Source: an optimization exercise on an open RTL-to-GDS flow (aim: small area, a short achievable clock period and few clock cycles). Production flows keep margins and buffers that such runs may drop. RTL that was checked went through simulation tests only; none was proved equivalent to the original. Some runs may be left out. An edit can pass the tests and still lose a function that they never use. No functional check of the RTL was part of runs 2 to 6.

### flow/design.v
module SingleCycleCPU(halt, clk, rst,
                      imem_addr, imem_data,
                      dmem_addr, dmem_size, dmem_wdata, dmem_we, dmem_rdata);
   output halt;
   input clk, rst;
   output [32-1:0] imem_addr;
   input  [32-1:0] imem_data;
   output [32-1:0] dmem_addr;
   output [1:0]             dmem_size;
   output [32-1:0] dmem_wdata;
   output                   dmem_we;
   input  [32-1:0] dmem_rdata;
   wire [32-1:0] PC, InstWord;
   wire [32-1:0] DataAddr, StoreData, DataWord;
   wire [1:0]  MemSize, load_size, store_size;
   wire        MemWrEn;
   wire [4:0]  Rsrc1, Rsrc2, Rdst;
   wire [32-1:0] Rdata1, Rdata2, RWrdata, EU_out;
   wire [32-1 :0] immediate, immediate_i, immediate_j, immediate_b, immediate_st;
   wire        RWrEn;
   wire        ALUSrc, EACalc_control, muldiv_control;
   wire        Inv_R_type, Inv_I_type, Inv_Loads, Inv_B_type, Inv_J_type, Inv_U_type, Inv_S_type, Inv_MulDiv;
   wire [32-1:0] NPC, PC_Plus_4;
   wire [6:0]  opcode;
   wire [6:0]  funct7;
   wire [2:0]  funct3;
   wire branch_taken;
   wire [32-1:0] branch_target;
   wire [32-1:0] jal_target;
   wire [32-1:0] jalr_target;
   wire [31:0] imm_upper;    
   wire [32-1:0] lui_result; 
   wire [32-1:0] auipc_result;
   wire invalid_op;
   assign halt = invalid_op;
   assign Inv_R_type = ((opcode == 7'b0110011) && 
                       (((funct7 == 7'b0100000) && ((funct3 == 3'b000) || (funct3 == 3'b101)))||
                       ((funct7 == 7'b0000000) && ((funct3 == 3'b000)||(funct3 == 3'b100) || (funct3 == 3'b110) || 
                       (funct3 == 3'b111) || (funct3 == 3'b001) || (funct3 == 3'b101) || 
                       (funct3 == 3'b010) || (funct3 == 3'b011)))
                        ));
   assign Inv_I_type = ((opcode == 7'b0010011) && ((funct3 == 3'b000 || funct3 == 3'b100 
                         || funct3 == 3'b110 || funct3 == 3'b111 || funct3 == 3'b001 || funct3 == 3'b101 ||
                         funct3 == 3'b101 || funct3 == 3'b010 || funct3 == 3'b011)))
                        || ((opcode == 7'b1100111) && (funct3 == 3'b000)) ;
   assign Inv_Loads =  ((opcode == 7'b0000011) && ((funct3 == 3'b000 || funct3 == 3'b100) || 
                        ((funct3 == 3'b010) && (DataAddr[1:0] == 2'b00)) || 
                        ((funct3 == 3'b001|| funct3 == 3'b101) && (DataAddr[0] == 1'b0))));
   assign Inv_B_type = ((opcode == 7'b1100011) && ((funct3 == 3'b000) || (funct3 == 3'b001)
                        || (funct3 == 3'b100) || (funct3 == 3'b101) || (funct3 == 3'b110) || (funct3 == 3'b111)));
   assign Inv_J_type = (opcode == 7'b1101111);
   assign Inv_U_type = ((opcode == 7'b0110111) || (opcode == 7'b0010111));
   assign Inv_S_type = ((opcode == 7'b0100011) && ((funct3 == 3'b000) || 
                        ((funct3 == 3'b001) && (DataAddr[0] == 1'b0)) 
                        || ((funct3 == 3'b010) && (DataAddr[1:0] == 2'b00))));
   assign Inv_MulDiv = ((opcode == 7'b0110011) && (funct7 == 7'b0000001) && (funct3 == 3'b000 || funct3 == 3'b001
                        || funct3 == 3'b010 || funct3 == 3'b011 || funct3 == 3'b100 || funct3 == 3'b101 
                        || funct3 == 3'b110 || funct3 == 3'b111));
   assign invalid_op = !(Inv_R_type || Inv_I_type || Inv_Loads || Inv_B_type || Inv_J_type || Inv_U_type || Inv_S_type || Inv_MulDiv ); 
   assign imem_addr = PC;
   assign InstWord = imem_data;
   assign dmem_addr = DataAddr;
   assign dmem_size = MemSize;
   assign dmem_wdata = StoreData;
   assign dmem_we = MemWrEn;
   assign DataWord = dmem_rdata;
   RegFile RF(.AddrA(Rsrc1), .DataOutA(Rdata1), 
	           .AddrB(Rsrc2), .DataOutB(Rdata2), 
	           .AddrW(Rdst), .DataInW(RWrdata), .WenW(RWrEn), .CLK(clk));
   Reg PC_REG(.Din(NPC), .Qout(PC), .WE(1'b1), .CLK(clk), .RST(rst));
   assign opcode = InstWord[6:0];   
   assign Rdst = InstWord[11:7]; 
   assign Rsrc1 = InstWord[19:15]; 
   assign funct3 = InstWord[14:12];   
   assign immediate_i = {{20{InstWord[31]}}, InstWord[31:20]};   
   assign immediate_b = {{19{InstWord[31]}}, InstWord[31], InstWord[7], InstWord[30:25], InstWord[11:8], 1'b0};
   assign immediate_j = {{11{InstWord[31]}}, InstWord[31], InstWord[19:12], InstWord[20], InstWord[30:21], 1'b0};  
   assign immediate_st = {{20{InstWord[31]}}, InstWord[31:25], InstWord[11:7]};  
   assign Rsrc2 = InstWord[24:20];
   assign funct7 = InstWord[31:25];   
   assign imm_upper = {InstWord[31:12], 12'b0}; 
   assign immediate = (opcode == 7'b0100011) ? immediate_st :
                      ((opcode == 7'b0000011 || opcode == 7'b0010011)) ? immediate_i : 32'h00;
   assign ALUSrc = (opcode == 7'b0010011) ? 1'b1 : 1'b0;
   assign EACalc_control =  (opcode == 7'b0000011 || opcode == 7'b0100011) ? 1'b1: 1'b0;
   assign muldiv_control = (opcode == 7'b0110011) && (funct7 == 7'b0000001) ? 1'b1: 1'b0;
   assign MemWrEn = !invalid_op && (opcode == 7'b0100011);
   assign DataAddr = (opcode == 7'b0000011 || opcode == 7'b0100011) ? EU_out: 32'h0000;
   assign StoreData = ((opcode == 7'b0100011) && (funct3 == 3'b000)) ? {{24{Rdata2[7]}}, Rdata2[7:0]} :
                      ((opcode == 7'b0100011) && ((funct3 == 3'b001))) ? {{16{Rdata2[15]}}, Rdata2[15:0]} :
                      ((opcode == 7'b0100011) && (funct3 == 3'b010)) ? Rdata2 : 32'h00;
   assign load_size = ((opcode == 7'b0000011) && ((funct3 == 3'b000) || (funct3 == 3'b100))) ? 2'b00 :
                      ((opcode == 7'b0000011) && ((funct3 == 3'b001) || (funct3 == 3'b101))) ? 2'b01 :
                      ((opcode == 7'b0000011) && (funct3 == 3'b010)) ? 2'b10 : 2'b00;
   assign store_size = ((opcode == 7'b0100011) && (funct3 == 3'b000)) ? 2'b00 :
                       ((opcode == 7'b0100011) && ((funct3 == 3'b001))) ? 2'b01 :
                       ((opcode == 7'b0100011) && (funct3 == 3'b010)) ? 2'b10 : 2'b00;
   assign MemSize = (opcode == 7'b0000011) ? load_size :
                    (opcode == 7'b0100011) ? store_size : 2'b00;
   assign RWrEn = (opcode == 7'b0110011 || opcode == 7'b0010011 || opcode == 7'b0000011 ||
                   opcode == 7'b0110111 || opcode == 7'b0010111 || opcode== 7'b0110011 ||
                   opcode == 7'b1101111 || opcode == 7'b1100111);
   assign RWrdata = (opcode == 7'b0000011 && funct3 == 3'b010) ? DataWord :
                    (opcode == 7'b0000011 && funct3 == 3'b001) ? {{16{DataWord[15]}}, DataWord[15:0]} :
                    (opcode == 7'b0000011 && funct3 == 3'b000) ? {{24{DataWord[7]}}, DataWord[7:0]} :
                    (opcode == 7'b0000011 && funct3 == 3'b100) ? {24'b0, DataWord[7:0]} :
                    (opcode == 7'b0000011 && funct3 == 3'b101) ? {16'b0, DataWord[15:0]} :
                    (opcode == 7'b0110011 || opcode == 7'b0010011 || opcode == 7'b0110011) ? EU_out : 
                    (opcode == 7'b1101111 || opcode == 7'b1100111) ? PC_Plus_4 :
                    (opcode == 7'b0110111) ? lui_result :
                    (opcode == 7'b0010111) ? auipc_result :
                    32'h00000000;
   assign branch_target = PC + immediate_b;
   assign branch_taken = (opcode == 7'b1100011) && (
     (funct3 == 3'b000  && (Rdata1 == Rdata2)) ||    
     (funct3 == 3'b001  && (Rdata1 != Rdata2)) ||    
     (funct3 == 3'b100  && ($signed(Rdata1) < $signed(Rdata2))) ||  
     (funct3 == 3'b101  && ($signed(Rdata1) >= $signed(Rdata2))) ||  
     (funct3 == 3'b110 && (Rdata1 < Rdata2)) ||     
     (funct3 == 3'b111 && (Rdata1 >= Rdata2))       
   );
   assign jal_target = PC + immediate_j;
   assign jalr_target = (Rdata1 + immediate_i) & ~1;
   assign lui_result = imm_upper;
   assign auipc_result = PC + imm_upper;
   ExecutionUnit EU(.out(EU_out),
                    .opA(Rdata1), 
                    .opB(Rdata2), 
                    .func(funct3), 
                    .auxFunc(funct7), 
                    .imm(immediate), 
                    .aluSrc(ALUSrc),
                    .EACalc(EACalc_control),
                    .MulDiv(muldiv_control));
   assign PC_Plus_4 = PC + 4;
   assign NPC = (opcode == 7'b1101111)  ? jal_target :
                (opcode == 7'b1100111) ? jalr_target :
                branch_taken             ? branch_target :
                PC_Plus_4;
endmodule  
module ALU_imm(out1, rs1, imm1, funca, eaCalc);
   output [32-1:0] out1;
   input [32-1:0]  rs1, imm1;
   input [2:0] 	 funca;
   input eaCalc;
   wire [32-1:0] add = rs1 + imm1; 
   wire [32-1:0] subtract = rs1 - imm1;
   wire [32-1:0] ored = rs1 | imm1;
   wire [32-1:0] anded = rs1 & imm1;
   wire [32-1:0] xored = rs1 ^ imm1;
   wire [32-1:0] signed_lt = ($signed(rs1) < $signed(imm1)) ? 32'b1 : 32'b0;  
   wire [32-1:0] unsigned_lt = (rs1 < imm1) ? 32'b1 : 32'b0;
   wire [32-1:0] sll = rs1 << imm1[4:0];
   wire [32-1:0] srl = rs1 >> imm1[4:0];
   wire [32-1:0] sra =($signed(rs1)) >>> imm1[4:0];
   assign out1 = (eaCalc)? add:
                (funca == 3'b000) ? add :
                (funca == 3'b100) ? xored:
                (funca == 3'b110) ? ored :
                (funca == 3'b111) ? anded:
                (funca == 3'b010) ? signed_lt :
                (funca == 3'b011) ? unsigned_lt :
                (funca == 3'b001 && imm1[11:5] == 7'b0000000) ? sll :
                (funca == 3'b101 && imm1[11:5] == 7'b0000000) ? srl :
                (funca == 3'b101 && imm1[11:5] == 7'b0100000) ? sra : 32'h00000000;
endmodule
module MultDiv (out3, inputA, inputB, funcc, auxFuncc);
   output [32-1:0] out3;
   input  [32-1:0]  inputA, inputB;
   input  [2:0] 	 funcc;
   input  [6:0] 	 auxFuncc;
   wire signed [(32 * 2)-1:0] signed_inputA = {{32{inputA[32-1]}}, inputA};
   wire signed [(32 * 2)-1:0] signed_inputB = {{32{inputB[32-1]}}, inputB};
   wire  [(32 * 2)-1:0] unsigned_inputA = {{32{1'b0}}, inputA};
   wire  [(32 * 2)-1:0] unsigned_inputB = {{32{1'b0}}, inputB};
   wire [(32 * 2)-1:0] mul = inputA * inputB;
   wire [(32 * 2)-1:0] mul_ss = signed_inputA * signed_inputB;
   wire [(32 * 2)-1:0] mul_su = signed_inputA * unsigned_inputB;
   wire [(32 * 2)-1:0] mul_uu = unsigned_inputA * unsigned_inputB;
   wire div_by_zero = (inputB == 32'h00000000);
   wire div_ovf = (inputA == 32'h80000000) && (inputB == 32'hffffffff);
   wire [32-1:0] signed_div_raw = $signed(inputA) / $signed(inputB);
   wire [32-1:0] signed_rem_raw = $signed(inputA) % $signed(inputB);
   wire [32-1:0] signed_div = div_by_zero ? 32'hffffffff : div_ovf ? 32'h80000000 : signed_div_raw;
   wire [32-1:0] unsigned_div = div_by_zero ? 32'hffffffff : inputA / inputB;
   wire [32-1:0] signed_remainder = div_by_zero ? inputA : div_ovf ? 32'h00000000 : signed_rem_raw;
   wire [32-1:0] unsigned_remainder = div_by_zero ? inputA : inputA % inputB;
   assign out3 = (funcc == 3'b000 && auxFuncc == 7'b0000001) ? mul[31:0] :
                 (funcc == 3'b001 && auxFuncc == 7'b0000001) ? mul_ss[63:32] :
                 (funcc == 3'b010 && auxFuncc == 7'b0000001) ? mul_su[63:32] :
                 (funcc == 3'b011 && auxFuncc == 7'b0000001) ? mul_uu[63:32] :
                 (funcc == 3'b100 && auxFuncc == 7'b0000001) ? signed_div:
                 (funcc == 3'b101 && auxFuncc == 7'b0000001) ? unsigned_div :
                 (funcc == 3'b110 && auxFuncc == 7'b0000001) ? signed_remainder :
                 (funcc == 3'b111 && auxFuncc == 7'b0000001) ? unsigned_remainder : 32'h00;
endmodule
module ALU_reg(out2, inA, inB, funcb, auxFuncb);
   output [32-1:0] out2;
   input [32-1:0]  inA, inB;
   input [2:0] 	 funcb;
   input [6:0] 	 auxFuncb;
   wire [32-1:0] add = inA + inB; 
   wire [32-1:0] subtract = inA - inB;
   wire [32-1:0] ored = inA | inB;
   wire [32-1:0] anded = inA & inB;
   wire [32-1:0] xored = inA ^ inB;
   wire [32-1:0] signed_lt = ($signed(inA) < $signed(inB)) ? 32'b1 : 32'b0;  
   wire [32-1:0] unsigned_lt = (inA < inB) ? 32'b1 : 32'b0;
   wire [32-1:0] sll = inA << inB[4:0];
   wire [32-1:0] srl = inA >> inB[4:0];
   wire [32-1:0] sra =($signed(inA)) >>> inB[4:0];
   assign out2 = (funcb == 3'b000 && auxFuncb == 7'b0000000) ? add :
                (funcb == 3'b000 && auxFuncb == 7'b0100000) ? subtract :
                (funcb == 3'b001 && auxFuncb == 7'b0000000) ? sll :
                (funcb == 3'b010 && auxFuncb == 7'b0000000) ? signed_lt :
                (funcb == 3'b011 && auxFuncb == 7'b0000000) ? unsigned_lt :
                (funcb == 3'b100 && auxFuncb == 7'b0000000) ? xored:
                (funcb == 3'b101 && auxFuncb == 7'b0000000) ? srl :
                (funcb == 3'b101 && auxFuncb == 7'b0100000) ? sra :
                (funcb == 3'b110 && auxFuncb == 7'b0000000) ? ored :
                (funcb == 3'b111 && auxFuncb == 7'b0000000) ? anded : 32'h00000000;
endmodule
module ALU_mux(out4, aluSrc1, eaCalc, muldiv, immresult, regresult, muldivresult);
   output [32-1 :0] out4;
   input  aluSrc1, eaCalc, muldiv;
   input [32-1:0]  immresult, regresult, muldivresult;
   assign out4 = (muldiv) ? muldivresult :
                 (eaCalc) ? immresult:
                 (aluSrc1)? immresult: regresult;
endmodule
module ExecutionUnit(out, opA, opB, func, auxFunc, imm, aluSrc, EACalc, MulDiv);
   output [32-1:0] out;
   input [32-1:0]  opA, opB, imm;
   input [2:0] 	 func;
   input [6:0] 	 auxFunc;
   input aluSrc, EACalc, MulDiv;
   wire [32-1:0] imm_result;
   wire [32-1:0] reg_result;
   wire [32-1:0] muldiv_result;
   ALU_imm imm_ops(.out1(imm_result), 
                   .rs1(opA), 
                   .imm1(imm), 
                   .funca(func),
                   .eaCalc(EACalc));
   ALU_reg reg_ops(.out2(reg_result),
                   .inA(opA),
                  .inB(opB), 
                  .funcb(func), 
                  .auxFuncb(auxFunc));
   MultDiv multiplier(.out3(muldiv_result),
                      .inputA(opA),
                      .inputB(opB),
                      .funcc(func),
                      .auxFuncc(auxFunc));
   ALU_mux mux (.out4(out),
               .aluSrc1(aluSrc),
               .eaCalc(EACalc),
               .muldiv(MulDiv),
               .immresult(imm_result),
               .regresult(reg_result),
               .muldivresult(muldiv_result));
endmodule  
module RegFile(AddrA, DataOutA,
	       AddrB, DataOutB,
	       AddrW, DataInW, WenW, CLK);
   input [4:0] AddrA, AddrB, AddrW;
   output [31:0] DataOutA, DataOutB;  
   input [31:0]  DataInW;
   input 	 WenW, CLK;
   reg [31:0] 	 Mem[0:31];
   assign DataOutA = (AddrA == 0) ? 32'h00000000 : Mem[AddrA];
   assign DataOutB = (AddrB == 0) ? 32'h00000000 : Mem[AddrB]; 
   always @ (posedge CLK) begin
     if (WenW) begin
       Mem[AddrW] <= DataInW;
     end
      Mem[0] <= 0;  
   end
endmodule  
module Reg(Din, Qout, WE, CLK, RST);
   parameter width = 32;
   parameter init = 0;
   input [width-1:0] Din;
   output [width-1:0] Qout;
   input 	      WE, CLK, RST;
   reg [width-1:0]    Qout;
   always @ (posedge CLK or negedge RST)
     if (!RST)
       Qout <= init;
     else
       if (WE)
	     Qout <= Din;
endmodule  
### flow/run.sh
#!/bin/bash
# synth_recipe.tcl (not shown) runs the flow's synth.tcl, then flattens the netlist and writes it again
# the make line also repeats each setting of config.mk as NAME=value (left out here)
make -C /OpenROAD-flow-scripts/flow DESIGN_CONFIG=/design/flow/config.mk WORK_HOME=/design/flow/orfs CLKGATE_MAP_FILE= SYNTH_SCRIPT=/design/flow/synth_recipe.tcl finish
### flow/config.mk
export PLATFORM = sky130hd
export DESIGN_NAME = SingleCycleCPU
export DESIGN_NICKNAME = SingleCycleCPU
export VERILOG_FILES = /design/flow/design.v
export SDC_FILE = /design/flow/constraint.sdc
export NUM_CORES = 8
export LEC_CHECK = 0
export CAP_MARGIN = 20
export CORE_MARGIN = 2
export CORE_UTILIZATION = 40
export SLEW_MARGIN = 20
### flow/constraint.sdc
create_clock -name core_clock -period 230.0 [get_ports {clk}]
set_input_delay 46.0000 -clock core_clock [delete_from_list [all_inputs] [get_ports {clk}]]
set_output_delay 46.0000 -clock core_clock [all_outputs]
set_load 0.01 [all_outputs]
==> run summary, run 1 <==
- Synth Register Bits: ~1000
- Vias in the first global route: about 190k
- Syn Nets: 27400
- Largest registers: RF.Mem: 992 flops, PC_REG.Qout: 31 flops
- DRT iter0 DRCs: roughly 27000
- Critical Path Source: imem_data[20]
- Nets: about 27000
- Synth top area cells: fa_1 (22%), edfxtp_1 (15%), ha_1 (12%), inv_1 (5.4%), mux4_2 (5.0%)
- Tapcells: about 6700
- Buf/Inv on CP: 34
- Slowest stage cell, crit path: o31ai_1
- GRT overflow: 0
- # DRC: 0
- Setup_tns: 0 ps
- Reg-to-Reg Start: RF.Mem[2][11]
- Layout clock buffers: 93
- Skew final: around 97 ps
- Inserted Diodes: around 120
- Count leader, synth: inv_1
- Number of non-clock inverters in the layout: about 3000
- Post_cts resized: 0
- FFs w/ async S/R, synth: 3.03%
- Antenna violations before repair: 168
- Dpl hpwl: roughly 900000 um
- CP endpoint kind: output port
- Ys flop type: edfxtp_1
- Max FFs per register: about 1000
- Worst EP required: around 180000 ps
- Final Setup Violations: 0
- Max Cap Viol: 0
- Clock transition at path regs: 70 ps
- Commonest non-fill, non-tap cells in the layout: inv_1 (2939), fa_1 (2285), nor2_1 (2150)
- Top cell category: multi-input combinational cells
- Clock latency (worst-skew pair): ~730 ps
- Multi-input comb cells: about 18000
- Clock-cell share: 1.38%
- First-pass GRT wire length: 1550000 um
- Cell area after synthesis: just over 200000 um2
- H-tree depth: 3
- Post-synth top area share: between 20% and 30%
- Number of I/O pins: approximately 170
- Hold Path Cell Cnt: 2
- RSZ-0062 raised after global routing: no
- Clk sinks: between 1000 and 1500
- Area grow syn2layout: 7.95%
- Syn_area_per_cell: 8.88 um2
- Critical Path Stages: 400
- WL/cell: between 30 and 40 um
- Hold-fix buffers, CTS: 0
- CTS root buffer: clkbuf_16
- Post-synthesis sequential area ratio: roughly 15%
- FF+latch area: about 31000 um2
- Worst Path Max Fanout: 67
- EDFF count, synth: between 900 and 1000
- Synth warn: 2
- Most common cell after layout, fill and taps aside: inv_1
- Multi-input combinational area share: 72.4%
- Worst setup endpoint: dmem_addr[24]
- HP Class: reg2reg
- Total iterations of the first detailed-routing run: 9
- TritonCTS Buffers: between 80 and 90
- Largest net degree at the start of global routing: 93
- Top cell types by occurrence after synthesis: inv_1 (2969), fa_1 (2286), nor2_1 (2219)
- Mapped Cells: ~23000
- Die area: around 520000 um2
- Slew of the pin with the lowest slew margin: approximately 1400 ps
- Sequential share of cell area: 13.8%
- Vias per cell: 6.54
- Worst hold margin: between 700 and 800 ps
- DIE HEIGHT: 720 um
- Detail Route Antenna Nets: 0
- Largest Register: RF.Mem
- Worst EP arrival: 162450 ps
- Layout cells sized above 1: just over 9%
- Worst-case hold path end point: PC_REG.Qout[1]
- Initial Utilization: between 40 and 50%
- Signal buffers: slightly above 900
- Post-CTS Setup Inserts: 0
- Final worst-path cycle share: approximately nine tenths
- Fmax: between 4 and 5 MHz
- GR Util All Layers: between 40% and 50%
- Multi-input logic area: about 160000 um2
- NonClk Buf Share: under 10%
- CTS tree: built
- Max clock buf depth: 3
- Startpoint Class: input port
- Synth unique cells: around 130
- Slew margin rel.: between 5 and 6%
- Fin. Hold Viols: 0
- HP Start: PC_REG.Qout[1]
- WS Path Type: in2out
- Crit path top cell by count: a21oi_1
- GP Congestion: ~1.1
- Slew Limit Fails: 0
- Worst R2R End: RF.Mem[30][28]
- Status: no timing/DRC/antenna violations
- DIE WIDTH: between 700 and 800 um
## run 1: kinds of logic after synthesis
group	Yosys count	synth area share, %
xor gates and xnor gates	956	4.08
other	1	0.00183
and+or+nand+nor	6451	14.2
AOI/OAI and AO/OA	5441	17.4
adders and majority gates	4279	34.5
muxes	899	7.30
DFF	1023	14.9
buffers and inverters	4043	7.63
## run 1: routing by layer
metal / up-vias / wire length (um) / GRT usage (%)
li1: 80800 / - / -
met2: 13500 / 462000 / 60.8
met1: 98200 / 432000 / 54.3
met3: 3173 / 153000 / 16.1
met4: 114 / 91900 / 28.3
met5: - / 1120 / 0.398
## run 1: metrics by stage
step	setup WS [ps]	instance area, um2	cells
floorplan	42970	205000	23100
global placement	26690	218000	29700
detailed placement	25080	218000	29700
CTS	24640	221000	29800
global route	15610	221000	29900
finish	21550	221000	30000
Run 1, placement view:
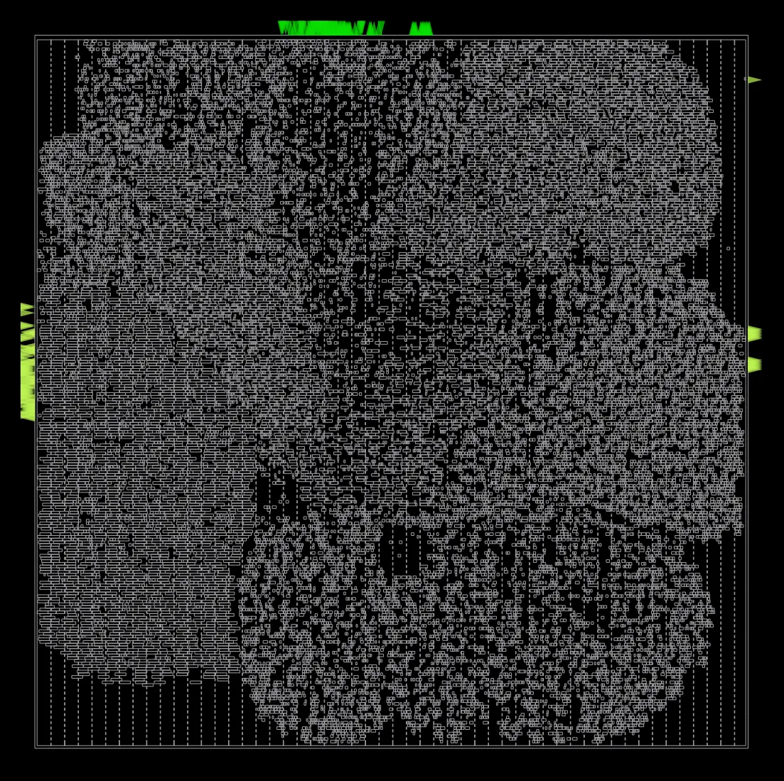
number of flip-flops and latches: 1023
FP Rows: 262
core area: 510000 um2
post-layout util: 43.4%

Run 1, metal 3:
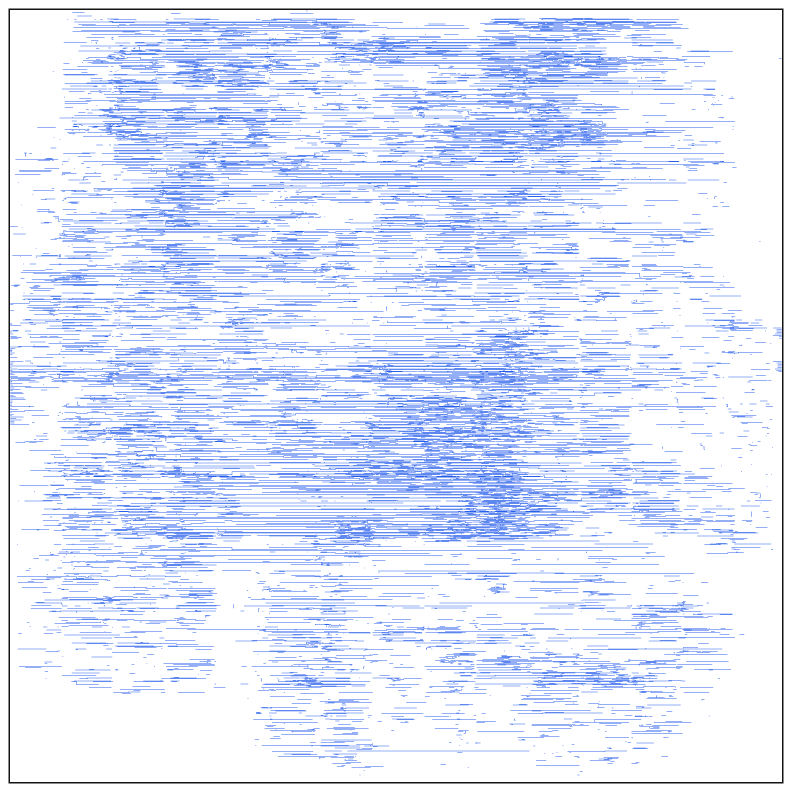
The wires run mostly horizontal. The longest straight run is 430 um.
routing usage on met3: 16.1%
Detailed Route WL: 1140000 um
via count: 196000

Run 1, M1 wires:
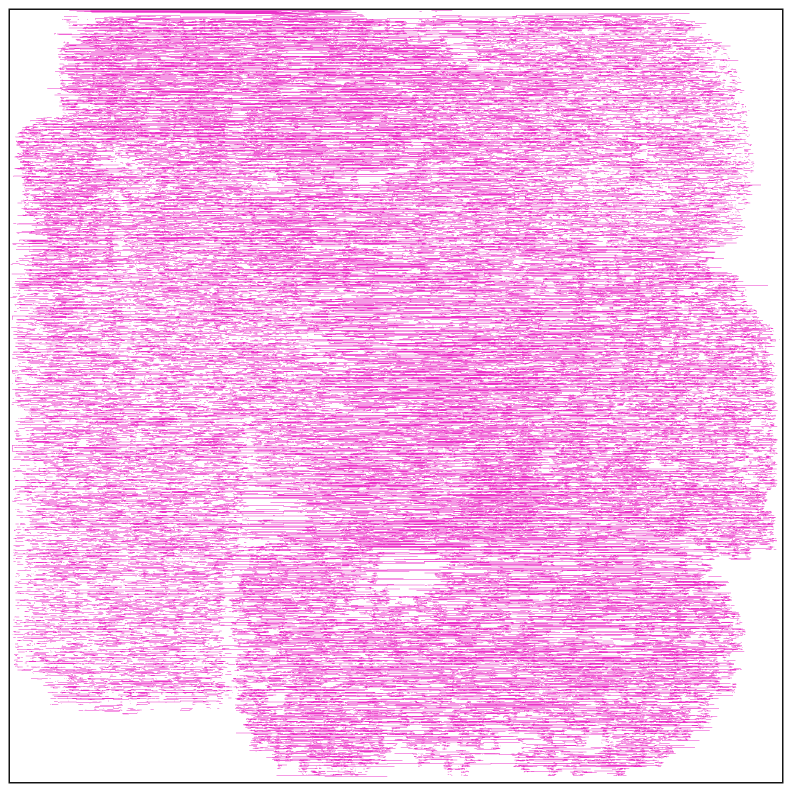
26337 nets have wire on it. The layer holds 38% of the routed length. The layer carries 432 mm of wire. The wires run mostly horizontal. The longest straight run is 239 um.
met1 Use GR: 54.3%

Run 1, placement density heat map:
36 x 36 tiles, from black (low) to pale yellow (high), 0 to 100% covered.
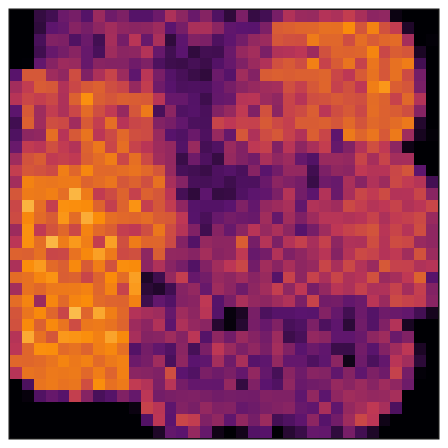

--- run 2 (changed files replaced; the others as in run 1) ---
==> flow/design.v <==
module SingleCycleCPU(halt, clk, rst,
                      imem_addr, imem_data,
                      dmem_addr, dmem_size, dmem_wdata, dmem_we, dmem_rdata);
   output halt;
   input  clk, rst;
   output [31:0] imem_addr;
   input  [31:0] imem_data;
   output [31:0] dmem_addr;
   output [1:0]  dmem_size;
   output [31:0] dmem_wdata;
   output        dmem_we;
   input  [31:0] dmem_rdata;
   reg [31:0] fpc;           
   reg [31:0] ir;            
   reg        ir_v;
   reg        halt_r;
   reg        w_v;           
   reg        w_ld;          
   reg [4:0]  w_rd;
   reg [2:0]  w_f3;
   reg [31:0] w_data;        
   reg [31:0] st_data;
   reg        st_we;
   reg        m_busy;
   reg [32:0] m_acc;         
   reg [35:0] m_lo;          
   reg [3:0]  m_cnt;         
   reg        m_bp;          
   reg [31:0] rf [1:31];
   assign imem_addr  = fpc;
   assign dmem_addr  = w_data;
   assign dmem_size  = w_f3[1:0];
   assign dmem_wdata = st_data;
   assign dmem_we    = st_we;
   assign halt       = halt_r;
   wire [6:0] op  = ir[6:0];
   wire [2:0] f3  = ir[14:12];
   wire [6:0] f7  = ir[31:25];
   wire [4:0] rd  = ir[11:7];
   wire [4:0] rs1 = ir[19:15];
   wire [4:0] rs2 = ir[24:20];
   wire is_op    = (op == 7'b0110011);
   wire is_opimm = (op == 7'b0010011);
   wire is_load  = (op == 7'b0000011);
   wire is_store = (op == 7'b0100011);
   wire is_br    = (op == 7'b1100011);
   wire is_jal   = (op == 7'b1101111);
   wire is_jalr  = (op == 7'b1100111);
   wire is_lui   = (op == 7'b0110111);
   wire is_auipc = (op == 7'b0010111);
   wire f7_zero  = (f7 == 7'b0000000);
   wire f7_alt   = (f7 == 7'b0100000);
   wire f7_m     = (f7 == 7'b0000001);
   wire is_m     = is_op & f7_m;
   wire [31:0] imm_i = {{20{ir[31]}}, ir[31:20]};
   wire [31:0] imm_s = {{20{ir[31]}}, ir[31:25], ir[11:7]};
   wire [31:0] imm_b = {{19{ir[31]}}, ir[31], ir[7], ir[30:25], ir[11:8], 1'b0};
   wire [31:0] imm_j = {{11{ir[31]}}, ir[31], ir[19:12], ir[20], ir[30:21], 1'b0};
   wire [31:0] imm_u = {ir[31:12], 12'b0};
   wire [31:0] rf_a = (rs1 == 5'd0) ? 32'd0 : rf[rs1];
   wire [31:0] rf_b = (rs2 == 5'd0) ? 32'd0 : rf[rs2];
   wire fwd_a = w_v & ~w_ld & (w_rd == rs1);
   wire fwd_b = w_v & ~w_ld & (w_rd == rs2);
   wire [31:0] a = fwd_a ? w_data : rf_a;
   wire [31:0] b = fwd_b ? w_data : rf_b;
   wire uses1 = ~(is_lui | is_auipc | is_jal);
   wire uses2 = is_op | is_store | is_br;
   wire lu_stall = ir_v & w_v & w_ld &
                   (((w_rd == rs1) & uses1) | ((w_rd == rs2) & uses2));
   wire [31:0] opb = (is_op | is_br) ? b : (is_store ? imm_s : imm_i);
   wire alu_sub = is_br | (is_op & f7[5] & (f3 == 3'b000)) |
                  ((is_op | is_opimm) & (f3[2:1] == 2'b01));
   wire [32:0] sum33;
   rca #(32) u_add(.a(a), .b(alu_sub ? ~opb : opb), .ci(alu_sub), .s(sum33));
   wire [31:0] sum = sum33[31:0];
   wire ltu = ~sum33[32];
   wire lt  = (a[31] ^ opb[31]) ? a[31] : sum[31];
   wire eq  = (sum == 32'd0);
   reg br_t;
   always @* begin
      case (f3)
        3'b000: br_t = eq;
        3'b001: br_t = ~eq;
        3'b100: br_t = lt;
        3'b101: br_t = ~lt;
        3'b110: br_t = ltu;
        3'b111: br_t = ~ltu;
        default: br_t = 1'b0;
      endcase
   end
   wire sh_ok  = is_op | (f3[2] ? (f7_zero | f7_alt) : f7_zero);
   wire sh_sra = f3[2] & f7[5];
   wire mul_sa = (f3[1:0] != 2'b11);       
   wire mul_sb = ~f3[1];                   
   wire [32:0] xa = {mul_sa & a[31], a};
   wire [32:0] xb = {mul_sb & b[31], b};
   wire [31:0] ea = ~(xa[31:0] ^ {32{xa[32]}});
   wire [31:0] eb = ~(xb[31:0] ^ {32{xb[32]}});
   wire [7:0] ta, tb;
   genvar gi;
   generate for (gi = 1; gi <= 8; gi = gi + 1) begin : g_fit
      assign ta[gi-1] = &ea[31:4*gi-1];
      assign tb[gi-1] = &eb[31:4*gi-1];
   end endgenerate
   wire mul_swap = |(ta & ~tb);            
   wire [32:0] mier  = mul_swap ? xa : xb;
   wire [32:0] mcand = mul_swap ? xb : xa;
   wire [8:0]  tm = {1'b1, ta | tb};       
   wire [8:0]  mchunks = tm & ~{tm[7:0], 1'b0};
   wire [3:0]  mbits = m_busy ? m_lo[3:0] : mier[3:0];
   wire [32:0] acc0  = m_busy ? m_acc : 33'd0;
   wire [35:0] lo_in = m_busy ? m_lo : {{3{mier[32]}}, mier};
   wire [33:0] bsum0, bsum1, bsum2, bsum3;
   wire [32:0] acc1 = bsum0[33:1], acc2 = bsum1[33:1], acc3 = bsum2[33:1], acc4 = bsum3[33:1];
   booth_row u_b0(.acc(acc0), .m(mcand), .cur(mbits[0]), .prev(m_busy & m_bp), .s(bsum0));
   booth_row u_b1(.acc(acc1), .m(mcand), .cur(mbits[1]), .prev(mbits[0]), .s(bsum1));
   booth_row u_b2(.acc(acc2), .m(mcand), .cur(mbits[2]), .prev(mbits[1]), .s(bsum2));
   booth_row u_b3(.acc(acc3), .m(mcand), .cur(mbits[3]), .prev(mbits[2]), .s(bsum3));
   wire [35:0] lo_nx = {bsum3[0], bsum2[0], bsum1[0], bsum0[0], lo_in[35:4]};
   wire [3:0] mul_ci = m_busy ? m_cnt : 4'd0;     
   wire mul_last = tm[mul_ci];
   wire mul_c9 = mchunks[8];
   reg [5:0] mul_amt;
   always @* begin
      case (1'b1)
        mchunks[0]: mul_amt = 6'd28;
        mchunks[1]: mul_amt = 6'd24;
        mchunks[2]: mul_amt = 6'd20;
        mchunks[3]: mul_amt = 6'd16;
        mchunks[4]: mul_amt = 6'd12;
        mchunks[5]: mul_amt = 6'd8;
        mchunks[6]: mul_amt = 6'd4;
        mchunks[7]: mul_amt = 6'd0;
        default:    mul_amt = 6'd28;
      endcase
   end
   wire mul_low = (f3[1:0] == 2'b00) | mul_c9;    
   wire dsgn = ~f3[0];
   wire negA = dsgn & a[31];
   wire negB = dsgn & b[31];
   wire [31:0] absA = negA ? (~a + 32'd1) : a;
   wire [31:0] absB = negB ? (~b + 32'd1) : b;
   wire bz = (b == 32'd0);
   wire [5:0] lzA, lzB;
   clz32 u_lza(.x(absA), .n(lzA));
   clz32 u_lzb(.x(absB), .n(lzB));
   wire a_lt = (lzA > lzB);                   
   wire [5:0] dsh = lzB - lzA;                
   wire [5:0] dn  = (dsh + 6'd2) & 6'b111110;  
   wire [3:0] dpairs_m1 = dn[4:1] - 4'd1;     
   wire [3:0] dj = m_cnt;
   wire [31:0] absA_sh = absA >> {dj, 1'b0};
   wire dbit1 = absA_sh[1];
   wire dbit0 = absA_sh[0];
   wire [32:0] dt1, dt2;
   wire dge1_c, dge2_c;
   wire [32:0] dr1 = {m_acc[31:0], dbit1};
   rca #(33) u_ds1(.a(dr1), .b(~{1'b0, absB}), .ci(1'b1), .s({dge1_c, dt1}));
   wire [31:0] drem1 = dge1_c ? dt1[31:0] : dr1[31:0];
   wire [32:0] dr2 = {drem1, dbit0};
   rca #(33) u_ds2(.a(dr2), .b(~{1'b0, absB}), .ci(1'b1), .s({dge2_c, dt2}));
   wire [31:0] drem2 = dge2_c ? dt2[31:0] : dr2[31:0];
   wire [31:0] dquo2 = {m_lo[29:0], dge1_c, dge2_c};
   wire div_last = (m_cnt == 4'd0);
   wire is_rem = f3[1];
   wire dneg = is_rem ? negA : (negA ^ negB);
   wire [31:0] dres_raw = is_rem ? drem2 : dquo2;
   wire [31:0] dres = dneg ? (~dres_raw + 32'd1) : dres_raw;
   wire [31:0] dres_early = is_rem ? a : {32{bz}};
   wire is_mul = is_m & ~f3[2];
   wire is_div = is_m & f3[2];
   reg [31:0] fs_hi, fs_lo;
   reg [5:0]  fs_amt;
   always @* begin
      if (is_mul) begin
         fs_hi  = mul_low ? acc4[31:0] : {32{acc4[32]}};
         fs_lo  = mul_low ? lo_nx[35:4] : acc4[31:0];
         fs_amt = mul_amt;
      end else if (is_div) begin
         fs_hi  = 32'd0;
         fs_lo  = absA;
         fs_amt = dn;
      end else if (f3[2]) begin                  
         fs_hi  = {32{sh_sra & a[31]}};
         fs_lo  = a;
         fs_amt = {1'b0, opb[4:0]};
      end else begin                             
         fs_hi  = a;
         fs_lo  = 32'd0;
         fs_amt = 6'd32 - {1'b0, opb[4:0]};
      end
   end
   wire [31:0] fs_out;
   funnel u_fs(.hi(fs_hi), .lo(fs_lo), .amt(fs_amt), .y(fs_out));
   wire m_go = ir_v & is_m & ~lu_stall & ~halt_r;
   wire m_done = is_mul ? mul_last :
                 (m_busy ? div_last : (bz | a_lt));
   wire m_stall = m_go & ~m_done;
   wire [31:0] m_res = is_mul ? fs_out : (m_busy ? dres : dres_early);
   reg [31:0] alu;
   always @* begin
      case (f3)
        3'b000: alu = sum;
        3'b001: alu = sh_ok ? fs_out : 32'd0;
        3'b010: alu = {31'd0, lt};
        3'b011: alu = {31'd0, ltu};
        3'b100: alu = a ^ opb;
        3'b101: alu = sh_ok ? fs_out : 32'd0;
        3'b110: alu = a | opb;
        default: alu = a & opb;
      endcase
   end
   wire [31:0] imm_pc = is_br ? imm_b : (is_jal ? imm_j : imm_u);
   wire [31:0] imm_pcm4;
   dec4 u_dec(.x(imm_pc), .y(imm_pcm4));
   wire [32:0] pcadd33;
   rca #(32) u_pcadd(.a(fpc), .b(imm_pcm4), .ci(1'b0), .s(pcadd33));
   wire [31:0] pcadd = pcadd33[31:0];
   wire [31:0] x_res = is_lui ? imm_u :
                       is_auipc ? pcadd :
                       (is_jal | is_jalr) ? fpc :
                       is_m ? m_res :
                       (is_load | is_store) ? sum : alu;
   wire ok_op   = is_op & (f7_zero | f7_m | (f7_alt & ((f3 == 3'b000) | (f3 == 3'b101))));
   wire ok_load = is_load & ((f3 == 3'b000) | (f3 == 3'b100) |
                             ((f3 == 3'b010) & (sum[1:0] == 2'b00)) |
                             (((f3 == 3'b001) | (f3 == 3'b101)) & ~sum[0]));
   wire ok_store = is_store & ((f3 == 3'b000) | ((f3 == 3'b001) & ~sum[0]) |
                               ((f3 == 3'b010) & (sum[1:0] == 2'b00)));
   wire legal = ok_op | is_opimm | is_lui | is_auipc | is_jal |
                (is_jalr & (f3 == 3'b000)) | (is_br & (f3[2:1] != 2'b01)) |
                ok_load | ok_store;
   wire stall  = lu_stall | m_stall;
   wire x_go   = ir_v & ~stall & legal & ~halt_r;
   wire x_halt = ir_v & ~lu_stall & ~legal;
   wire take   = is_jal | is_jalr | (is_br & br_t);
   wire redirect = x_go & take;
   wire [31:0] target = is_jalr ? {sum[31:1], 1'b0} : pcadd;
   wire writes_rd = is_op | is_opimm | is_load | is_lui | is_auipc | is_jal | is_jalr;
   wire [31:0] fpc_inc;
   inc4 u_inc(.x(fpc), .y(fpc_inc));
   wire [31:0] ld_val;
   assign ld_val[7:0]   = dmem_rdata[7:0];
   wire ld_fill = ~w_f3[2] & (w_f3[0] ? dmem_rdata[15] : dmem_rdata[7]);
   assign ld_val[15:8]  = (w_f3[1:0] == 2'b00) ? {8{ld_fill}} : dmem_rdata[15:8];
   assign ld_val[31:16] = w_f3[1] ? dmem_rdata[31:16] : {16{ld_fill}};
   wire [31:0] wb_val = w_ld ? ld_val : w_data;
   always @(posedge clk)
      if (w_v) rf[w_rd] <= wb_val;
   always @(posedge clk or negedge rst) begin
      if (!rst) begin
         fpc    <= 32'd0;
         ir_v   <= 1'b0;
         halt_r <= 1'b0;
         w_v    <= 1'b0;
         st_we  <= 1'b0;
         m_busy <= 1'b0;
      end else begin
         if (!halt_r) begin
            if (redirect)
               fpc <= target;
            else if (!stall)
               fpc <= fpc_inc;
            if (!stall)
               ir_v <= ~redirect;
         end
         halt_r <= halt_r | x_halt;
         w_v    <= x_go & writes_rd & (rd != 5'd0);
         st_we  <= x_go & is_store;
         m_busy <= m_stall;
      end
   end
   always @(posedge clk) begin
      if (!stall)
         ir <= imem_data;
      w_ld    <= is_load;
      w_rd    <= rd;
      w_f3    <= f3;
      w_data  <= x_res;
      st_data <= b;
      if (m_go) begin
         if (is_mul) begin
            m_acc <= acc4;
            m_lo  <= lo_nx;
            m_bp  <= mbits[3];
            m_cnt <= mul_ci + 4'd1;
         end else if (!m_busy) begin
            m_acc <= {1'b0, fs_out};
            m_lo  <= 36'd0;
            m_cnt <= dpairs_m1;
         end else begin
            m_acc <= {1'b0, drem2};
            m_lo  <= {4'd0, dquo2};
            m_cnt <= m_cnt - 4'd1;
         end
      end
   end
endmodule
module rca #(parameter W = 32) (a, b, ci, s);
   input  [W-1:0] a, b;
   input          ci;
   output [W:0]   s;
   wire [W:0] c;
   assign c[0] = ci;
   genvar i;
   generate for (i = 0; i < W; i = i + 1) begin : g
      assign s[i]   = a[i] ^ b[i] ^ c[i];
      assign c[i+1] = (a[i] & b[i]) | (c[i] & (a[i] ^ b[i]));
   end endgenerate
   assign s[W] = c[W];
endmodule
module booth_row(acc, m, cur, prev, s);
   input  [32:0] acc, m;
   input         cur, prev;
   output [33:0] s;
   wire sub = cur & ~prev;
   wire add = prev & ~cur;
   wire [32:0] mm = ({33{sub}} ^ m) & {33{sub | add}};
   wire [34:0] t;
   rca #(34) u(.a({acc[32], acc}), .b({mm[32], mm}), .ci(sub), .s(t));
   assign s = t[33:0];
endmodule
module dec4(x, y);
   input  [31:0] x;
   output [31:0] y;
   wire [32:2] z;
   assign z[2] = 1'b1;
   genvar i;
   generate for (i = 2; i < 32; i = i + 1) begin : g
      assign y[i]   = x[i] ^ z[i];
      assign z[i+1] = z[i] & ~x[i];
   end endgenerate
   assign y[1:0] = x[1:0];
endmodule
module inc4(x, y);
   input  [31:0] x;
   output [31:0] y;
   wire [32:2] z;
   assign z[2] = 1'b1;
   genvar i;
   generate for (i = 2; i < 32; i = i + 1) begin : g
      assign y[i]   = x[i] ^ z[i];
      assign z[i+1] = z[i] & x[i];
   end endgenerate
   assign y[1:0] = x[1:0];
endmodule
module clz32(x, n);
   input  [31:0] x;
   output reg [5:0] n;
   integer i;
   always @* begin
      n = 6'd32;
      for (i = 0; i < 32; i = i + 1)
         if (x[i]) n = 6'd31 - i;
   end
endmodule
module funnel(hi, lo, amt, y);
   input  [31:0] hi, lo;
   input  [5:0]  amt;
   output [31:0] y;
   wire [62:0] s5 = amt[5] ? {31'd0, hi} : {hi[30:0], lo};
   wire [46:0] s4 = amt[4] ? s5[62:16] : s5[46:0];
   wire [38:0] s3 = amt[3] ? s4[46:8]  : s4[38:0];
   wire [34:0] s2 = amt[2] ? s3[38:4]  : s3[34:0];
   wire [32:0] s1 = amt[1] ? s2[34:2]  : s2[32:0];
   assign y = amt[0] ? s1[32:1] : s1[31:0];
endmodule
Run 2, placement density heat map:
23 x 23 tiles, from black (low) to pale yellow (high), 0 to 100% covered.
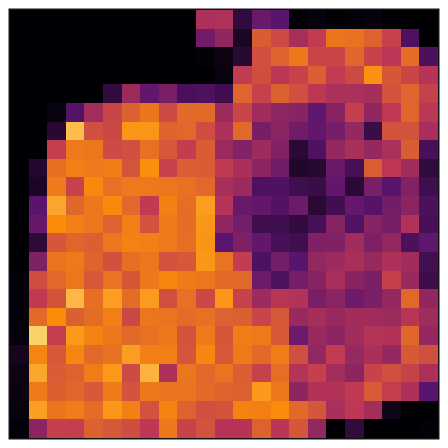
The mean over all tiles is 43%. The emptiest ninth of the die: north-west. 15% of the tiles are nearly empty. The densest ninth of the die: south. 4.5% of the tiles are over 75% full. The fullest tile reaches 90%.

Run 2, gate-type map:
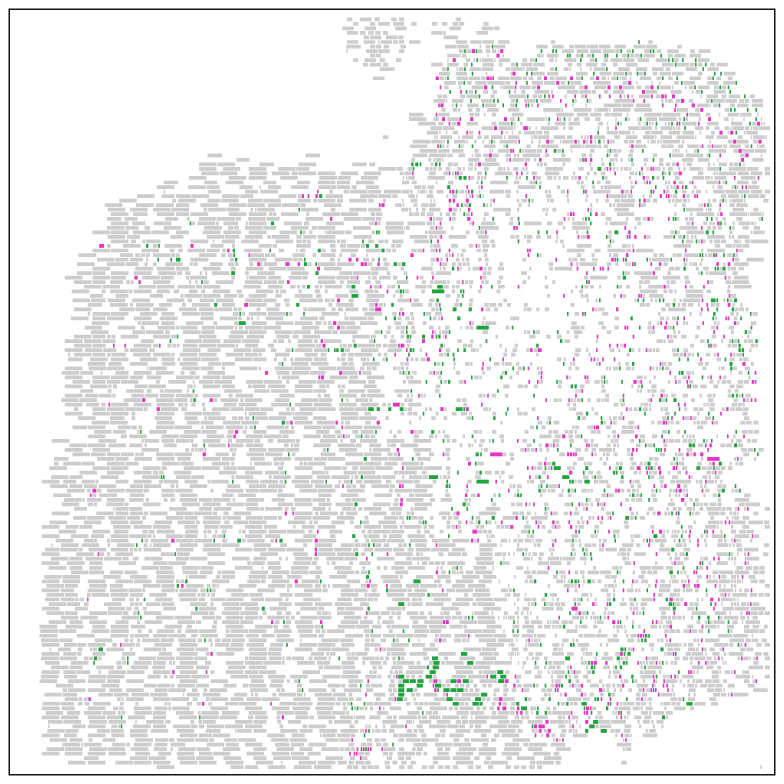
Key: magenta = nand cells [cells 772]; green = nor cells [cells 795]
multi-input combinational area share: 47.3%
most common cell after layout, fill and taps aside: edfxtp_1
Post-Layout Cell Count: 9992

Run 2, metal 3:
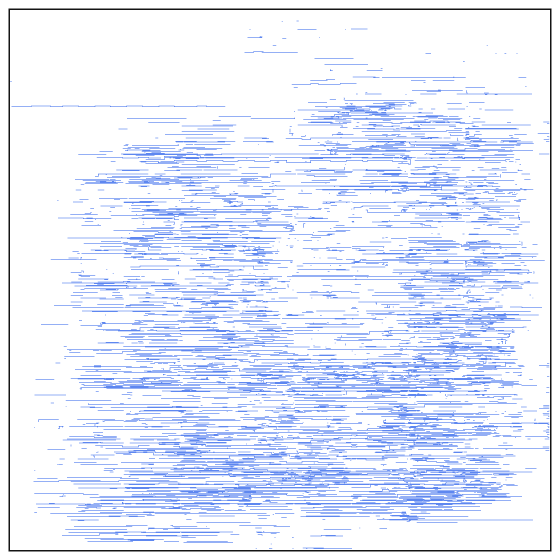
via count: 69900
routing usage on met3: 12.7%
Detailed Route WL: 415000 um

Run 2, placement view:
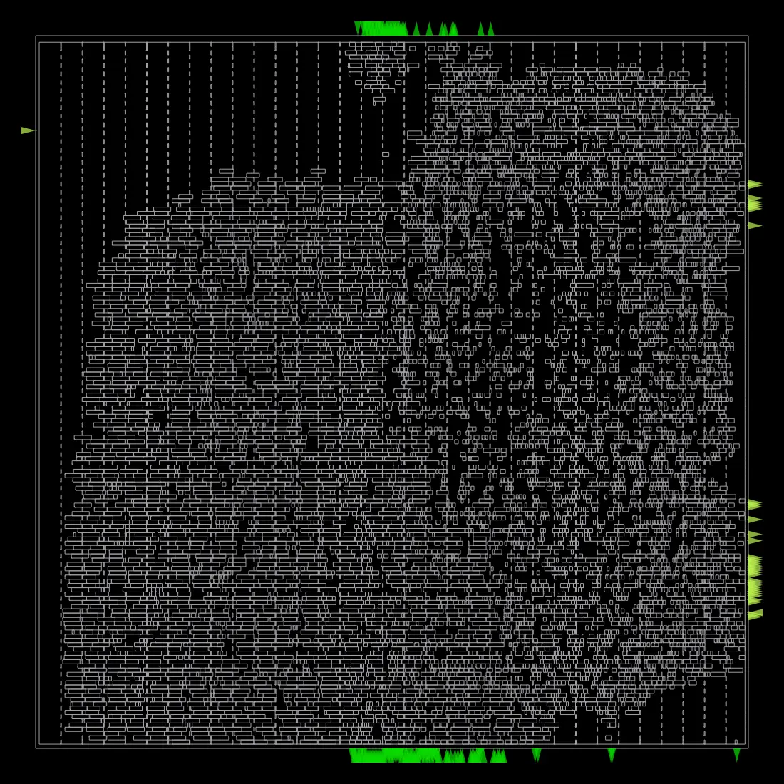
sequential share of cell area: 38.2%
fill count: 18500
post-layout util: 45.4%
number of flip-flops and latches: 1217

==> run summary, run 2 <==
- Status: no timing/DRC/antenna violations
- Slew margin rel.: 14.8% (+8.9 points)
- Final worst-path cycle share: 21.0% (-70 points)
- Largest registers: rf: 992 flops, m_lo: 36 flops, m_acc: 33 flops
- Final Setup Violations: 0 (unchanged)
- TritonCTS Buffers: 139 (+62%)
- Design area: 93000 um2 (-58%)
- Synth warn: 2 (unchanged)
- # DRC: 0 (unchanged)
- Slew of the pin with the lowest slew margin: 1280 ps (-126 ps)
- WL/cell: 41.5 um (+9.1%)
- Initial Utilization: 40.3% (+0.078 points)
- Buf/Inv on CP: 1 (-97%)
- Skew final: 105 ps (+7.81 ps)
- Layout cells sized above 1: 17.6% (+8.4 points)
- Post-synth top area share: 39.9% (+18 points)
- Clk sinks: 1217 (+19%)
- Met2 track demand over resource: 56.8% (-4.0 points)
- Fmax: 20.7 MHz (+330%)
- GP Congestion: 1.07 (-3.0%)
- HP Class: reg2reg
- Mapped Cells: 7090 (-69%)
- Antenna violations before repair: 47 (-72%)
- GR Util All Layers: 38.8% (-4.0 points)
- Number of I/O pins: 166 (unchanged)
- Slowest stage cell, crit path: clkdlybuf4s50_1
- Gr busiest metal: met2
- Reg2reg setup slack: between 150000 and 200000 ps
- Fin worst setup slack: 181690 ps (+160140 ps)
- Max FFs per register: 992 (unchanged)
- Post-CTS Setup Inserts: 0 (unchanged)
- CP endpoint kind: output port
- Met1 Use GR: 46.3% (-8.0 points)
- Synth top area cells: edfxtp_1 (40%), mux4_2 (11%), fa_1 (6.2%), mux2i_1 (3.8%), nor2_1 (2.7%)
- First-pass GRT wire length: 560000 um (-64%)
- Clock latency (worst-skew pair): 880 ps (+150 ps)
- Syn_area_per_cell: 11.7 um2 (+31%)
- Largest delay share family, worst path: buffers and inverters
- Count leader, synth: edfxtp_1
- Fin. Hold Viols: 0 (unchanged)
- Max Cap Viol: 0 (unchanged)
- DIE HEIGHT: 458 um (-36%)
- Worst EP required: 184000 ps (about the same)
- Cell area after synthesis: 82600 um2 (-60%)
- Worst hold margin: 551 ps (-223 ps)
- Slew Limit Fails: 0 (unchanged)
- Vias in the first global route: 65800 (-65%)
- FFs w/ async S/R, synth: 2.96% (-0.072 points)
- Nets: 7633 (-72%)
- Total iterations of the first detailed-routing run: 9 (unchanged)
- Placed cell areas: 87900 um2 (-60%)
- FP Rows: 166 (-37%)
- Worst EP arrival: 2310 ps (-160140 ps)
- Post-synthesis sequential area ratio: 43.0% (+28 points)
- Post_cts resized: 0 (unchanged)
- EDFF count, synth: 1098 (+11%)
- Hold-fix buffers, CTS: 0 (unchanged)
- DIE WIDTH: 458 um (-36%)
- CTS tree: built
- Top cell types by occurrence after synthesis: edfxtp_1 (1098), nor2_1 (600), nand2_1 (521)
- Synth unique cells: 133 (+5.6%)
- Largest net degree at the start of global routing: 100 (+7.5%)
- Setup_tns: 0 ps (unchanged)
- Startpoint Class: register
- DP Worst Slack: 180930 ps (+155860 ps)
- Synth Register Bits: 1217 (+19%)
- Largest Register: rf
- CTS root buffer: clkbuf_16
- Worst Path Max Fanout: 6 (-91%)
- Syn Nets: 7560 (-72%)
- Max clock buf depth: 3 (unchanged)
- Ys flop type: edfxtp_1
- Vias per cell: 6.99 (+7.0%)
- Area grow syn2layout: 12.6%
- Die area: 210000 um2 (-59%)
- Clock transition at path regs: 60 ps (about the same)
- Core area: 205000 um2 (-60%)
- DRT iter0 DRCs: 12700 (-54%)
- Dpl hpwl: 285000 um (-68%)
- H-tree depth: 4 (+1)
- Placed cell count: 9709 (-67%)
- GRT overflow: 0 (unchanged)
- Commonest non-fill, non-tap cells in the layout: edfxtp_1 (1098), nor2_1 (561), nand2_1 (516)
- RSZ-0062 raised after global routing: no
- WS Path Type: reg2out
- Detail Route Antenna Nets: 0 (unchanged)
==> run 2: path summary, 6_finish.rpt <==
path,endpoint,from,cells after the start
worst max-delay path,dmem_addr[6],w_data[6],1
worst min-delay path,fpc[17],fpc[17],2
worst max register to register,w_data[26],register,101
worst min register to register,fpc[17],fpc[17],2
max in group asynchronous,m_busy,rst,1
min in group asynchronous,fpc[20],rst,1
==> run 2: routing by layer <==
layer  wire, um  share of wire (%)  up-vias
met5        161              0.039        -
li1           -                  -    27300
met1     138000                 33    35000
met3      54900                 13     1597
met4      43300                 10       26
met2     178000                 43     6022
==> run 2: cells by family after synthesis <==
group,after synthesis,synth area share (%)
other cells,1,0.00454
xor+xnor,282,2.99
fa+ha+maj,404,8.44
flops,1217,43.0
buf+inv,816,4.70
compound gates,1758,14.2
simple gates,1780,10.0
mux,832,16.6
==> run 2: cell type report <==
type	instances	area (um2)	area share, %
diodes	25	62.6	0.0672
clock buffers	173	3720	4.00
clock inverters	84	1260	1.36
inverters	271	1020	1.10
multi-input cells	5057	44000	47.3
flip-flops and latches	1217	35600	38.2
well taps	2688	3360	3.61
repair buffers	477	4070	4.37
Run 2, M1 wires:
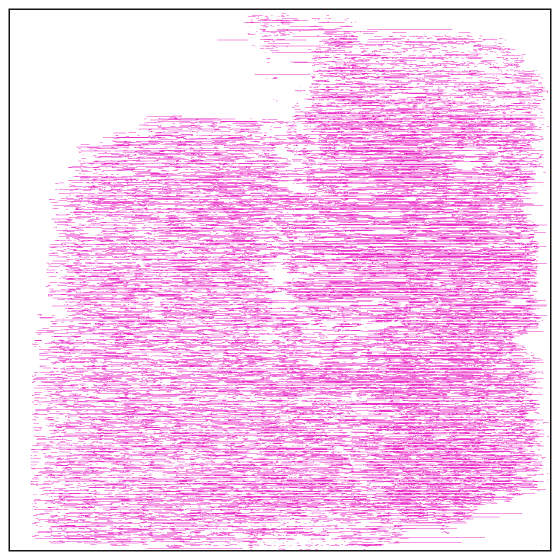

==> run 3: a larger rewrite; changed files in full <==
removed: flow/run.sh
==> flow/design.v <==
module SingleCycleCPU(halt, clk, rst,
                      imem_addr, imem_data,
                      dmem_addr, dmem_size, dmem_wdata, dmem_we, dmem_rdata);
   output halt;
   input  clk, rst;
   output [31:0] imem_addr;
   input  [31:0] imem_data;
   output [31:0] dmem_addr;
   output [1:0]  dmem_size;
   output [31:0] dmem_wdata;
   output        dmem_we;
   input  [31:0] dmem_rdata;
   reg [31:0] fpc;           
   reg [31:0] ir;            
   reg        ir_v;
   reg        halt_r;
   reg        w_v;           
   reg        w_ld;          
   reg [4:0]  w_rd;
   reg [2:0]  w_f3;
   reg [31:0] w_data;        
   reg [31:0] st_data;       
   reg        st_we;
   reg        m_busy;
   reg        m_acc_hi;      
   reg [3:0]  m_lo_hi;
   reg [3:0]  m_cnt;
   reg        m_bp;
   assign imem_addr  = fpc;
   assign dmem_addr  = w_data;
   assign dmem_size  = w_f3[1:0];
   assign dmem_wdata = st_data;
   assign dmem_we    = st_we;
   assign halt       = halt_r;
   wire [6:0] op  = ir[6:0];
   wire [2:0] f3  = ir[14:12];
   wire [6:0] f7  = ir[31:25];
   wire [4:0] rd  = ir[11:7];
   wire [4:0] rs1 = ir[19:15];
   wire [4:0] rs2 = ir[24:20];
   wire is_op    = (op == 7'b0110011);
   wire is_opimm = (op == 7'b0010011);
   wire is_load  = (op == 7'b0000011);
   wire is_store = (op == 7'b0100011);
   wire is_br    = (op == 7'b1100011);
   wire is_jal   = (op == 7'b1101111);
   wire is_jalr  = (op == 7'b1100111);
   wire is_lui   = (op == 7'b0110111);
   wire is_auipc = (op == 7'b0010111);
   wire f7_zero  = (f7 == 7'b0000000);
   wire f7_alt   = (f7 == 7'b0100000);
   wire f7_m     = (f7 == 7'b0000001);
   wire is_m     = is_op & f7_m;
   wire [31:0] imm_i = {{20{ir[31]}}, ir[31:20]};
   wire [31:0] imm_s = {{20{ir[31]}}, ir[31:25], ir[11:7]};
   wire [31:0] imm_b = {{19{ir[31]}}, ir[31], ir[7], ir[30:25], ir[11:8], 1'b0};
   wire [31:0] imm_j = {{11{ir[31]}}, ir[31], ir[19:12], ir[20], ir[30:21], 1'b0};
   wire [31:0] imm_u = {ir[31:12], 12'b0};
   wire [31:0] wb_val;
   wire [31:0] rf_a, rf_b;
   regfile u_rf(.clk(clk), .ra(rs1), .rb(rs2), .qa(rf_a), .qb(rf_b),
                .we(w_v), .wa(w_rd), .wd(wb_val));
   wire fwd_a = w_v & ~w_ld & (w_rd == rs1);
   wire fwd_b = w_v & ~w_ld & (w_rd == rs2);
   wire [31:0] a = fwd_a ? w_data : rf_a;
   wire [31:0] b = fwd_b ? w_data : rf_b;
   wire uses1 = ~(is_lui | is_auipc | is_jal);
   wire uses2 = is_op | is_store | is_br;
   wire lu_stall = ir_v & w_v & w_ld &
                   (((w_rd == rs1) & uses1) | ((w_rd == rs2) & uses2));
   wire [31:0] opb = (is_op | is_br) ? b : (is_store ? imm_s : imm_i);
   wire alu_sub = is_br | (is_op & f7[5] & (f3 == 3'b000)) |
                  ((is_op | is_opimm) & (f3[2:1] == 2'b01));
   wire [32:0] sum33;
   rca #(32) u_add(.a(a), .b(alu_sub ? ~opb : opb), .ci(alu_sub), .s(sum33));
   wire [31:0] sum = sum33[31:0];
   wire ltu = ~sum33[32];
   wire lt  = (a[31] ^ opb[31]) ? a[31] : sum[31];
   wire eq  = (sum == 32'd0);
   reg br_t;
   always @* begin
      case (f3)
        3'b000: br_t = eq;
        3'b001: br_t = ~eq;
        3'b100: br_t = lt;
        3'b101: br_t = ~lt;
        3'b110: br_t = ltu;
        3'b111: br_t = ~ltu;
        default: br_t = 1'b0;
      endcase
   end
   wire sh_ok  = is_op | (f3[2] ? (f7_zero | f7_alt) : f7_zero);
   wire sh_sra = f3[2] & f7[5];
   wire is_mul = is_m & ~f3[2];
   wire is_div = is_m & f3[2];
   wire [31:0] fs_out;
   wire [31:0] md_fs_hi, md_fs_lo;
   wire [5:0]  md_fs_amt;
   wire        md_done;
   wire [31:0] md_res;
   wire [32:0] md_acc_d;
   wire [35:0] md_lo_d;
   wire [3:0]  md_cnt_d;
   wire        md_bp_d;
   mdu u_md(.a(a), .b(b), .f3(f3), .busy(m_busy), .cnt(m_cnt), .bp(m_bp),
            .acc_q({m_acc_hi, w_data}), .lo_q({m_lo_hi, st_data}),
            .fs_hi(md_fs_hi), .fs_lo(md_fs_lo), .fs_amt(md_fs_amt), .fs_out(fs_out),
            .done(md_done), .res(md_res),
            .acc_d(md_acc_d), .lo_d(md_lo_d), .cnt_d(md_cnt_d), .bp_d(md_bp_d));
   reg [31:0] fs_hi, fs_lo;
   reg [5:0]  fs_amt;
   always @* begin
      if (is_m) begin
         fs_hi  = md_fs_hi;
         fs_lo  = md_fs_lo;
         fs_amt = md_fs_amt;
      end else if (f3[2]) begin                  
         fs_hi  = {32{sh_sra & a[31]}};
         fs_lo  = a;
         fs_amt = {1'b0, opb[4:0]};
      end else begin                             
         fs_hi  = a;
         fs_lo  = 32'd0;
         fs_amt = 6'd32 - {1'b0, opb[4:0]};
      end
   end
   funnel u_fs(.hi(fs_hi), .lo(fs_lo), .amt(fs_amt), .y(fs_out));
   wire m_go = ir_v & is_m & ~lu_stall & ~halt_r;
   wire m_stall = m_go & ~md_done;
   reg [31:0] alu;
   always @* begin
      case (f3)
        3'b000: alu = sum;
        3'b001: alu = sh_ok ? fs_out : 32'd0;
        3'b010: alu = {31'd0, lt};
        3'b011: alu = {31'd0, ltu};
        3'b100: alu = a ^ opb;
        3'b101: alu = sh_ok ? fs_out : 32'd0;
        3'b110: alu = a | opb;
        default: alu = a & opb;
      endcase
   end
   wire [31:0] imm_pc = is_br ? imm_b : (is_jal ? imm_j : imm_u);
   wire [31:0] imm_pcm4;
   dec4 u_dec(.x(imm_pc), .y(imm_pcm4));
   wire [32:0] pcadd33;
   rca #(32) u_pcadd(.a(fpc), .b(imm_pcm4), .ci(1'b0), .s(pcadd33));
   wire [31:0] pcadd = pcadd33[31:0];
   wire [31:0] x_res = is_lui ? imm_u :
                       is_auipc ? pcadd :
                       (is_jal | is_jalr) ? fpc :
                       is_m ? md_res :
                       (is_load | is_store) ? sum : alu;
   wire ok_op   = is_op & (f7_zero | f7_m | (f7_alt & ((f3 == 3'b000) | (f3 == 3'b101))));
   wire ok_load = is_load & ((f3 == 3'b000) | (f3 == 3'b100) |
                             ((f3 == 3'b010) & (sum[1:0] == 2'b00)) |
                             (((f3 == 3'b001) | (f3 == 3'b101)) & ~sum[0]));
   wire ok_store = is_store & ((f3 == 3'b000) | ((f3 == 3'b001) & ~sum[0]) |
                               ((f3 == 3'b010) & (sum[1:0] == 2'b00)));
   wire legal = ok_op | is_opimm | is_lui | is_auipc | is_jal |
                (is_jalr & (f3 == 3'b000)) | (is_br & (f3[2:1] != 2'b01)) |
                ok_load | ok_store;
   wire stall  = lu_stall | m_stall;
   wire x_go   = ir_v & ~stall & legal & ~halt_r;
   wire x_halt = ir_v & ~lu_stall & ~legal;
   wire take   = is_jal | is_jalr | (is_br & br_t);
   wire redirect = x_go & take;
   wire [31:0] target = is_jalr ? {sum[31:1], 1'b0} : pcadd;
   wire writes_rd = is_op | is_opimm | is_load | is_lui | is_auipc | is_jal | is_jalr;
   wire [31:0] fpc_inc;
   inc4 u_inc(.x(fpc), .y(fpc_inc));
   wire [31:0] ld_val;
   assign ld_val[7:0]   = dmem_rdata[7:0];
   wire ld_fill = ~w_f3[2] & (w_f3[0] ? dmem_rdata[15] : dmem_rdata[7]);
   assign ld_val[15:8]  = (w_f3[1:0] == 2'b00) ? {8{ld_fill}} : dmem_rdata[15:8];
   assign ld_val[31:16] = w_f3[1] ? dmem_rdata[31:16] : {16{ld_fill}};
   assign wb_val = w_ld ? ld_val : w_data;
   always @(posedge clk or negedge rst) begin
      if (!rst) begin
         fpc    <= 32'd0;
         ir_v   <= 1'b0;
         halt_r <= 1'b0;
         w_v    <= 1'b0;
         st_we  <= 1'b0;
         m_busy <= 1'b0;
      end else begin
         if (!halt_r) begin
            if (redirect)
               fpc <= target;
            else if (!stall)
               fpc <= fpc_inc;
            if (!stall)
               ir_v <= ~redirect;
         end
         halt_r <= halt_r | x_halt;
         w_v    <= x_go & writes_rd & (rd != 5'd0);
         st_we  <= x_go & is_store;
         m_busy <= m_stall;
      end
   end
   always @(posedge clk) begin
      if (!stall)
         ir <= imem_data;
      w_ld     <= is_load;
      w_rd     <= rd;
      w_f3     <= f3;
      w_data   <= m_stall ? md_acc_d[31:0] : x_res;
      st_data  <= m_stall ? md_lo_d[31:0] : b;
      m_acc_hi <= md_acc_d[32];
      m_lo_hi  <= md_lo_d[35:32];
      m_cnt    <= md_cnt_d;
      m_bp     <= md_bp_d;
   end
endmodule
module regfile(clk, ra, rb, qa, qb, we, wa, wd);
   input         clk;
   input  [4:0]  ra, rb, wa;
   output [31:0] qa, qb;
   input         we;
   input  [31:0] wd;
   reg [31:0] r [1:31];
   always @(posedge clk)
      if (we) r[wa] <= wd;
   reg [31:0] oa, ob;
   integer k;
   always @* begin
      oa = 32'd0;
      ob = 32'd0;
      for (k = 1; k < 32; k = k + 1) begin
         oa = oa | ({32{ra == k}} & r[k]);
         ob = ob | ({32{rb == k}} & r[k]);
      end
   end
   assign qa = oa;
   assign qb = ob;
endmodule
module mdu(a, b, f3, busy, cnt, bp, acc_q, lo_q,
           fs_hi, fs_lo, fs_amt, fs_out,
           done, res, acc_d, lo_d, cnt_d, bp_d);
   input  [31:0] a, b;
   input  [2:0]  f3;
   input         busy;
   input  [3:0]  cnt;
   input         bp;
   input  [32:0] acc_q;
   input  [35:0] lo_q;
   output reg [31:0] fs_hi, fs_lo;
   output reg [5:0]  fs_amt;
   input  [31:0] fs_out;
   output        done;
   output [31:0] res;
   output [32:0] acc_d;
   output [35:0] lo_d;
   output [3:0]  cnt_d;
   output        bp_d;
   wire is_div = f3[2];
   wire mul_sa = (f3[1:0] != 2'b11);       
   wire mul_sb = ~f3[1];                   
   wire [32:0] xa = {mul_sa & a[31], a};
   wire [32:0] xb = {mul_sb & b[31], b};
   wire [31:0] ea = ~(xa[31:0] ^ {32{xa[32]}});
   wire [31:0] eb = ~(xb[31:0] ^ {32{xb[32]}});
   wire [7:0] ta, tb;
   genvar gi;
   generate for (gi = 1; gi <= 8; gi = gi + 1) begin : g_fit
      assign ta[gi-1] = &ea[31:4*gi-1];
      assign tb[gi-1] = &eb[31:4*gi-1];
   end endgenerate
   wire mul_swap = |(ta & ~tb);            
   wire [32:0] mier  = mul_swap ? xa : xb;
   wire [32:0] mcand = mul_swap ? xb : xa;
   wire [8:0]  tm = {1'b1, ta | tb};       
   wire [8:0]  mchunks = tm & ~{tm[7:0], 1'b0};
   wire [3:0]  mbits = busy ? lo_q[3:0] : mier[3:0];
   wire        mprev = busy & bp;
   wire [32:0] acc0  = busy ? acc_q : 33'd0;
   wire [35:0] lo_in = busy ? lo_q : {{3{mier[32]}}, mier};
   wire [34:0] t0, t1;
   booth4_row u_r0(.acc(acc0), .m(mcand), .b({mbits[1:0], mprev}), .s(t0));
   booth4_row u_r1(.acc(t0[34:2]), .m(mcand), .b(mbits[3:1]), .s(t1));
   wire [32:0] macc = t1[34:2];
   wire [35:0] mlo = {t1[1:0], t0[1:0], lo_in[35:4]};
   wire [3:0]  mul_ci = busy ? cnt : 4'd0;    
   wire        mul_last = tm[mul_ci];
   wire        mul_c9 = mchunks[8];
   reg  [5:0]  mul_amt;                       
   always @* begin
      case (1'b1)
        mchunks[1]: mul_amt = 6'd24;
        mchunks[2]: mul_amt = 6'd20;
        mchunks[3]: mul_amt = 6'd16;
        mchunks[4]: mul_amt = 6'd12;
        mchunks[5]: mul_amt = 6'd8;
        mchunks[6]: mul_amt = 6'd4;
        mchunks[7]: mul_amt = 6'd0;
        default:    mul_amt = 6'd28;
      endcase
   end
   wire mul_low = (f3[1:0] == 2'b00) | mul_c9;    
   wire dsgn = ~f3[0];
   wire negA = dsgn & a[31];
   wire negB = dsgn & b[31];
   wire [31:0] absA = negA ? (~a + 32'd1) : a;
   wire [31:0] absB = negB ? (~b + 32'd1) : b;
   wire bz = (b == 32'd0);
   wire [5:0] lzA, lzB;
   clz32 u_lza(.x(absA), .n(lzA));
   clz32 u_lzb(.x(absB), .n(lzB));
   wire a_lt = (lzA > lzB);                    
   wire [5:0] dsh = lzB - lzA;                 
   wire [5:0] dn  = (dsh + 6'd2) & 6'b111110;  
   wire [3:0] dpairs_m1 = dn[4:1] - 4'd1;
   wire [31:0] absA_sh = absA >> {cnt, 1'b0};
   wire [32:0] dt1, dt2;
   wire dge1, dge2;
   wire [32:0] dr1 = {acc_q[31:0], absA_sh[1]};
   rca #(33) u_ds1(.a(dr1), .b(~{1'b0, absB}), .ci(1'b1), .s({dge1, dt1}));
   wire [31:0] drem1 = dge1 ? dt1[31:0] : dr1[31:0];
   wire [32:0] dr2 = {drem1, absA_sh[0]};
   rca #(33) u_ds2(.a(dr2), .b(~{1'b0, absB}), .ci(1'b1), .s({dge2, dt2}));
   wire [31:0] drem2 = dge2 ? dt2[31:0] : dr2[31:0];
   wire [31:0] dquo2 = {lo_q[29:0], dge1, dge2};
   wire is_rem = f3[1];
   wire dneg = is_rem ? negA : (negA ^ negB);
   wire [31:0] dres_raw = is_rem ? drem2 : dquo2;
   wire [31:0] dres = dneg ? (~dres_raw + 32'd1) : dres_raw;
   wire [31:0] dres_early = is_rem ? a : {32{bz}};
   always @* begin
      if (!is_div) begin
         fs_hi  = mul_low ? macc[31:0] : {32{macc[32]}};
         fs_lo  = mul_low ? mlo[35:4] : macc[31:0];
         fs_amt = mul_amt;
      end else begin
         fs_hi  = 32'd0;
         fs_lo  = absA;
         fs_amt = dn;
      end
   end
   assign done  = is_div ? (busy ? (cnt == 4'd0) : (bz | a_lt)) : mul_last;
   assign res   = is_div ? (busy ? dres : dres_early) : fs_out;
   assign acc_d = is_div ? {1'b0, busy ? drem2 : fs_out} : macc;
   assign lo_d  = is_div ? {4'd0, busy ? dquo2 : 32'd0} : mlo;
   assign cnt_d = is_div ? (busy ? cnt - 4'd1 : dpairs_m1) : mul_ci + 4'd1;
   assign bp_d  = mbits[3];
endmodule
module booth4_row(acc, m, b, s);
   input  [32:0] acc, m;
   input  [2:0]  b;
   output [34:0] s;
   wire one = b[1] ^ b[0];
   wire two = (b[2] & ~b[1] & ~b[0]) | (~b[2] & b[1] & b[0]);
   wire neg = b[2];
   wire [34:0] m1 = {{2{m[32]}}, m};
   wire [34:0] m2 = {m[32], m, 1'b0};
   wire [34:0] mm = (({35{one}} & m1) | ({35{two}} & m2)) ^ {35{neg}};
   wire [35:0] t;
   rca #(35) u(.a({{2{acc[32]}}, acc}), .b(mm), .ci(neg), .s(t));
   assign s = t[34:0];
endmodule
module rca #(parameter W = 32) (a, b, ci, s);
   input  [W-1:0] a, b;
   input          ci;
   output [W:0]   s;
   wire [W:0] c;
   assign c[0] = ci;
   genvar i;
   generate for (i = 0; i < W; i = i + 1) begin : g
      assign s[i]   = a[i] ^ b[i] ^ c[i];
      assign c[i+1] = (a[i] & b[i]) | (c[i] & (a[i] ^ b[i]));
   end endgenerate
   assign s[W] = c[W];
endmodule
module dec4(x, y);
   input  [31:0] x;
   output [31:0] y;
   wire [32:2] z;
   assign z[2] = 1'b1;
   genvar i;
   generate for (i = 2; i < 32; i = i + 1) begin : g
      assign y[i]   = x[i] ^ z[i];
      assign z[i+1] = z[i] & ~x[i];
   end endgenerate
   assign y[1:0] = x[1:0];
endmodule
module inc4(x, y);
   input  [31:0] x;
   output [31:0] y;
   wire [32:2] z;
   assign z[2] = 1'b1;
   genvar i;
   generate for (i = 2; i < 32; i = i + 1) begin : g
      assign y[i]   = x[i] ^ z[i];
      assign z[i+1] = z[i] & x[i];
   end endgenerate
   assign y[1:0] = x[1:0];
endmodule
module clz32(x, n);
   input  [31:0] x;
   output reg [5:0] n;
   integer i;
   always @* begin
      n = 6'd32;
      for (i = 0; i < 32; i = i + 1)
         if (x[i]) n = 6'd31 - i;
   end
endmodule
module funnel(hi, lo, amt, y);
   input  [31:0] hi, lo;
   input  [5:0]  amt;
   output [31:0] y;
   wire [62:0] s5 = amt[5] ? {31'd0, hi} : {hi[30:0], lo};
   wire [46:0] s4 = amt[4] ? s5[62:16] : s5[46:0];
   wire [38:0] s3 = amt[3] ? s4[46:8]  : s4[38:0];
   wire [34:0] s2 = amt[2] ? s3[38:4]  : s3[34:0];
   wire [32:0] s1 = amt[1] ? s2[34:2]  : s2[32:0];
   assign y = amt[0] ? s1[32:1] : s1[31:0];
endmodule
==> flow/flow/run.sh <==
#!/bin/bash
# Standard layout (standard.sh), with abc mapping for area (flow/area.abc).
set -euo pipefail
here=$(pwd)
export MY_ABC_SCRIPT=$here/flow/area.abc
sed "s#SYNTH_SCRIPT=[^ ]*#SYNTH_SCRIPT=$here/flow/synth.tcl#" standard.sh > my_standard.sh
grep -q "SYNTH_SCRIPT=$here/flow/synth.tcl" my_standard.sh
bash my_standard.sh > flow_make.log 2>&1
==> flow/flow/area.abc <==
&get -n
&st
&dch
&nf -R 1000
&put
==> flow/flow/synth.tcl <==
# The standard flow's synthesis script (synth_recipe.tcl), with abc run on flow/area.abc
proc synth {args} { yosys synth -nofsm -noshare {*}$args }
proc abc {args} {
  set i [lsearch -exact $args -script]
  if { $i >= 0 } { lset args [expr {$i + 1}] $::env(MY_ABC_SCRIPT) }
  yosys abc {*}$args
}
source $::env(SCRIPTS_DIR)/synth.tcl
# left out here: clear keep_hierarchy, flatten, clean up, hide names made inside functions, write 1_2_yosys.v
==> flow/standard.sh <==
#!/bin/bash
# synth_recipe.tcl (not shown) runs the flow's synth.tcl, then flattens the netlist and writes it again
# the make line also repeats each setting of config.mk as NAME=value (left out here)
make -C /OpenROAD-flow-scripts/flow DESIGN_CONFIG=/design/flow/config.mk WORK_HOME=/design/flow/orfs CLKGATE_MAP_FILE= SYNTH_SCRIPT=/design/flow/synth_recipe.tcl "${@:-finish}"
Run 3, M1 wires:
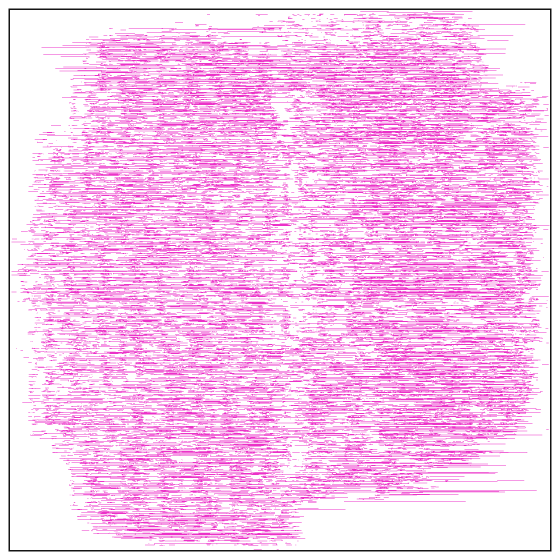
The layer carries 125 mm of wire. The layer holds 33% of the routed length. 6624 nets have wire on it.

Run 3, placement density heat map:
21 x 21 tiles, from black (low) to pale yellow (high), 0 to 100% covered.
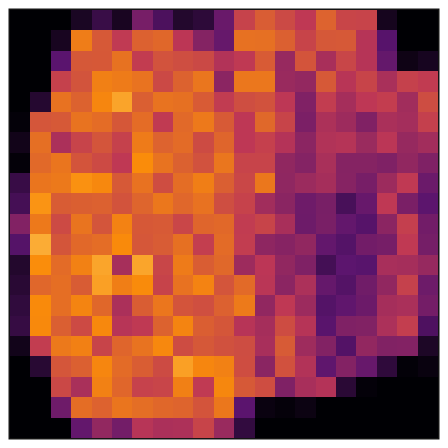
post-layout util: 47.4%
Initial Utilization: 40.1%
core area: 167000 um2

==> run summary, run 3 <==
- Status: no timing/DRC/antenna violations
- # DRC: 0 (unchanged)
- Fill count: 15300 (-18%)
- Vias per cell: 7.41 (+5.9%)
- Setup_tns: 0 ps (unchanged)
- TritonCTS Buffers: 130 (-6.5%)
- Mux cell area share after synthesis: 2.36% (-14 points)
- Antenna violations before repair: 28 (-40%)
- Area grow syn2layout: 18.0%
- Multi-input comb cells: 4662 (-7.8%)
- Fmax: 20.6 MHz (-0.27%)
- HP Class: reg2reg
- Slew of the pin with the lowest slew margin: 1330 ps (+55.9 ps)
- Placed cell count: 8720 (-10%)
- Nets: 7052 (-7.6%)
- Sequential share of cell area: 42.2% (+4.0 points)
- Die area: 170000 um2 (-19%)
- Most common cell after layout, fill and taps aside: edfxtp_1
- Skew final: 38.1 ps (-66.8 ps)
- Max clock buf depth: 3 (unchanged)
- Total iterations of the first detailed-routing run: 11 (+2)
- Synth warn: 4 (+2)
- DRT iter0 DRCs: 14800 (+17%)
- First-pass GRT wire length: 504000 um (-10%)
- Multi-input combinational area share: 42.9% (-4.4 points)
- Count leader, synth: edfxtp_1
- Post-synthesis sequential area ratio: 49.8% (+6.8 points)
- NonClk Buf Share: 5.04% (+0.67 points)
- Worst Path Max Fanout: 7 (+1)
- Top cell category: multi-input combinational cells
- DP Worst Slack: 180580 ps (-356 ps)
- Clock latency (worst-skew pair): 820 ps (-60 ps)
- Worst EP arrival: 2440 ps (+130 ps)
- Compound-cell area share of the yosys netlist: 24.0% (+9.7 points)
- Number of I/O pins: 166 (unchanged)
- Fin worst setup slack: 181560 ps (-129 ps)
- Mapped Cells: 6052 (-15%)
- Worst hold margin: 515 ps (-36.0 ps)
- Ys flop type: edfxtp_1
- GR Util All Layers: 42.9% (+4.1 points)
- WS Path Type: reg2out
- Largest net degree at the start of global routing: 76 (-24%)
- Layout clock buffers: 168 (-2.9%)
- Design area: 78900 um2 (-15%)
- Inserted Diodes: 13 (-48%)
- DIE HEIGHT: 413 um (-9.9%)
- Synth top area cells: edfxtp_1 (46%), fa_1 (5.7%), a222oi_1 (3.8%), o21ai_0 (3.5%), nand2_1 (3.5%)
- Fin. Hold Viols: 0 (unchanged)
- Startpoint Class: register
- Layout cells sized above 1: 9.48% (-8.1 points)
- FFs w/ async S/R, synth: 3.15% (+0.19 points)
- Clock-cell share: 5.19% (-0.17 points)
- Multi-input logic area: 33800 um2 (-23%)
- Clock transition at path regs: 60 ps (about the same)
- Final Setup Violations: 0 (unchanged)
- Slew margin rel.: 10.7% (-4.1 points)
- Syn Nets: 6452 (-15%)
- Signal buffers: 471 (-1.3%)
- Vias in the first global route: 61900 (-6.0%)
- Synth Register Bits: 1143 (-6.1%)
- Hold-fix buffers, CTS: 0 (unchanged)
- EDFF count, synth: 1024 (-6.7%)
- Syn_area_per_cell: 11.1 um2 (-5.2%)
- RSZ-0062 raised after global routing: no
- Synth unique cells: 65 (-51%)
- Buf/Inv on CP: 1 (unchanged)
- FF+latch area: 33300 um2 (-6.3%)
- Synth Area in Simple Gates: 11.7% (+1.7 points)
- Placed cell areas: 74500 um2 (-15%)
- CTS tree: built
- Cell area after synthesis: 66900 um2 (-19%)
- CP endpoint kind: output port
- Post-synth top area share: 46.0% (+6.1 points)
- Dpl hpwl: 245000 um (-14%)
- Slowest stage cell, crit path: dfxtp_1
- WL/cell: 42.0 um (+1.0%)
- DIE WIDTH: 413 um (-9.9%)
- Max FFs per register: 992 (unchanged)
- Largest family of logic cells by synthesized area: compound AO/OA/AOI/OAI gates
- Post-CTS Setup Inserts: 0 (unchanged)
- GRT overflow: 0 (unchanged)
Run 3, placement view:
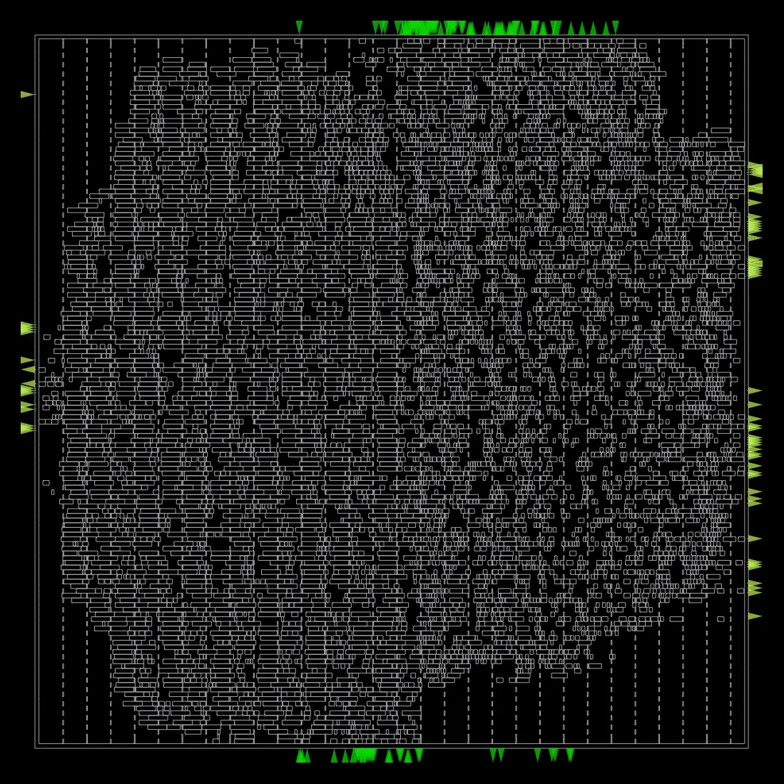
Post-Layout Cell Count: 8969
number of flip-flops and latches: 1143
FP Rows: 150
Tapcells: 2204

Run 3, metal 3:
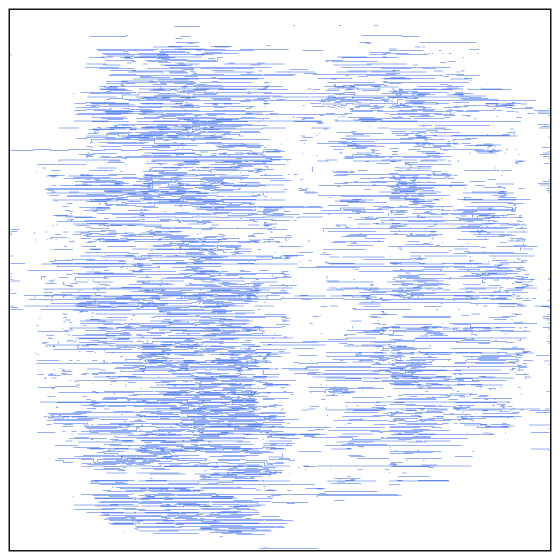
routing usage on met3: 16.2%
Detailed Route WL: 376000 um
via count: 66400

-- run 3: changes by cell type after synthesis, moves of 123 or more --
cell / previous run / this run
a221o_1: 21 / 145
a221oi_1: 43 / 167
a222oi_1: 4 / 252
a22oi_1: 94 / 238
clkbuf_1: 269 / 0
clkinv_1: 7 / 244
inv_1: 254 / 0
mux2i_1: 310 / 105
mux4_2: 402 / 3
nand4_1: 29 / 152
o21ai_0: 337 / 469
-- run 3: path summary, 6_finish.rpt --
| path | from | to | slack [ps] | cells past startpoint |
|---|---|---|---|---|
| hold reg to reg | ir[10] | w_rd[3] | 510 | 0 |
| min in group asynchronous | rst | fpc[27] | 45320 | 1 |
| max in group asynchronous | rst | m_busy | 183970 | 1 |
| hold / removal | ir[10] | w_rd[3] | 510 | 0 |
| setup / recovery | w_data[11] | dmem_addr[11] | 181560 | 1 |
| setup reg to reg | ir[18] | w_data[27] | 185760 | 115 |
-- run 3: metal layers --
layer,wire length (um),global-route usage (%)
met2,158000,62.8
met1,125000,50.8
met5,77,0
met3,57100,16.2
met4,36000,33.4
Run 3, gate-type map:
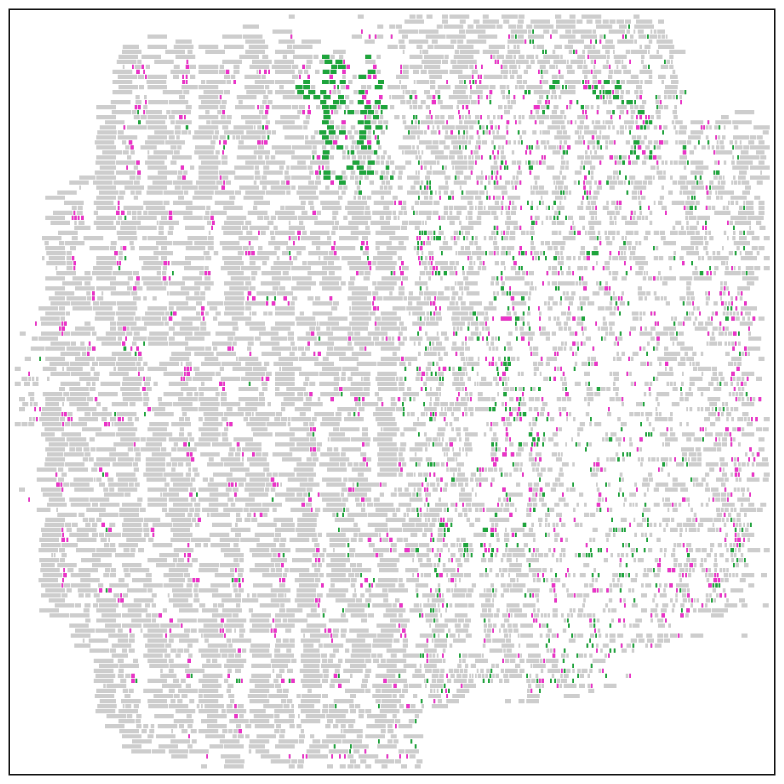

--- run 4 (diff from run 3) ---
--- a/flow/design.v
+++ b/flow/design.v
@@ -28,2 +28,6 @@
    reg        m_bp;
+   reg        btb_v;
+   reg [12:2] btb_tag;
+   reg [12:2] btb_tgt;
+   reg        ir_pred;       
    assign imem_addr  = fpc;
@@ -166,4 +170,11 @@
    wire take   = is_jal | is_jalr | (is_br & br_t);
-   wire redirect = x_go & take;
-   wire [31:0] target = is_jalr ? {sum[31:1], 1'b0} : pcadd;
+   wire mispred  = ir_pred & ~(is_br & br_t);
+   wire redirect = x_go & (ir_pred ? mispred : take);
+   wire [12:2] fall_lo = btb_tag + 11'd1;
+   wire [31:0] fall = {18'd0, (btb_tag == 11'h7ff), fall_lo, 2'b00};
+   wire [31:0] target = ir_pred ? fall : (is_jalr ? {sum[31:1], 1'b0} : pcadd);
+   wire [12:2] xpc_lo = fpc[12:2] - 11'd1;
+   wire btb_install = x_go & ~ir_pred & is_br & br_t & ir[31] &
+                      (fpc[31:13] == 19'd0) & (pcadd[31:13] == 19'd0) & (fpc[12:2] != 11'd0);
+   wire pred_hit = btb_v & (fpc[31:13] == 19'd0) & (fpc[12:2] == btb_tag);
    wire writes_rd = is_op | is_opimm | is_load | is_lui | is_auipc | is_jal | is_jalr;
@@ -185,2 +196,3 @@
          m_busy <= 1'b0;
+         btb_v  <= 1'b0;
       end else begin
@@ -190,3 +202,3 @@
             else if (!stall)
-               fpc <= fpc_inc;
+               fpc <= pred_hit ? {19'd0, btb_tgt, 2'b00} : fpc_inc;
             if (!stall)
@@ -194,2 +206,6 @@
          end
+         if (btb_install)
+            btb_v <= 1'b1;
+         else if (x_go & mispred)
+            btb_v <= 1'b0;
          halt_r <= halt_r | x_halt;
@@ -201,4 +217,10 @@
    always @(posedge clk) begin
-      if (!stall)
-         ir <= imem_data;
+      if (!stall) begin
+         ir      <= imem_data;
+         ir_pred <= pred_hit;
+      end
+      if (btb_install) begin
+         btb_tag <= xpc_lo;
+         btb_tgt <= pcadd[12:2];
+      end
       w_ld     <= is_load;
==> flow/flow/run.sh (replaced) <==
#!/bin/bash
# Standard layout (standard.sh) with: abc mapping for area (flow/area.abc),
# buf_2 port buffers, and repair_timing aiming at the port-bound period.
set -euo pipefail
here=$(pwd)
export MY_ABC_SCRIPT=$here/flow/area.abc
sed -e "s#SYNTH_SCRIPT=[^ ]*#SYNTH_SCRIPT=$here/flow/synth.tcl#" \
    -e 's#"${@:-finish}"#"BUFFER_PORTS_ARGS=-buffer_cell sky130_fd_sc_hd__buf_2" SETUP_SLACK_MARGIN=183 "${@:-finish}"#' \
    standard.sh > my_standard.sh
grep -q "SYNTH_SCRIPT=$here/flow/synth.tcl" my_standard.sh
grep -q "SETUP_SLACK_MARGIN=183" my_standard.sh
bash my_standard.sh > flow_make.log 2>&1
Run 4, gate-type map:
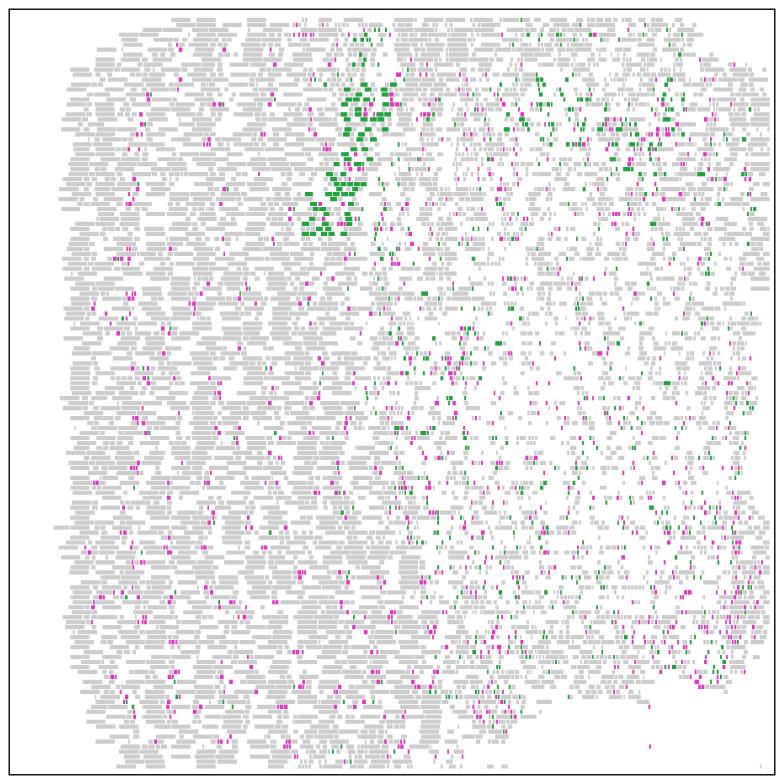
Key: magenta = nand cells [cells 977, where widely spread]; green = nor cells [cells 678]
multi-input combinational area share: 42.3%
Post-Layout Cell Count: 9310

Run 4, placement view:
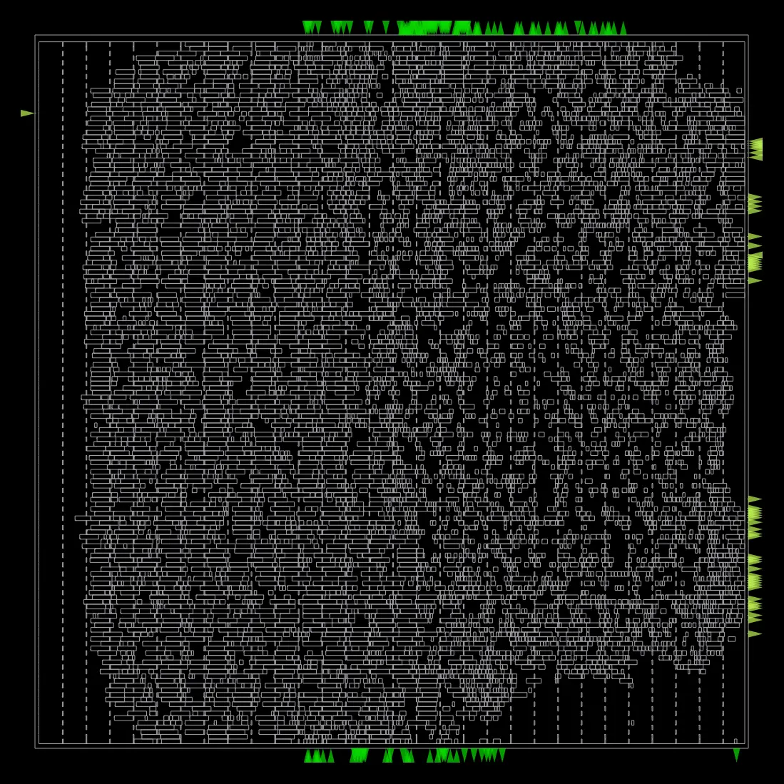
Tapcells: 2218
fill count: 15400
sequential share of cell area: 42.0%

Run 4, metal 3:
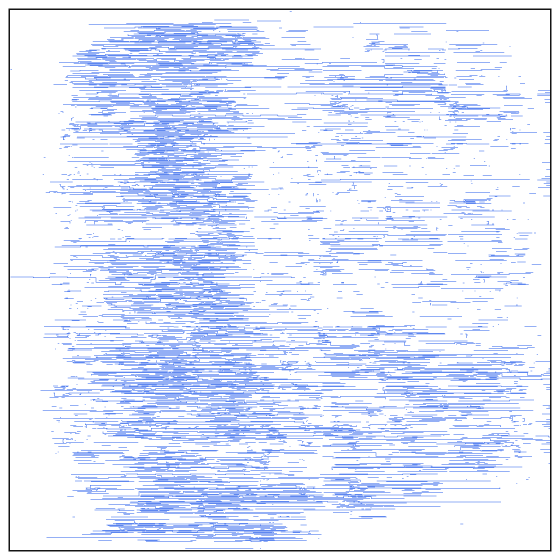
1379 nets have wire on it. The layer holds 15% of the routed length. The wires run mostly horizontal. The layer carries 61.2 mm of wire.

Run 4, placement density heat map:
21 x 21 tiles, from black (low) to pale yellow (high), 0 to 100% covered.
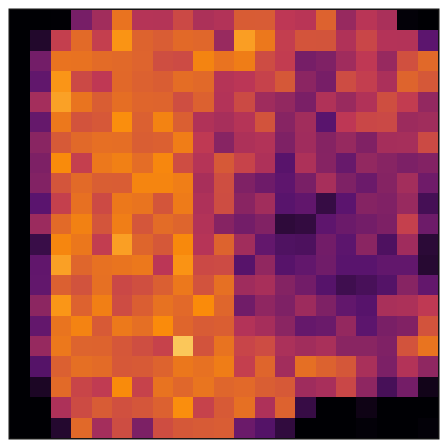
8.8% of the tiles are nearly empty. The fullest tile reaches 88%. The mean over all tiles is 45%.

==> run summary, run 4 <==
- Layout clock buffers: 150 (-11%)
- Worst-case hold path end point: btb_v
- Setup_tns: 0 ps (unchanged)
- Multi-input logic area: 34500 um2 (+2.1%)
- Cell area after synthesis: 68400 um2 (+2.2%)
- Synth unique cells: 64 (-1.5%)
- # DRC: 0 (unchanged)
- Total iterations of the first detailed-routing run: 11 (unchanged)
- Dpl hpwl: 270000 um (+9.9%)
- FF+latch area: 34200 um2 (+2.8%)
- Nets: 7371 (+4.5%)
- NonClk Buf Share: 6.24% (+1.2 points)
- Clock-cell share: 4.82% (-0.37 points)
- Reg-to-Reg Start: ir[18]
- Slew of the pin with the lowest slew margin: 1300 ps (-30.5 ps)
- DIE HEIGHT: 417 um (+1.1%)
- Worst setup endpoint: imem_addr[13]
- Max FFs per register: 992 (unchanged)
- Status: no timing/DRC/antenna violations
- Detailed Route WL: 410000 um (+9.0%)
- Worst EP arrival: 1440 ps (-1000 ps)
- HP Class: reg2reg
- Die area: 174000 um2 (+2.2%)
- TritonCTS Buffers: 119 (-8.5%)
- Area grow syn2layout: 19.3%
- Multi-input comb cells: 4794 (+2.8%)
- Fin. Hold Viols: 0 (unchanged)
- Synth warn: 4 (unchanged)
- Critical Path Stages: 1 (unchanged)
- WS Path Type: reg2out
- Post-synthesis sequential area ratio: 49.8% (about the same)
- CTS tree: built
- DRT iter0 DRCs: 14100 (-4.8%)
- Fin worst setup slack: 182560 ps (+998 ps)
- GRT overflow: 0 (unchanged)
- Top cell category: multi-input combinational cells
- FP Rows: 151 (+0.67%)
- Placed cell count: 8944 (+2.6%)
- Clock transition at path regs: 70 ps (about the same)
- Layout cells sized above 1: 15.3% (+5.8 points)
- Reg2reg path depth: 121 (+5.2%)
- Signal buffers: 629 (+34%)
- First-pass GRT wire length: 545000 um (+8.1%)
- Max clock buf depth: 3 (unchanged)
- Largest net degree at the start of global routing: 126 (+66%)
- Fmax: 21.1 MHz (+2.1%)
- Clock latency (worst-skew pair): 830 ps (about the same)
- Design area: 81600 um2 (+3.4%)
- DIE WIDTH: 417 um (+1.1%)
- GR Util All Layers: 45.6% (+2.7 points)
- DP Worst Slack: 181470 ps (+894 ps)
- FFs w/ async S/R, synth: 3.17% (+0.021 points)
- Synth top area cells: edfxtp_1 (46%), fa_1 (5.5%), a222oi_1 (3.8%), nand2_1 (3.6%), o21ai_0 (3.5%)
- Mapped Cells: 6215 (+2.7%)
- Most common cell after layout, fill and taps aside: edfxtp_1
- Post-synth top area share: 46.0% (about the same)
- CP endpoint kind: output port
- Skew final: 68.7 ps (+30.6 ps)
- Number of I/O pins: 166 (unchanged)
- Critical Path Source: fpc[13]
- Placed cell areas: 75600 um2 (+1.5%)
- Ys flop type: edfxtp_1
- Number of flip-flops and latches: 1167 (+2.1%)
- Worst Path Max Fanout: 2 (-5)
- Syn Nets: 6618 (+2.6%)
- Antenna violations before repair: 43 (+54%)
- Startpoint Class: register
- Count leader, synth: edfxtp_1
- Hold-fix buffers, CTS: 0 (unchanged)
- Synth Register Bits: 1167 (+2.1%)
- WL/cell: 44.1 um (+5.0%)
- Worst hold margin: 561 ps (+46.1 ps)
- Hold Path Cell Cnt: 2 (+2)
- Worst R2R End: w_data[31]
- Buf/Inv on CP: 1 (unchanged)
- Post-layout util: 48.1% (+0.74 points)
- Reg2reg setup slack: 185770 ps (about the same)
- Vias per cell: 7.45 (+0.57%)
- Initial Utilization: 40.3% (+0.17 points)
- Slew margin rel.: 13.3% (+2.6 points)
- Syn_area_per_cell: 11.0 um2 (-0.45%)
- EDFF count, synth: 1047 (+2.2%)
## run 4: cell families (layout without fill, tap and decap cells)
| logic type | count (synthesis) | in the layout | share of synthesized area [%] |
|---|---|---|---|
| compound gates | 2284 | 2291 | 23.5 |
| flops | 1167 | 1167 | 49.8 |
| other cells | 1 | 23 | 0.00548 |
| mux | 175 | 175 | 2.65 |
| simple gates | 1786 | 1786 | 11.8 |
| buf+inv | 261 | 1109 | 1.45 |
| fa+ha+maj | 337 | 337 | 8.24 |
| xor+xnor | 204 | 204 | 2.61 |
## run 4: per-layer routing
| metal | up-vias | track usage (%) | wire length [um] |
|---|---|---|---|
| li1 | 26900 | - | - |
| met1 | 33600 | 50.3 | 130000 |
| met2 | 6789 | 66.4 | 171000 |
| met3 | 2060 | 18.8 | 61200 |
| met4 | 28 | 42.7 | 47700 |
| met5 | - | 1.56 | 381 |
## run 4: repair_timing
item / CTS / global route
endpoints found under the setup margin: 459 / 318
pin swaps: 5 / 5
resized for setup: 245 / 12
cloned: 2 / 5
setup buffers: 101 / 9
Run 4, M1 wires:
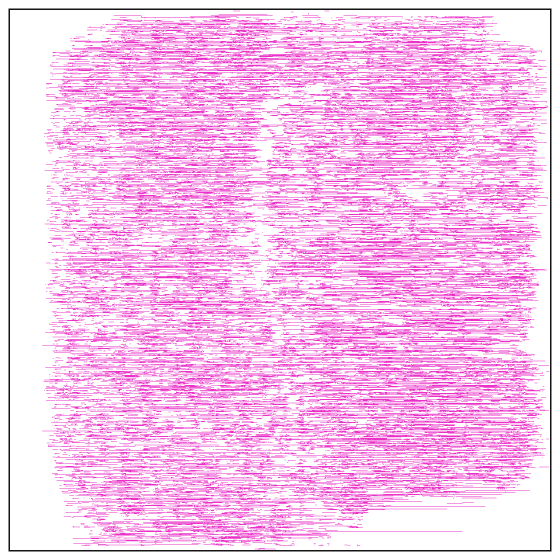

--- run 5 (diff from run 4) ---
--- a/flow/design.v
+++ b/flow/design.v
@@ -32,2 +32,6 @@
    reg        ir_pred;       
+   reg        btb_ev;
+   reg [4:0]  btb_rs;
+   reg        btb_r1;        
+   reg [2:0]  btb_f3;
    assign imem_addr  = fpc;
@@ -179,2 +183,17 @@
    wire pred_hit = btb_v & (fpc[31:13] == 19'd0) & (fpc[12:2] == btb_tag);
+   wire ev_use = btb_ev & x_go & (is_opimm | (is_op & ~is_m)) & (rd == btb_rs);
+   wire ev_z = (alu == 32'd0);
+   wire ev_s = alu[31];
+   reg  ev_take;
+   always @* begin
+      case (btb_f3)
+        3'b000: ev_take = ev_z;
+        3'b001: ev_take = ~ev_z;
+        3'b100: ev_take = btb_r1 ? ev_s : (~ev_s & ~ev_z);
+        3'b101: ev_take = btb_r1 ? ~ev_s : (ev_s | ev_z);
+        3'b110: ev_take = btb_r1 ? 1'b0 : ~ev_z;
+        default: ev_take = btb_r1 ? 1'b1 : ev_z;
+      endcase
+   end
+   wire pred_take = pred_hit & (~ev_use | ev_take);
    wire writes_rd = is_op | is_opimm | is_load | is_lui | is_auipc | is_jal | is_jalr;
@@ -202,3 +221,3 @@
             else if (!stall)
-               fpc <= pred_hit ? {19'd0, btb_tgt, 2'b00} : fpc_inc;
+               fpc <= pred_take ? {19'd0, btb_tgt, 2'b00} : fpc_inc;
             if (!stall)
@@ -219,3 +238,3 @@
          ir      <= imem_data;
-         ir_pred <= pred_hit;
+         ir_pred <= pred_take;
       end
@@ -224,2 +243,6 @@
          btb_tgt <= pcadd[12:2];
+         btb_ev  <= ((rs1 == 5'd0) | (rs2 == 5'd0)) & ((rs1 | rs2) != 5'd0);
+         btb_rs  <= rs1 | rs2;
+         btb_r1  <= (rs2 == 5'd0);
+         btb_f3  <= f3;
       end
@@ -324,4 +347,5 @@
    wire negB = dsgn & b[31];
-   wire [31:0] absA = negA ? (~a + 32'd1) : a;
-   wire [31:0] absB = negB ? (~b + 32'd1) : b;
+   wire [31:0] absA, absB;
+   cneg u_na(.x(a), .n(negA), .y(absA));
+   cneg u_nb(.x(b), .n(negB), .y(absB));
    wire bz = (b == 32'd0);
@@ -347,3 +371,4 @@
    wire [31:0] dres_raw = is_rem ? drem2 : dquo2;
-   wire [31:0] dres = dneg ? (~dres_raw + 32'd1) : dres_raw;
+   wire [31:0] dres;
+   cneg u_nr(.x(dres_raw), .n(dneg), .y(dres));
    wire [31:0] dres_early = is_rem ? a : {32{bz}};
@@ -381,2 +406,14 @@
 endmodule
+module cneg(x, n, y);
+   input  [31:0] x;
+   input         n;
+   output [31:0] y;
+   wire [32:0] any;
+   assign any[0] = 1'b0;
+   genvar i;
+   generate for (i = 0; i < 32; i = i + 1) begin : g
+      assign any[i+1] = any[i] | x[i];
+      assign y[i] = x[i] ^ (n & any[i]);
+   end endgenerate
+endmodule
 module rca #(parameter W = 32) (a, b, ci, s);
==> flow/flow/run.sh (replaced) <==
#!/bin/bash
# Standard layout (standard.sh) with: abc mapping for area (flow/area.abc),
# buf_2 port buffers, and a clock tree from clkbuf_4 / clkbuf_8.
set -euo pipefail
here=$(pwd)
export MY_ABC_SCRIPT=$here/flow/area.abc
sed -e "s#SYNTH_SCRIPT=[^ ]*#SYNTH_SCRIPT=$here/flow/synth.tcl#" \
    -e 's#"${@:-finish}"#"BUFFER_PORTS_ARGS=-buffer_cell sky130_fd_sc_hd__buf_2" "CTS_BUF_LIST=sky130_fd_sc_hd__clkbuf_4 sky130_fd_sc_hd__clkbuf_8" "${@:-finish}"#' \
    standard.sh > my_standard.sh
grep -q "SYNTH_SCRIPT=$here/flow/synth.tcl" my_standard.sh
bash my_standard.sh > flow_make.log 2>&1
Run 5, M1 wires:
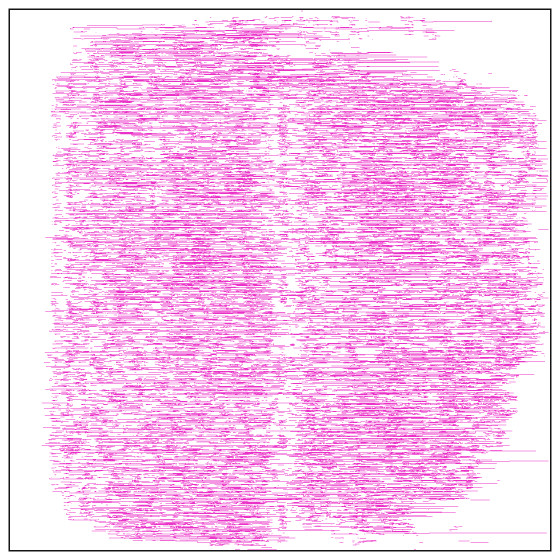
The wires run mostly horizontal. The layer holds 32% of the routed length.

Run 5, metal 3:
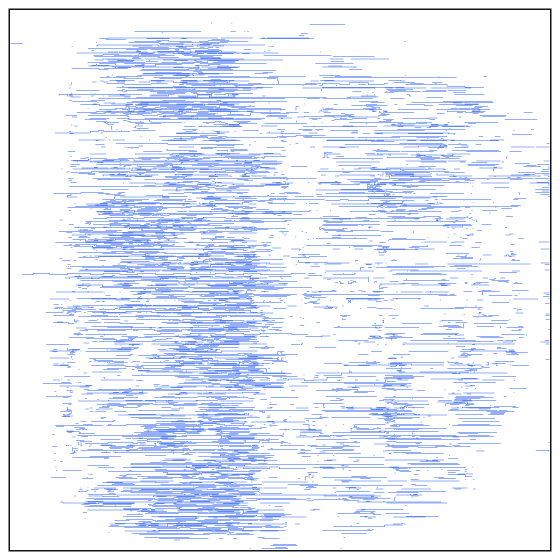
Detailed Route WL: 372000 um
routing usage on met3: 15.1%
via count: 67600

Run 5, placement view:
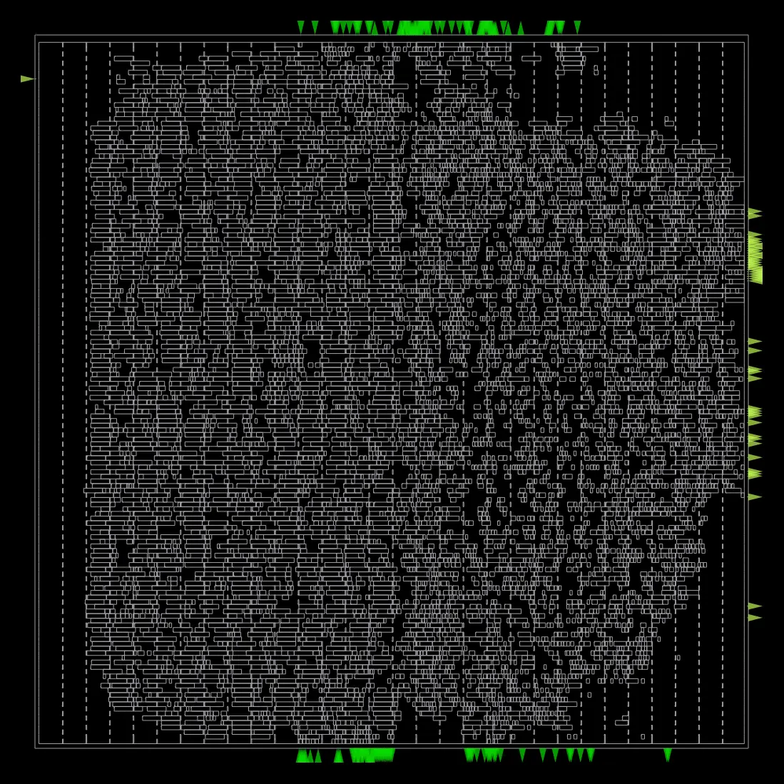
FP Rows: 151
core area: 170000 um2
fill count: 15700
number of flip-flops and latches: 1177

Run 5, placement density heat map:
21 x 21 tiles, from black (low) to pale yellow (high), 0 to 100% covered.
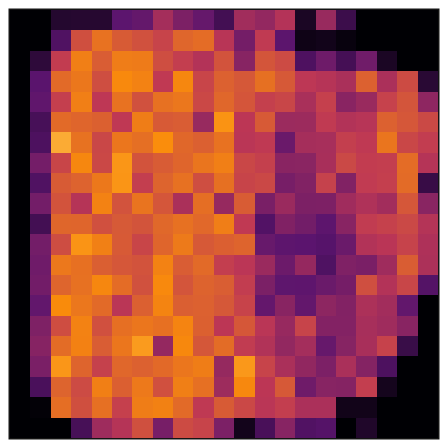
The mean over all tiles is 44%. 2.0% of the tiles are over 75% full. 11% of the tiles are nearly empty. The fullest tile reaches 82%. The emptiest ninth of the die: south-east.

==> run summary, run 5 <==
- Setup_tns: 0 ps (unchanged)
- CTS tree: built
- Critical Path Source: dmem_rdata[15]
- Buf/Inv on CP: 2 (+1)
- Met1 Use GR: 46.5% (-3.8 points)
- Number of I/O pins: 166 (unchanged)
- WL/cell: 40.0 um (-9.1%)
- Dpl hpwl: 243000 um (-9.8%)
- Clock latency (worst-skew pair): 1010 ps (+180 ps)
- Vias per cell: 7.28 (-2.3%)
- Syn Nets: 6609 (-0.14%)
- WL met3: 52600 um (-14%)
- Worst setup endpoint: u_rf.r[5][9]
- Fin worst setup slack: 181980 ps (-579 ps)
- Met2 WL post-DR: 158000 um (-7.5%)
- Post_cts resized: 0 (-100%)
- Placed cell count: 8902 (-0.47%)
- Skew final: 53.6 ps (-15.1 ps)
- Layout cells sized above 1: 13.4% (-1.9 points)
- HP Class: reg2reg
- Reg2reg setup slack: 185510 ps (-260 ps)
- FFs w/ async S/R, synth: 3.14% (-0.027 points)
- Mapped Cells: 6209 (-0.097%)
- Worst EP arrival: 48580 ps (+47140 ps)
- Slew of the pin with the lowest slew margin: 1300 ps (-5.09 ps)
- First-pass GRT wire length: 504000 um (-7.5%)
- Synth Register Bits: 1177 (+0.86%)
- Clock transition at path regs: 60 ps (about the same)
- Post-synth top area share: 46.4% (+0.37 points)
- Startpoint Class: input port
- Total iterations of the first detailed-routing run: 14 (+3)
- Synth warn: 4 (unchanged)
- Post-CTS Setup Inserts: 0 (-100%)
- DRT iter0 DRCs: 14700 (+4.3%)
- Fmax: 20.8 MHz (-1.2%)
- CTS root buffer: clkbuf_8
- # DRC: 0 (unchanged)
- Hold Path Cell Cnt: 3 (+1)
- DIE HEIGHT: 418 um (about the same)
- Die area: 175000 um2 (+0.14%)
- Wire length on met1: 120000 um (-7.8%)
- GR Util All Layers: 41.4% (-4.2 points)
- Worst R2R End: w_data[31]
- Post-synthesis sequential area ratio: 50.1% (+0.37 points)
- Slew margin rel.: 12.7% (-0.57 points)
- Post-Layout Cell Count: 9287 (-0.25%)
- Reg-to-Reg Start: ir[15]
- DIE WIDTH: 418 um (about the same)
- Antenna violations before repair: 27 (-37%)
- Status: no timing/DRC/antenna violations
- Most common cell after layout, fill and taps aside: edfxtp_1
- TritonCTS Buffers: 195 (+64%)
- Syn_area_per_cell: 11.0 um2 (+0.24%)
- Ys flop type: edfxtp_1
- Synth top area cells: edfxtp_1 (46%), fa_1 (5.5%), a222oi_1 (5.4%), o21ai_0 (4.1%), a21oi_1 (3.6%)
- WS Path Type: in2reg
- Worst-case hold path end point: fpc[5]
- Count leader, synth: edfxtp_1
- Max FFs per register: 992 (unchanged)
- Largest net degree at the start of global routing: 117 (-7.1%)
- DP Worst Slack: 180970 ps (-498 ps)
- Max clock buf depth: 3 (unchanged)
- Synth unique cells: 64 (unchanged)
- Worst Path Max Fanout: 31 (+29)
- Worst hold margin: 575 ps (+14.1 ps)
## run 5: stage by stage
stage	util (%)	instance area, um2
after floorplan	-	68500
after global placement	44.3	75200
after detailed placement	44.4	75300
after CTS	46.8	79400
after global routing	46.9	79500
final	46.9	79600
## run 5: layout make-up
class | instances | area, um2 | area share, %
diodes | 21 | 52.6 | 0.0660
multi-input cells | 4786 | 34200 | 42.9
clock inverters | 115 | 993 | 1.25
repair buffers | 482 | 3250 | 4.08
inverters | 242 | 908 | 1.14
clock buffers | 246 | 3090 | 3.89
flip-flops and latches | 1177 | 34300 | 43.2
well taps | 2218 | 2780 | 3.49
## run 5: logic make-up after synthesis
kind of cell	count (synthesis)	synth area share [%]
AO/OA/AOI/OAI	2280	23.0
AND/OR/NAND/NOR	1771	11.8
flip-flops	1177	50.1
adder cells (fa/ha/maj)	334	8.17
buffers and inverters	246	1.37
XOR/XNOR	239	3.06
multiplexers	161	2.45
other	1	0.00548
Run 5, gate-type map:
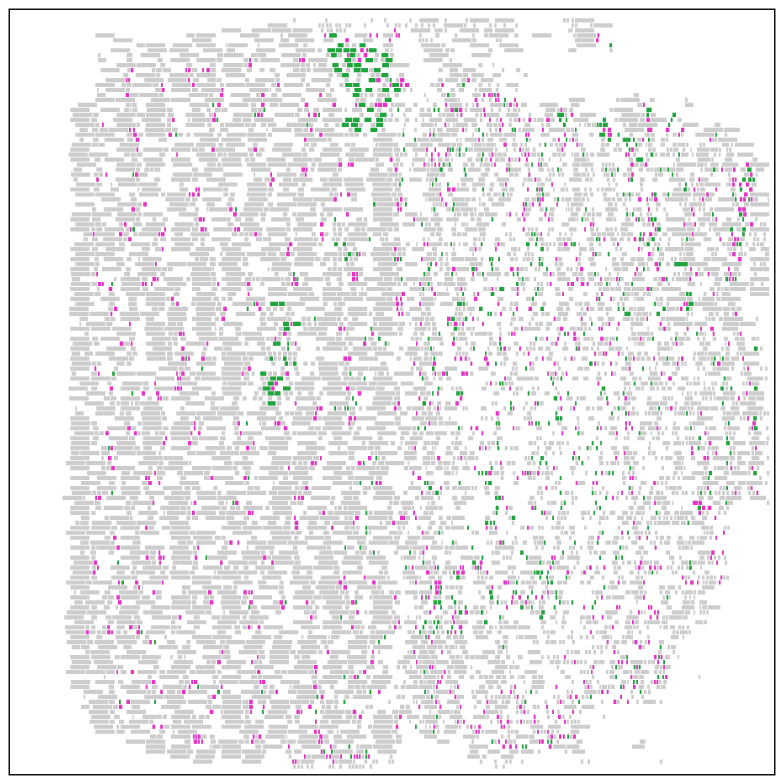

--- run 6 (diff from run 5) ---
==> flow/flow/run.sh (replaced) <==
#!/bin/bash
# Standard layout (standard.sh) with: abc mapping for area (flow/area.abc),
# buf_2 port buffers, a clock tree from clkbuf_4 / clkbuf_8, no timing-driven placement, 5% slew/cap margins.
set -euo pipefail
here=$(pwd)
export MY_ABC_SCRIPT=$here/flow/area.abc
sed -e "s#SYNTH_SCRIPT=[^ ]*#SYNTH_SCRIPT=$here/flow/synth.tcl#" \
    -e 's#"${@:-finish}"#"BUFFER_PORTS_ARGS=-buffer_cell sky130_fd_sc_hd__buf_2" "CTS_BUF_LIST=sky130_fd_sc_hd__clkbuf_4 sky130_fd_sc_hd__clkbuf_8" GPL_TIMING_DRIVEN=0 SLEW_MARGIN=5 CAP_MARGIN=5 "${@:-finish}"#' \
    standard.sh > my_standard.sh
grep -q "SYNTH_SCRIPT=$here/flow/synth.tcl" my_standard.sh
bash my_standard.sh > flow_make.log 2>&1
Run 6, gate-type map:
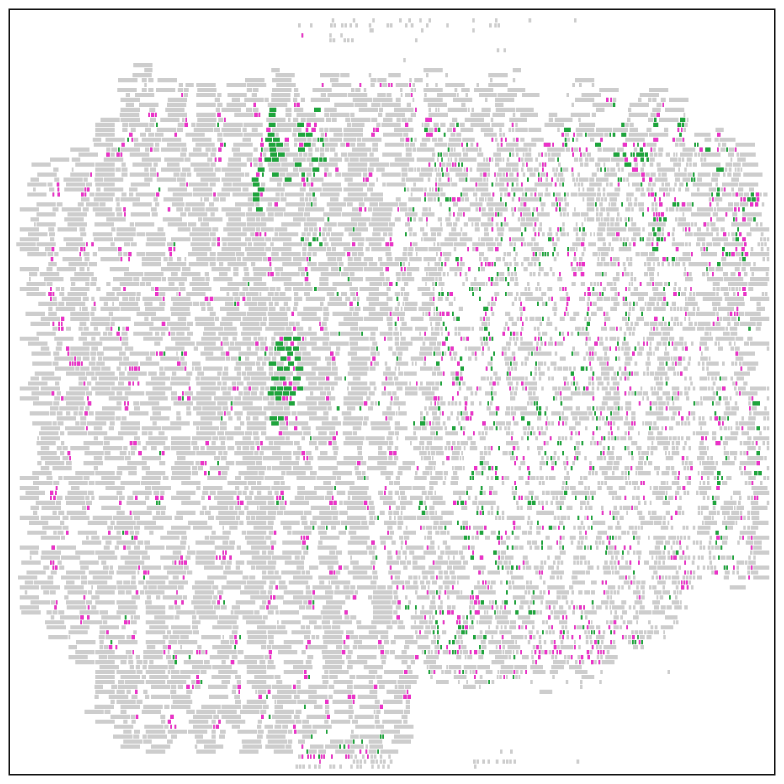
Post-Layout Cell Count: 9277
multi-input combinational area share: 41.9%

Run 6, placement view:
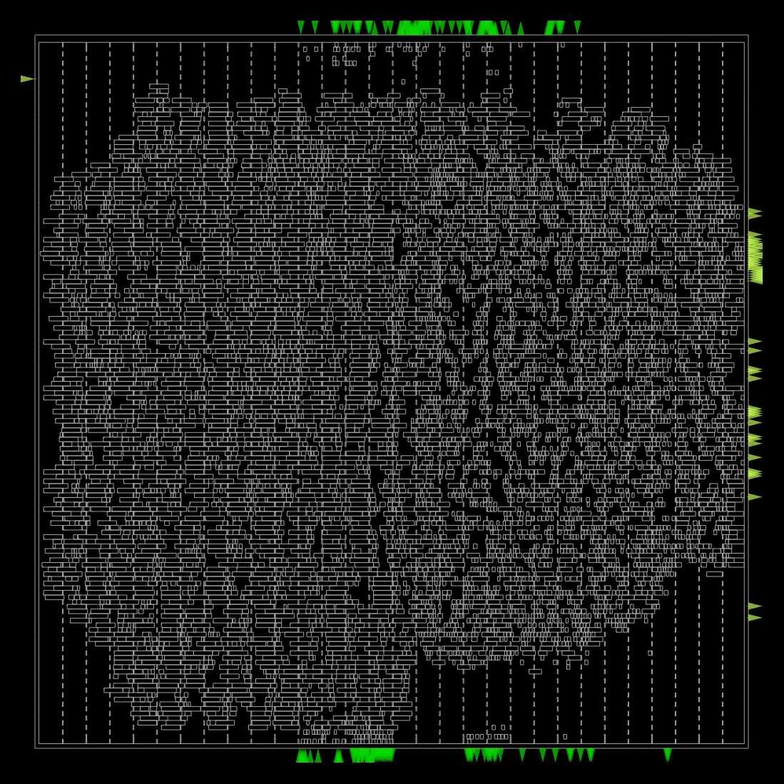
post-layout util: 48.3%
sequential share of cell area: 41.9%

Run 6, metal 3:
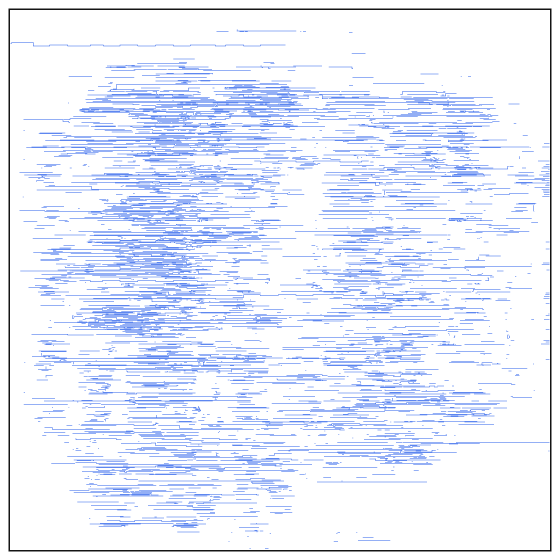
routing usage on met3: 10.8%
Detailed Route WL: 327000 um
via count: 65200

Run 6, M1 wires:
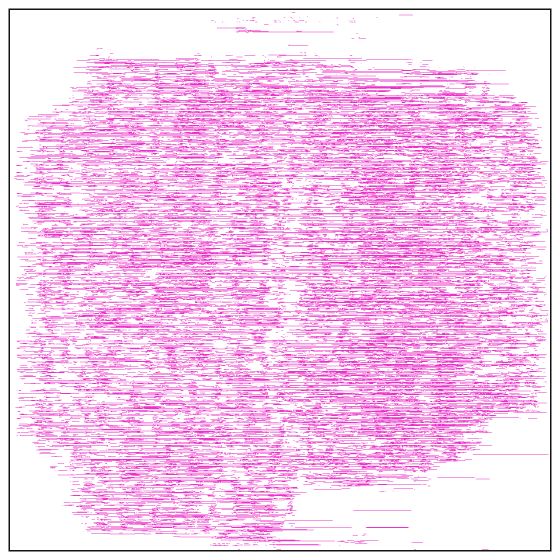
The layer holds 35% of the routed length. 6805 nets have wire on it. The layer carries 114 mm of wire.
met1 Use GR: 44.4%

==> run summary, run 6 <==
- DP Worst Slack: 181140 ps (+169 ps)
- Slew of the pin with the lowest slew margin: 1520 ps (+220 ps)
- Synth Area in XOR/XNOR: 3.06% (unchanged)
- Total iterations of the first detailed-routing run: 14 (unchanged)
- Syn_area_per_cell: 11.0 um2 (unchanged)
- Design area: 82000 um2 (+3.0%)
- Worst Path Max Fanout: 26 (-16%)
- Antenna violations before repair: 7 (-74%)
- DIE WIDTH: 418 um (unchanged)
- Adder-Cell Fraction of Synth Area: 8.17% (unchanged)
- Layout violations: capacitance limit, slew limit
- Clock transition at path regs: 70 ps (about the same)
- Skew final: 87.3 ps (+33.7 ps)
- Count leader, synth: edfxtp_1
- Compound-cell area share of the yosys netlist: 23.0% (unchanged)
- Status: finished with violations
- First-pass GRT wire length: 453000 um (-10%)
- Core area: 170000 um2 (unchanged)
- Worst EP arrival: 2680 ps (-45900 ps)
- Post-synth top area share: 46.4% (unchanged)
- Post_cts resized: 0 (unchanged)
- Synth warn: 4 (unchanged)
- Reg2reg setup slack: 185120 ps (-390 ps)
- Setup_tns: 0 ps (unchanged)
- Post-CTS Setup Inserts: 0 (unchanged)
- Buf/Inv on CP: 2 (unchanged)
- Placed cell areas: 77700 um2 (+3.3%)
- Max Cap Viol: 1
- CTS tree: built
- Mux cell area share after synthesis: 2.45% (unchanged)
- Worst-case hold path end point: w_f3[0]
- Ys flop type: edfxtp_1
- WL/cell: 35.2 um (-12%)
- Fin worst setup slack: 181320 ps (-661 ps)
- Vias per cell: 7.03 (-3.5%)
- Max FFs per register: 992 (unchanged)
- HP Class: reg2reg
- DIE HEIGHT: 418 um (unchanged)
- DRT iter0 DRCs: 13600 (-7.5%)
- Post-synthesis sequential area ratio: 50.1% (unchanged)
- Clock latency (worst-skew pair): 1020 ps (about the same)
- Largest family of logic cells by synthesized area: compound AO/OA/AOI/OAI gates
- Mapped Cells: 6209 (unchanged)
- FP Rows: 151 (unchanged)
- Slew Limit Fails: 9
- Die area: 175000 um2 (unchanged)
- # DRC: 0 (unchanged)
- Synth unique cells: 64 (unchanged)
- GR Util All Layers: 36.2% (-5.2 points)
- Worst R2R End: w_data[31]
- CTS root buffer: clkbuf_8
- Synth top area cells: edfxtp_1 (46%), fa_1 (5.5%), a222oi_1 (5.4%), o21ai_0 (4.1%), a21oi_1 (3.6%)
- Largest net degree at the start of global routing: 86 (-26%)
- Fmax: 20.5 MHz (-1.4%)
- Layout cells sized above 1: 14.4% (+1.1 points)
- Syn Nets: 6609 (unchanged)
- TritonCTS Buffers: 195 (unchanged)
- Synth Area in Simple Gates: 11.8% (unchanged)
## run 6: cell type report
| class | instances | area [um2] |
|---|---|---|
| fillers | 15400 | 87700 |
| flip-flops and latches | 1177 | 34300 |
| multi-input cells | 4786 | 34300 |
| repair buffers | 496 | 5550 |
| clock buffers | 269 | 3260 |
| well taps | 2218 | 2780 |
| inverters | 242 | 916 |
| clock inverters | 79 | 785 |
| plain buffers | 4 | 30.0 |
| diodes | 6 | 15.0 |
## run 6: worst max path at each step
stage,start,slack (ps),end
after floorplan,dmem_rdata[15],181630,u_rf.r[10][10]
after global placement,ir[16],173050,fpc[16]
after detailed placement,dmem_rdata[7],181140,u_rf.r[1][8]
after CTS,w_f3[1],181360,dmem_size[1]
after global routing,w_f3[1],181350,dmem_size[1]
final,w_f3[1],181320,dmem_size[1]
## run 6: metal layers
metal,wire length [um],vias to the layer above
met5,144,-
met4,27100,8
met3,44000,1243
met2,142000,5462
met1,114000,31800
li1,-,26700
## run 6: worst reg2reg max path: cells and delay by family (launching register included)
family                     cells  cell delay [ps]
adders and majority gates     63            25830
and+or+nand+nor               55            11740
AOI/OAI and AO/OA             12             3820
DFF                            1             1320
muxes                          3              830
buffers and inverters          6              770
xor gates and xnor gates       1              460

port drivers added, routing unchanged:
No port has a modelled driver above. Below, the same layouts with a new extraction and two added sets of constraints.
Step 1 (the two cells are an assumption about what drives the block):
set clk [get_ports {clk}]
set_driving_cell -lib_cell sky130_fd_sc_hd__clkbuf_16 $clk
set_driving_cell -lib_cell sky130_fd_sc_hd__buf_2 [delete_from_list [all_inputs] $clk]
Step 2 moves the port delays by t, midway between the first and last clock arrival at a register: inputs arrive t later, outputs are due t later. That takes back most of the time a late clock gives input paths.
Slacks: no drivers / after step 1 / after step 2; pairs: no drivers / after step 1.
run | shift t [ns] | slack for setup (ns) | slew at the worst register clock pin (ns) | pins driven straight from the clock port
run 1 | 0.744 | 21.549 / 21.499 / 21.499 | 0.08 / 0.08 | 1
run 2 | 0.909 | 181.692 / 181.609 / 181.297 | 0.08 / 0.08 | 1
run 3 | 0.886 | 181.563 / 181.473 / 180.768 | 0.08 / 0.08 | 1
run 4 | 0.884 | 182.561 / 182.476 / 182.117 | 0.08 / 0.08 | 1
run 5 | 1.067 | 181.982 / 181.990 / 180.956 | 0.08 / 0.08 | 1
run 6 | 1.055 | 181.321 / 181.238 / 181.011 | 0.08 / 0.08 | 1
For run 5, which loses most, drivers alone change the setup slack by +0.008 ns; drivers and shift together by -1.026 ns.
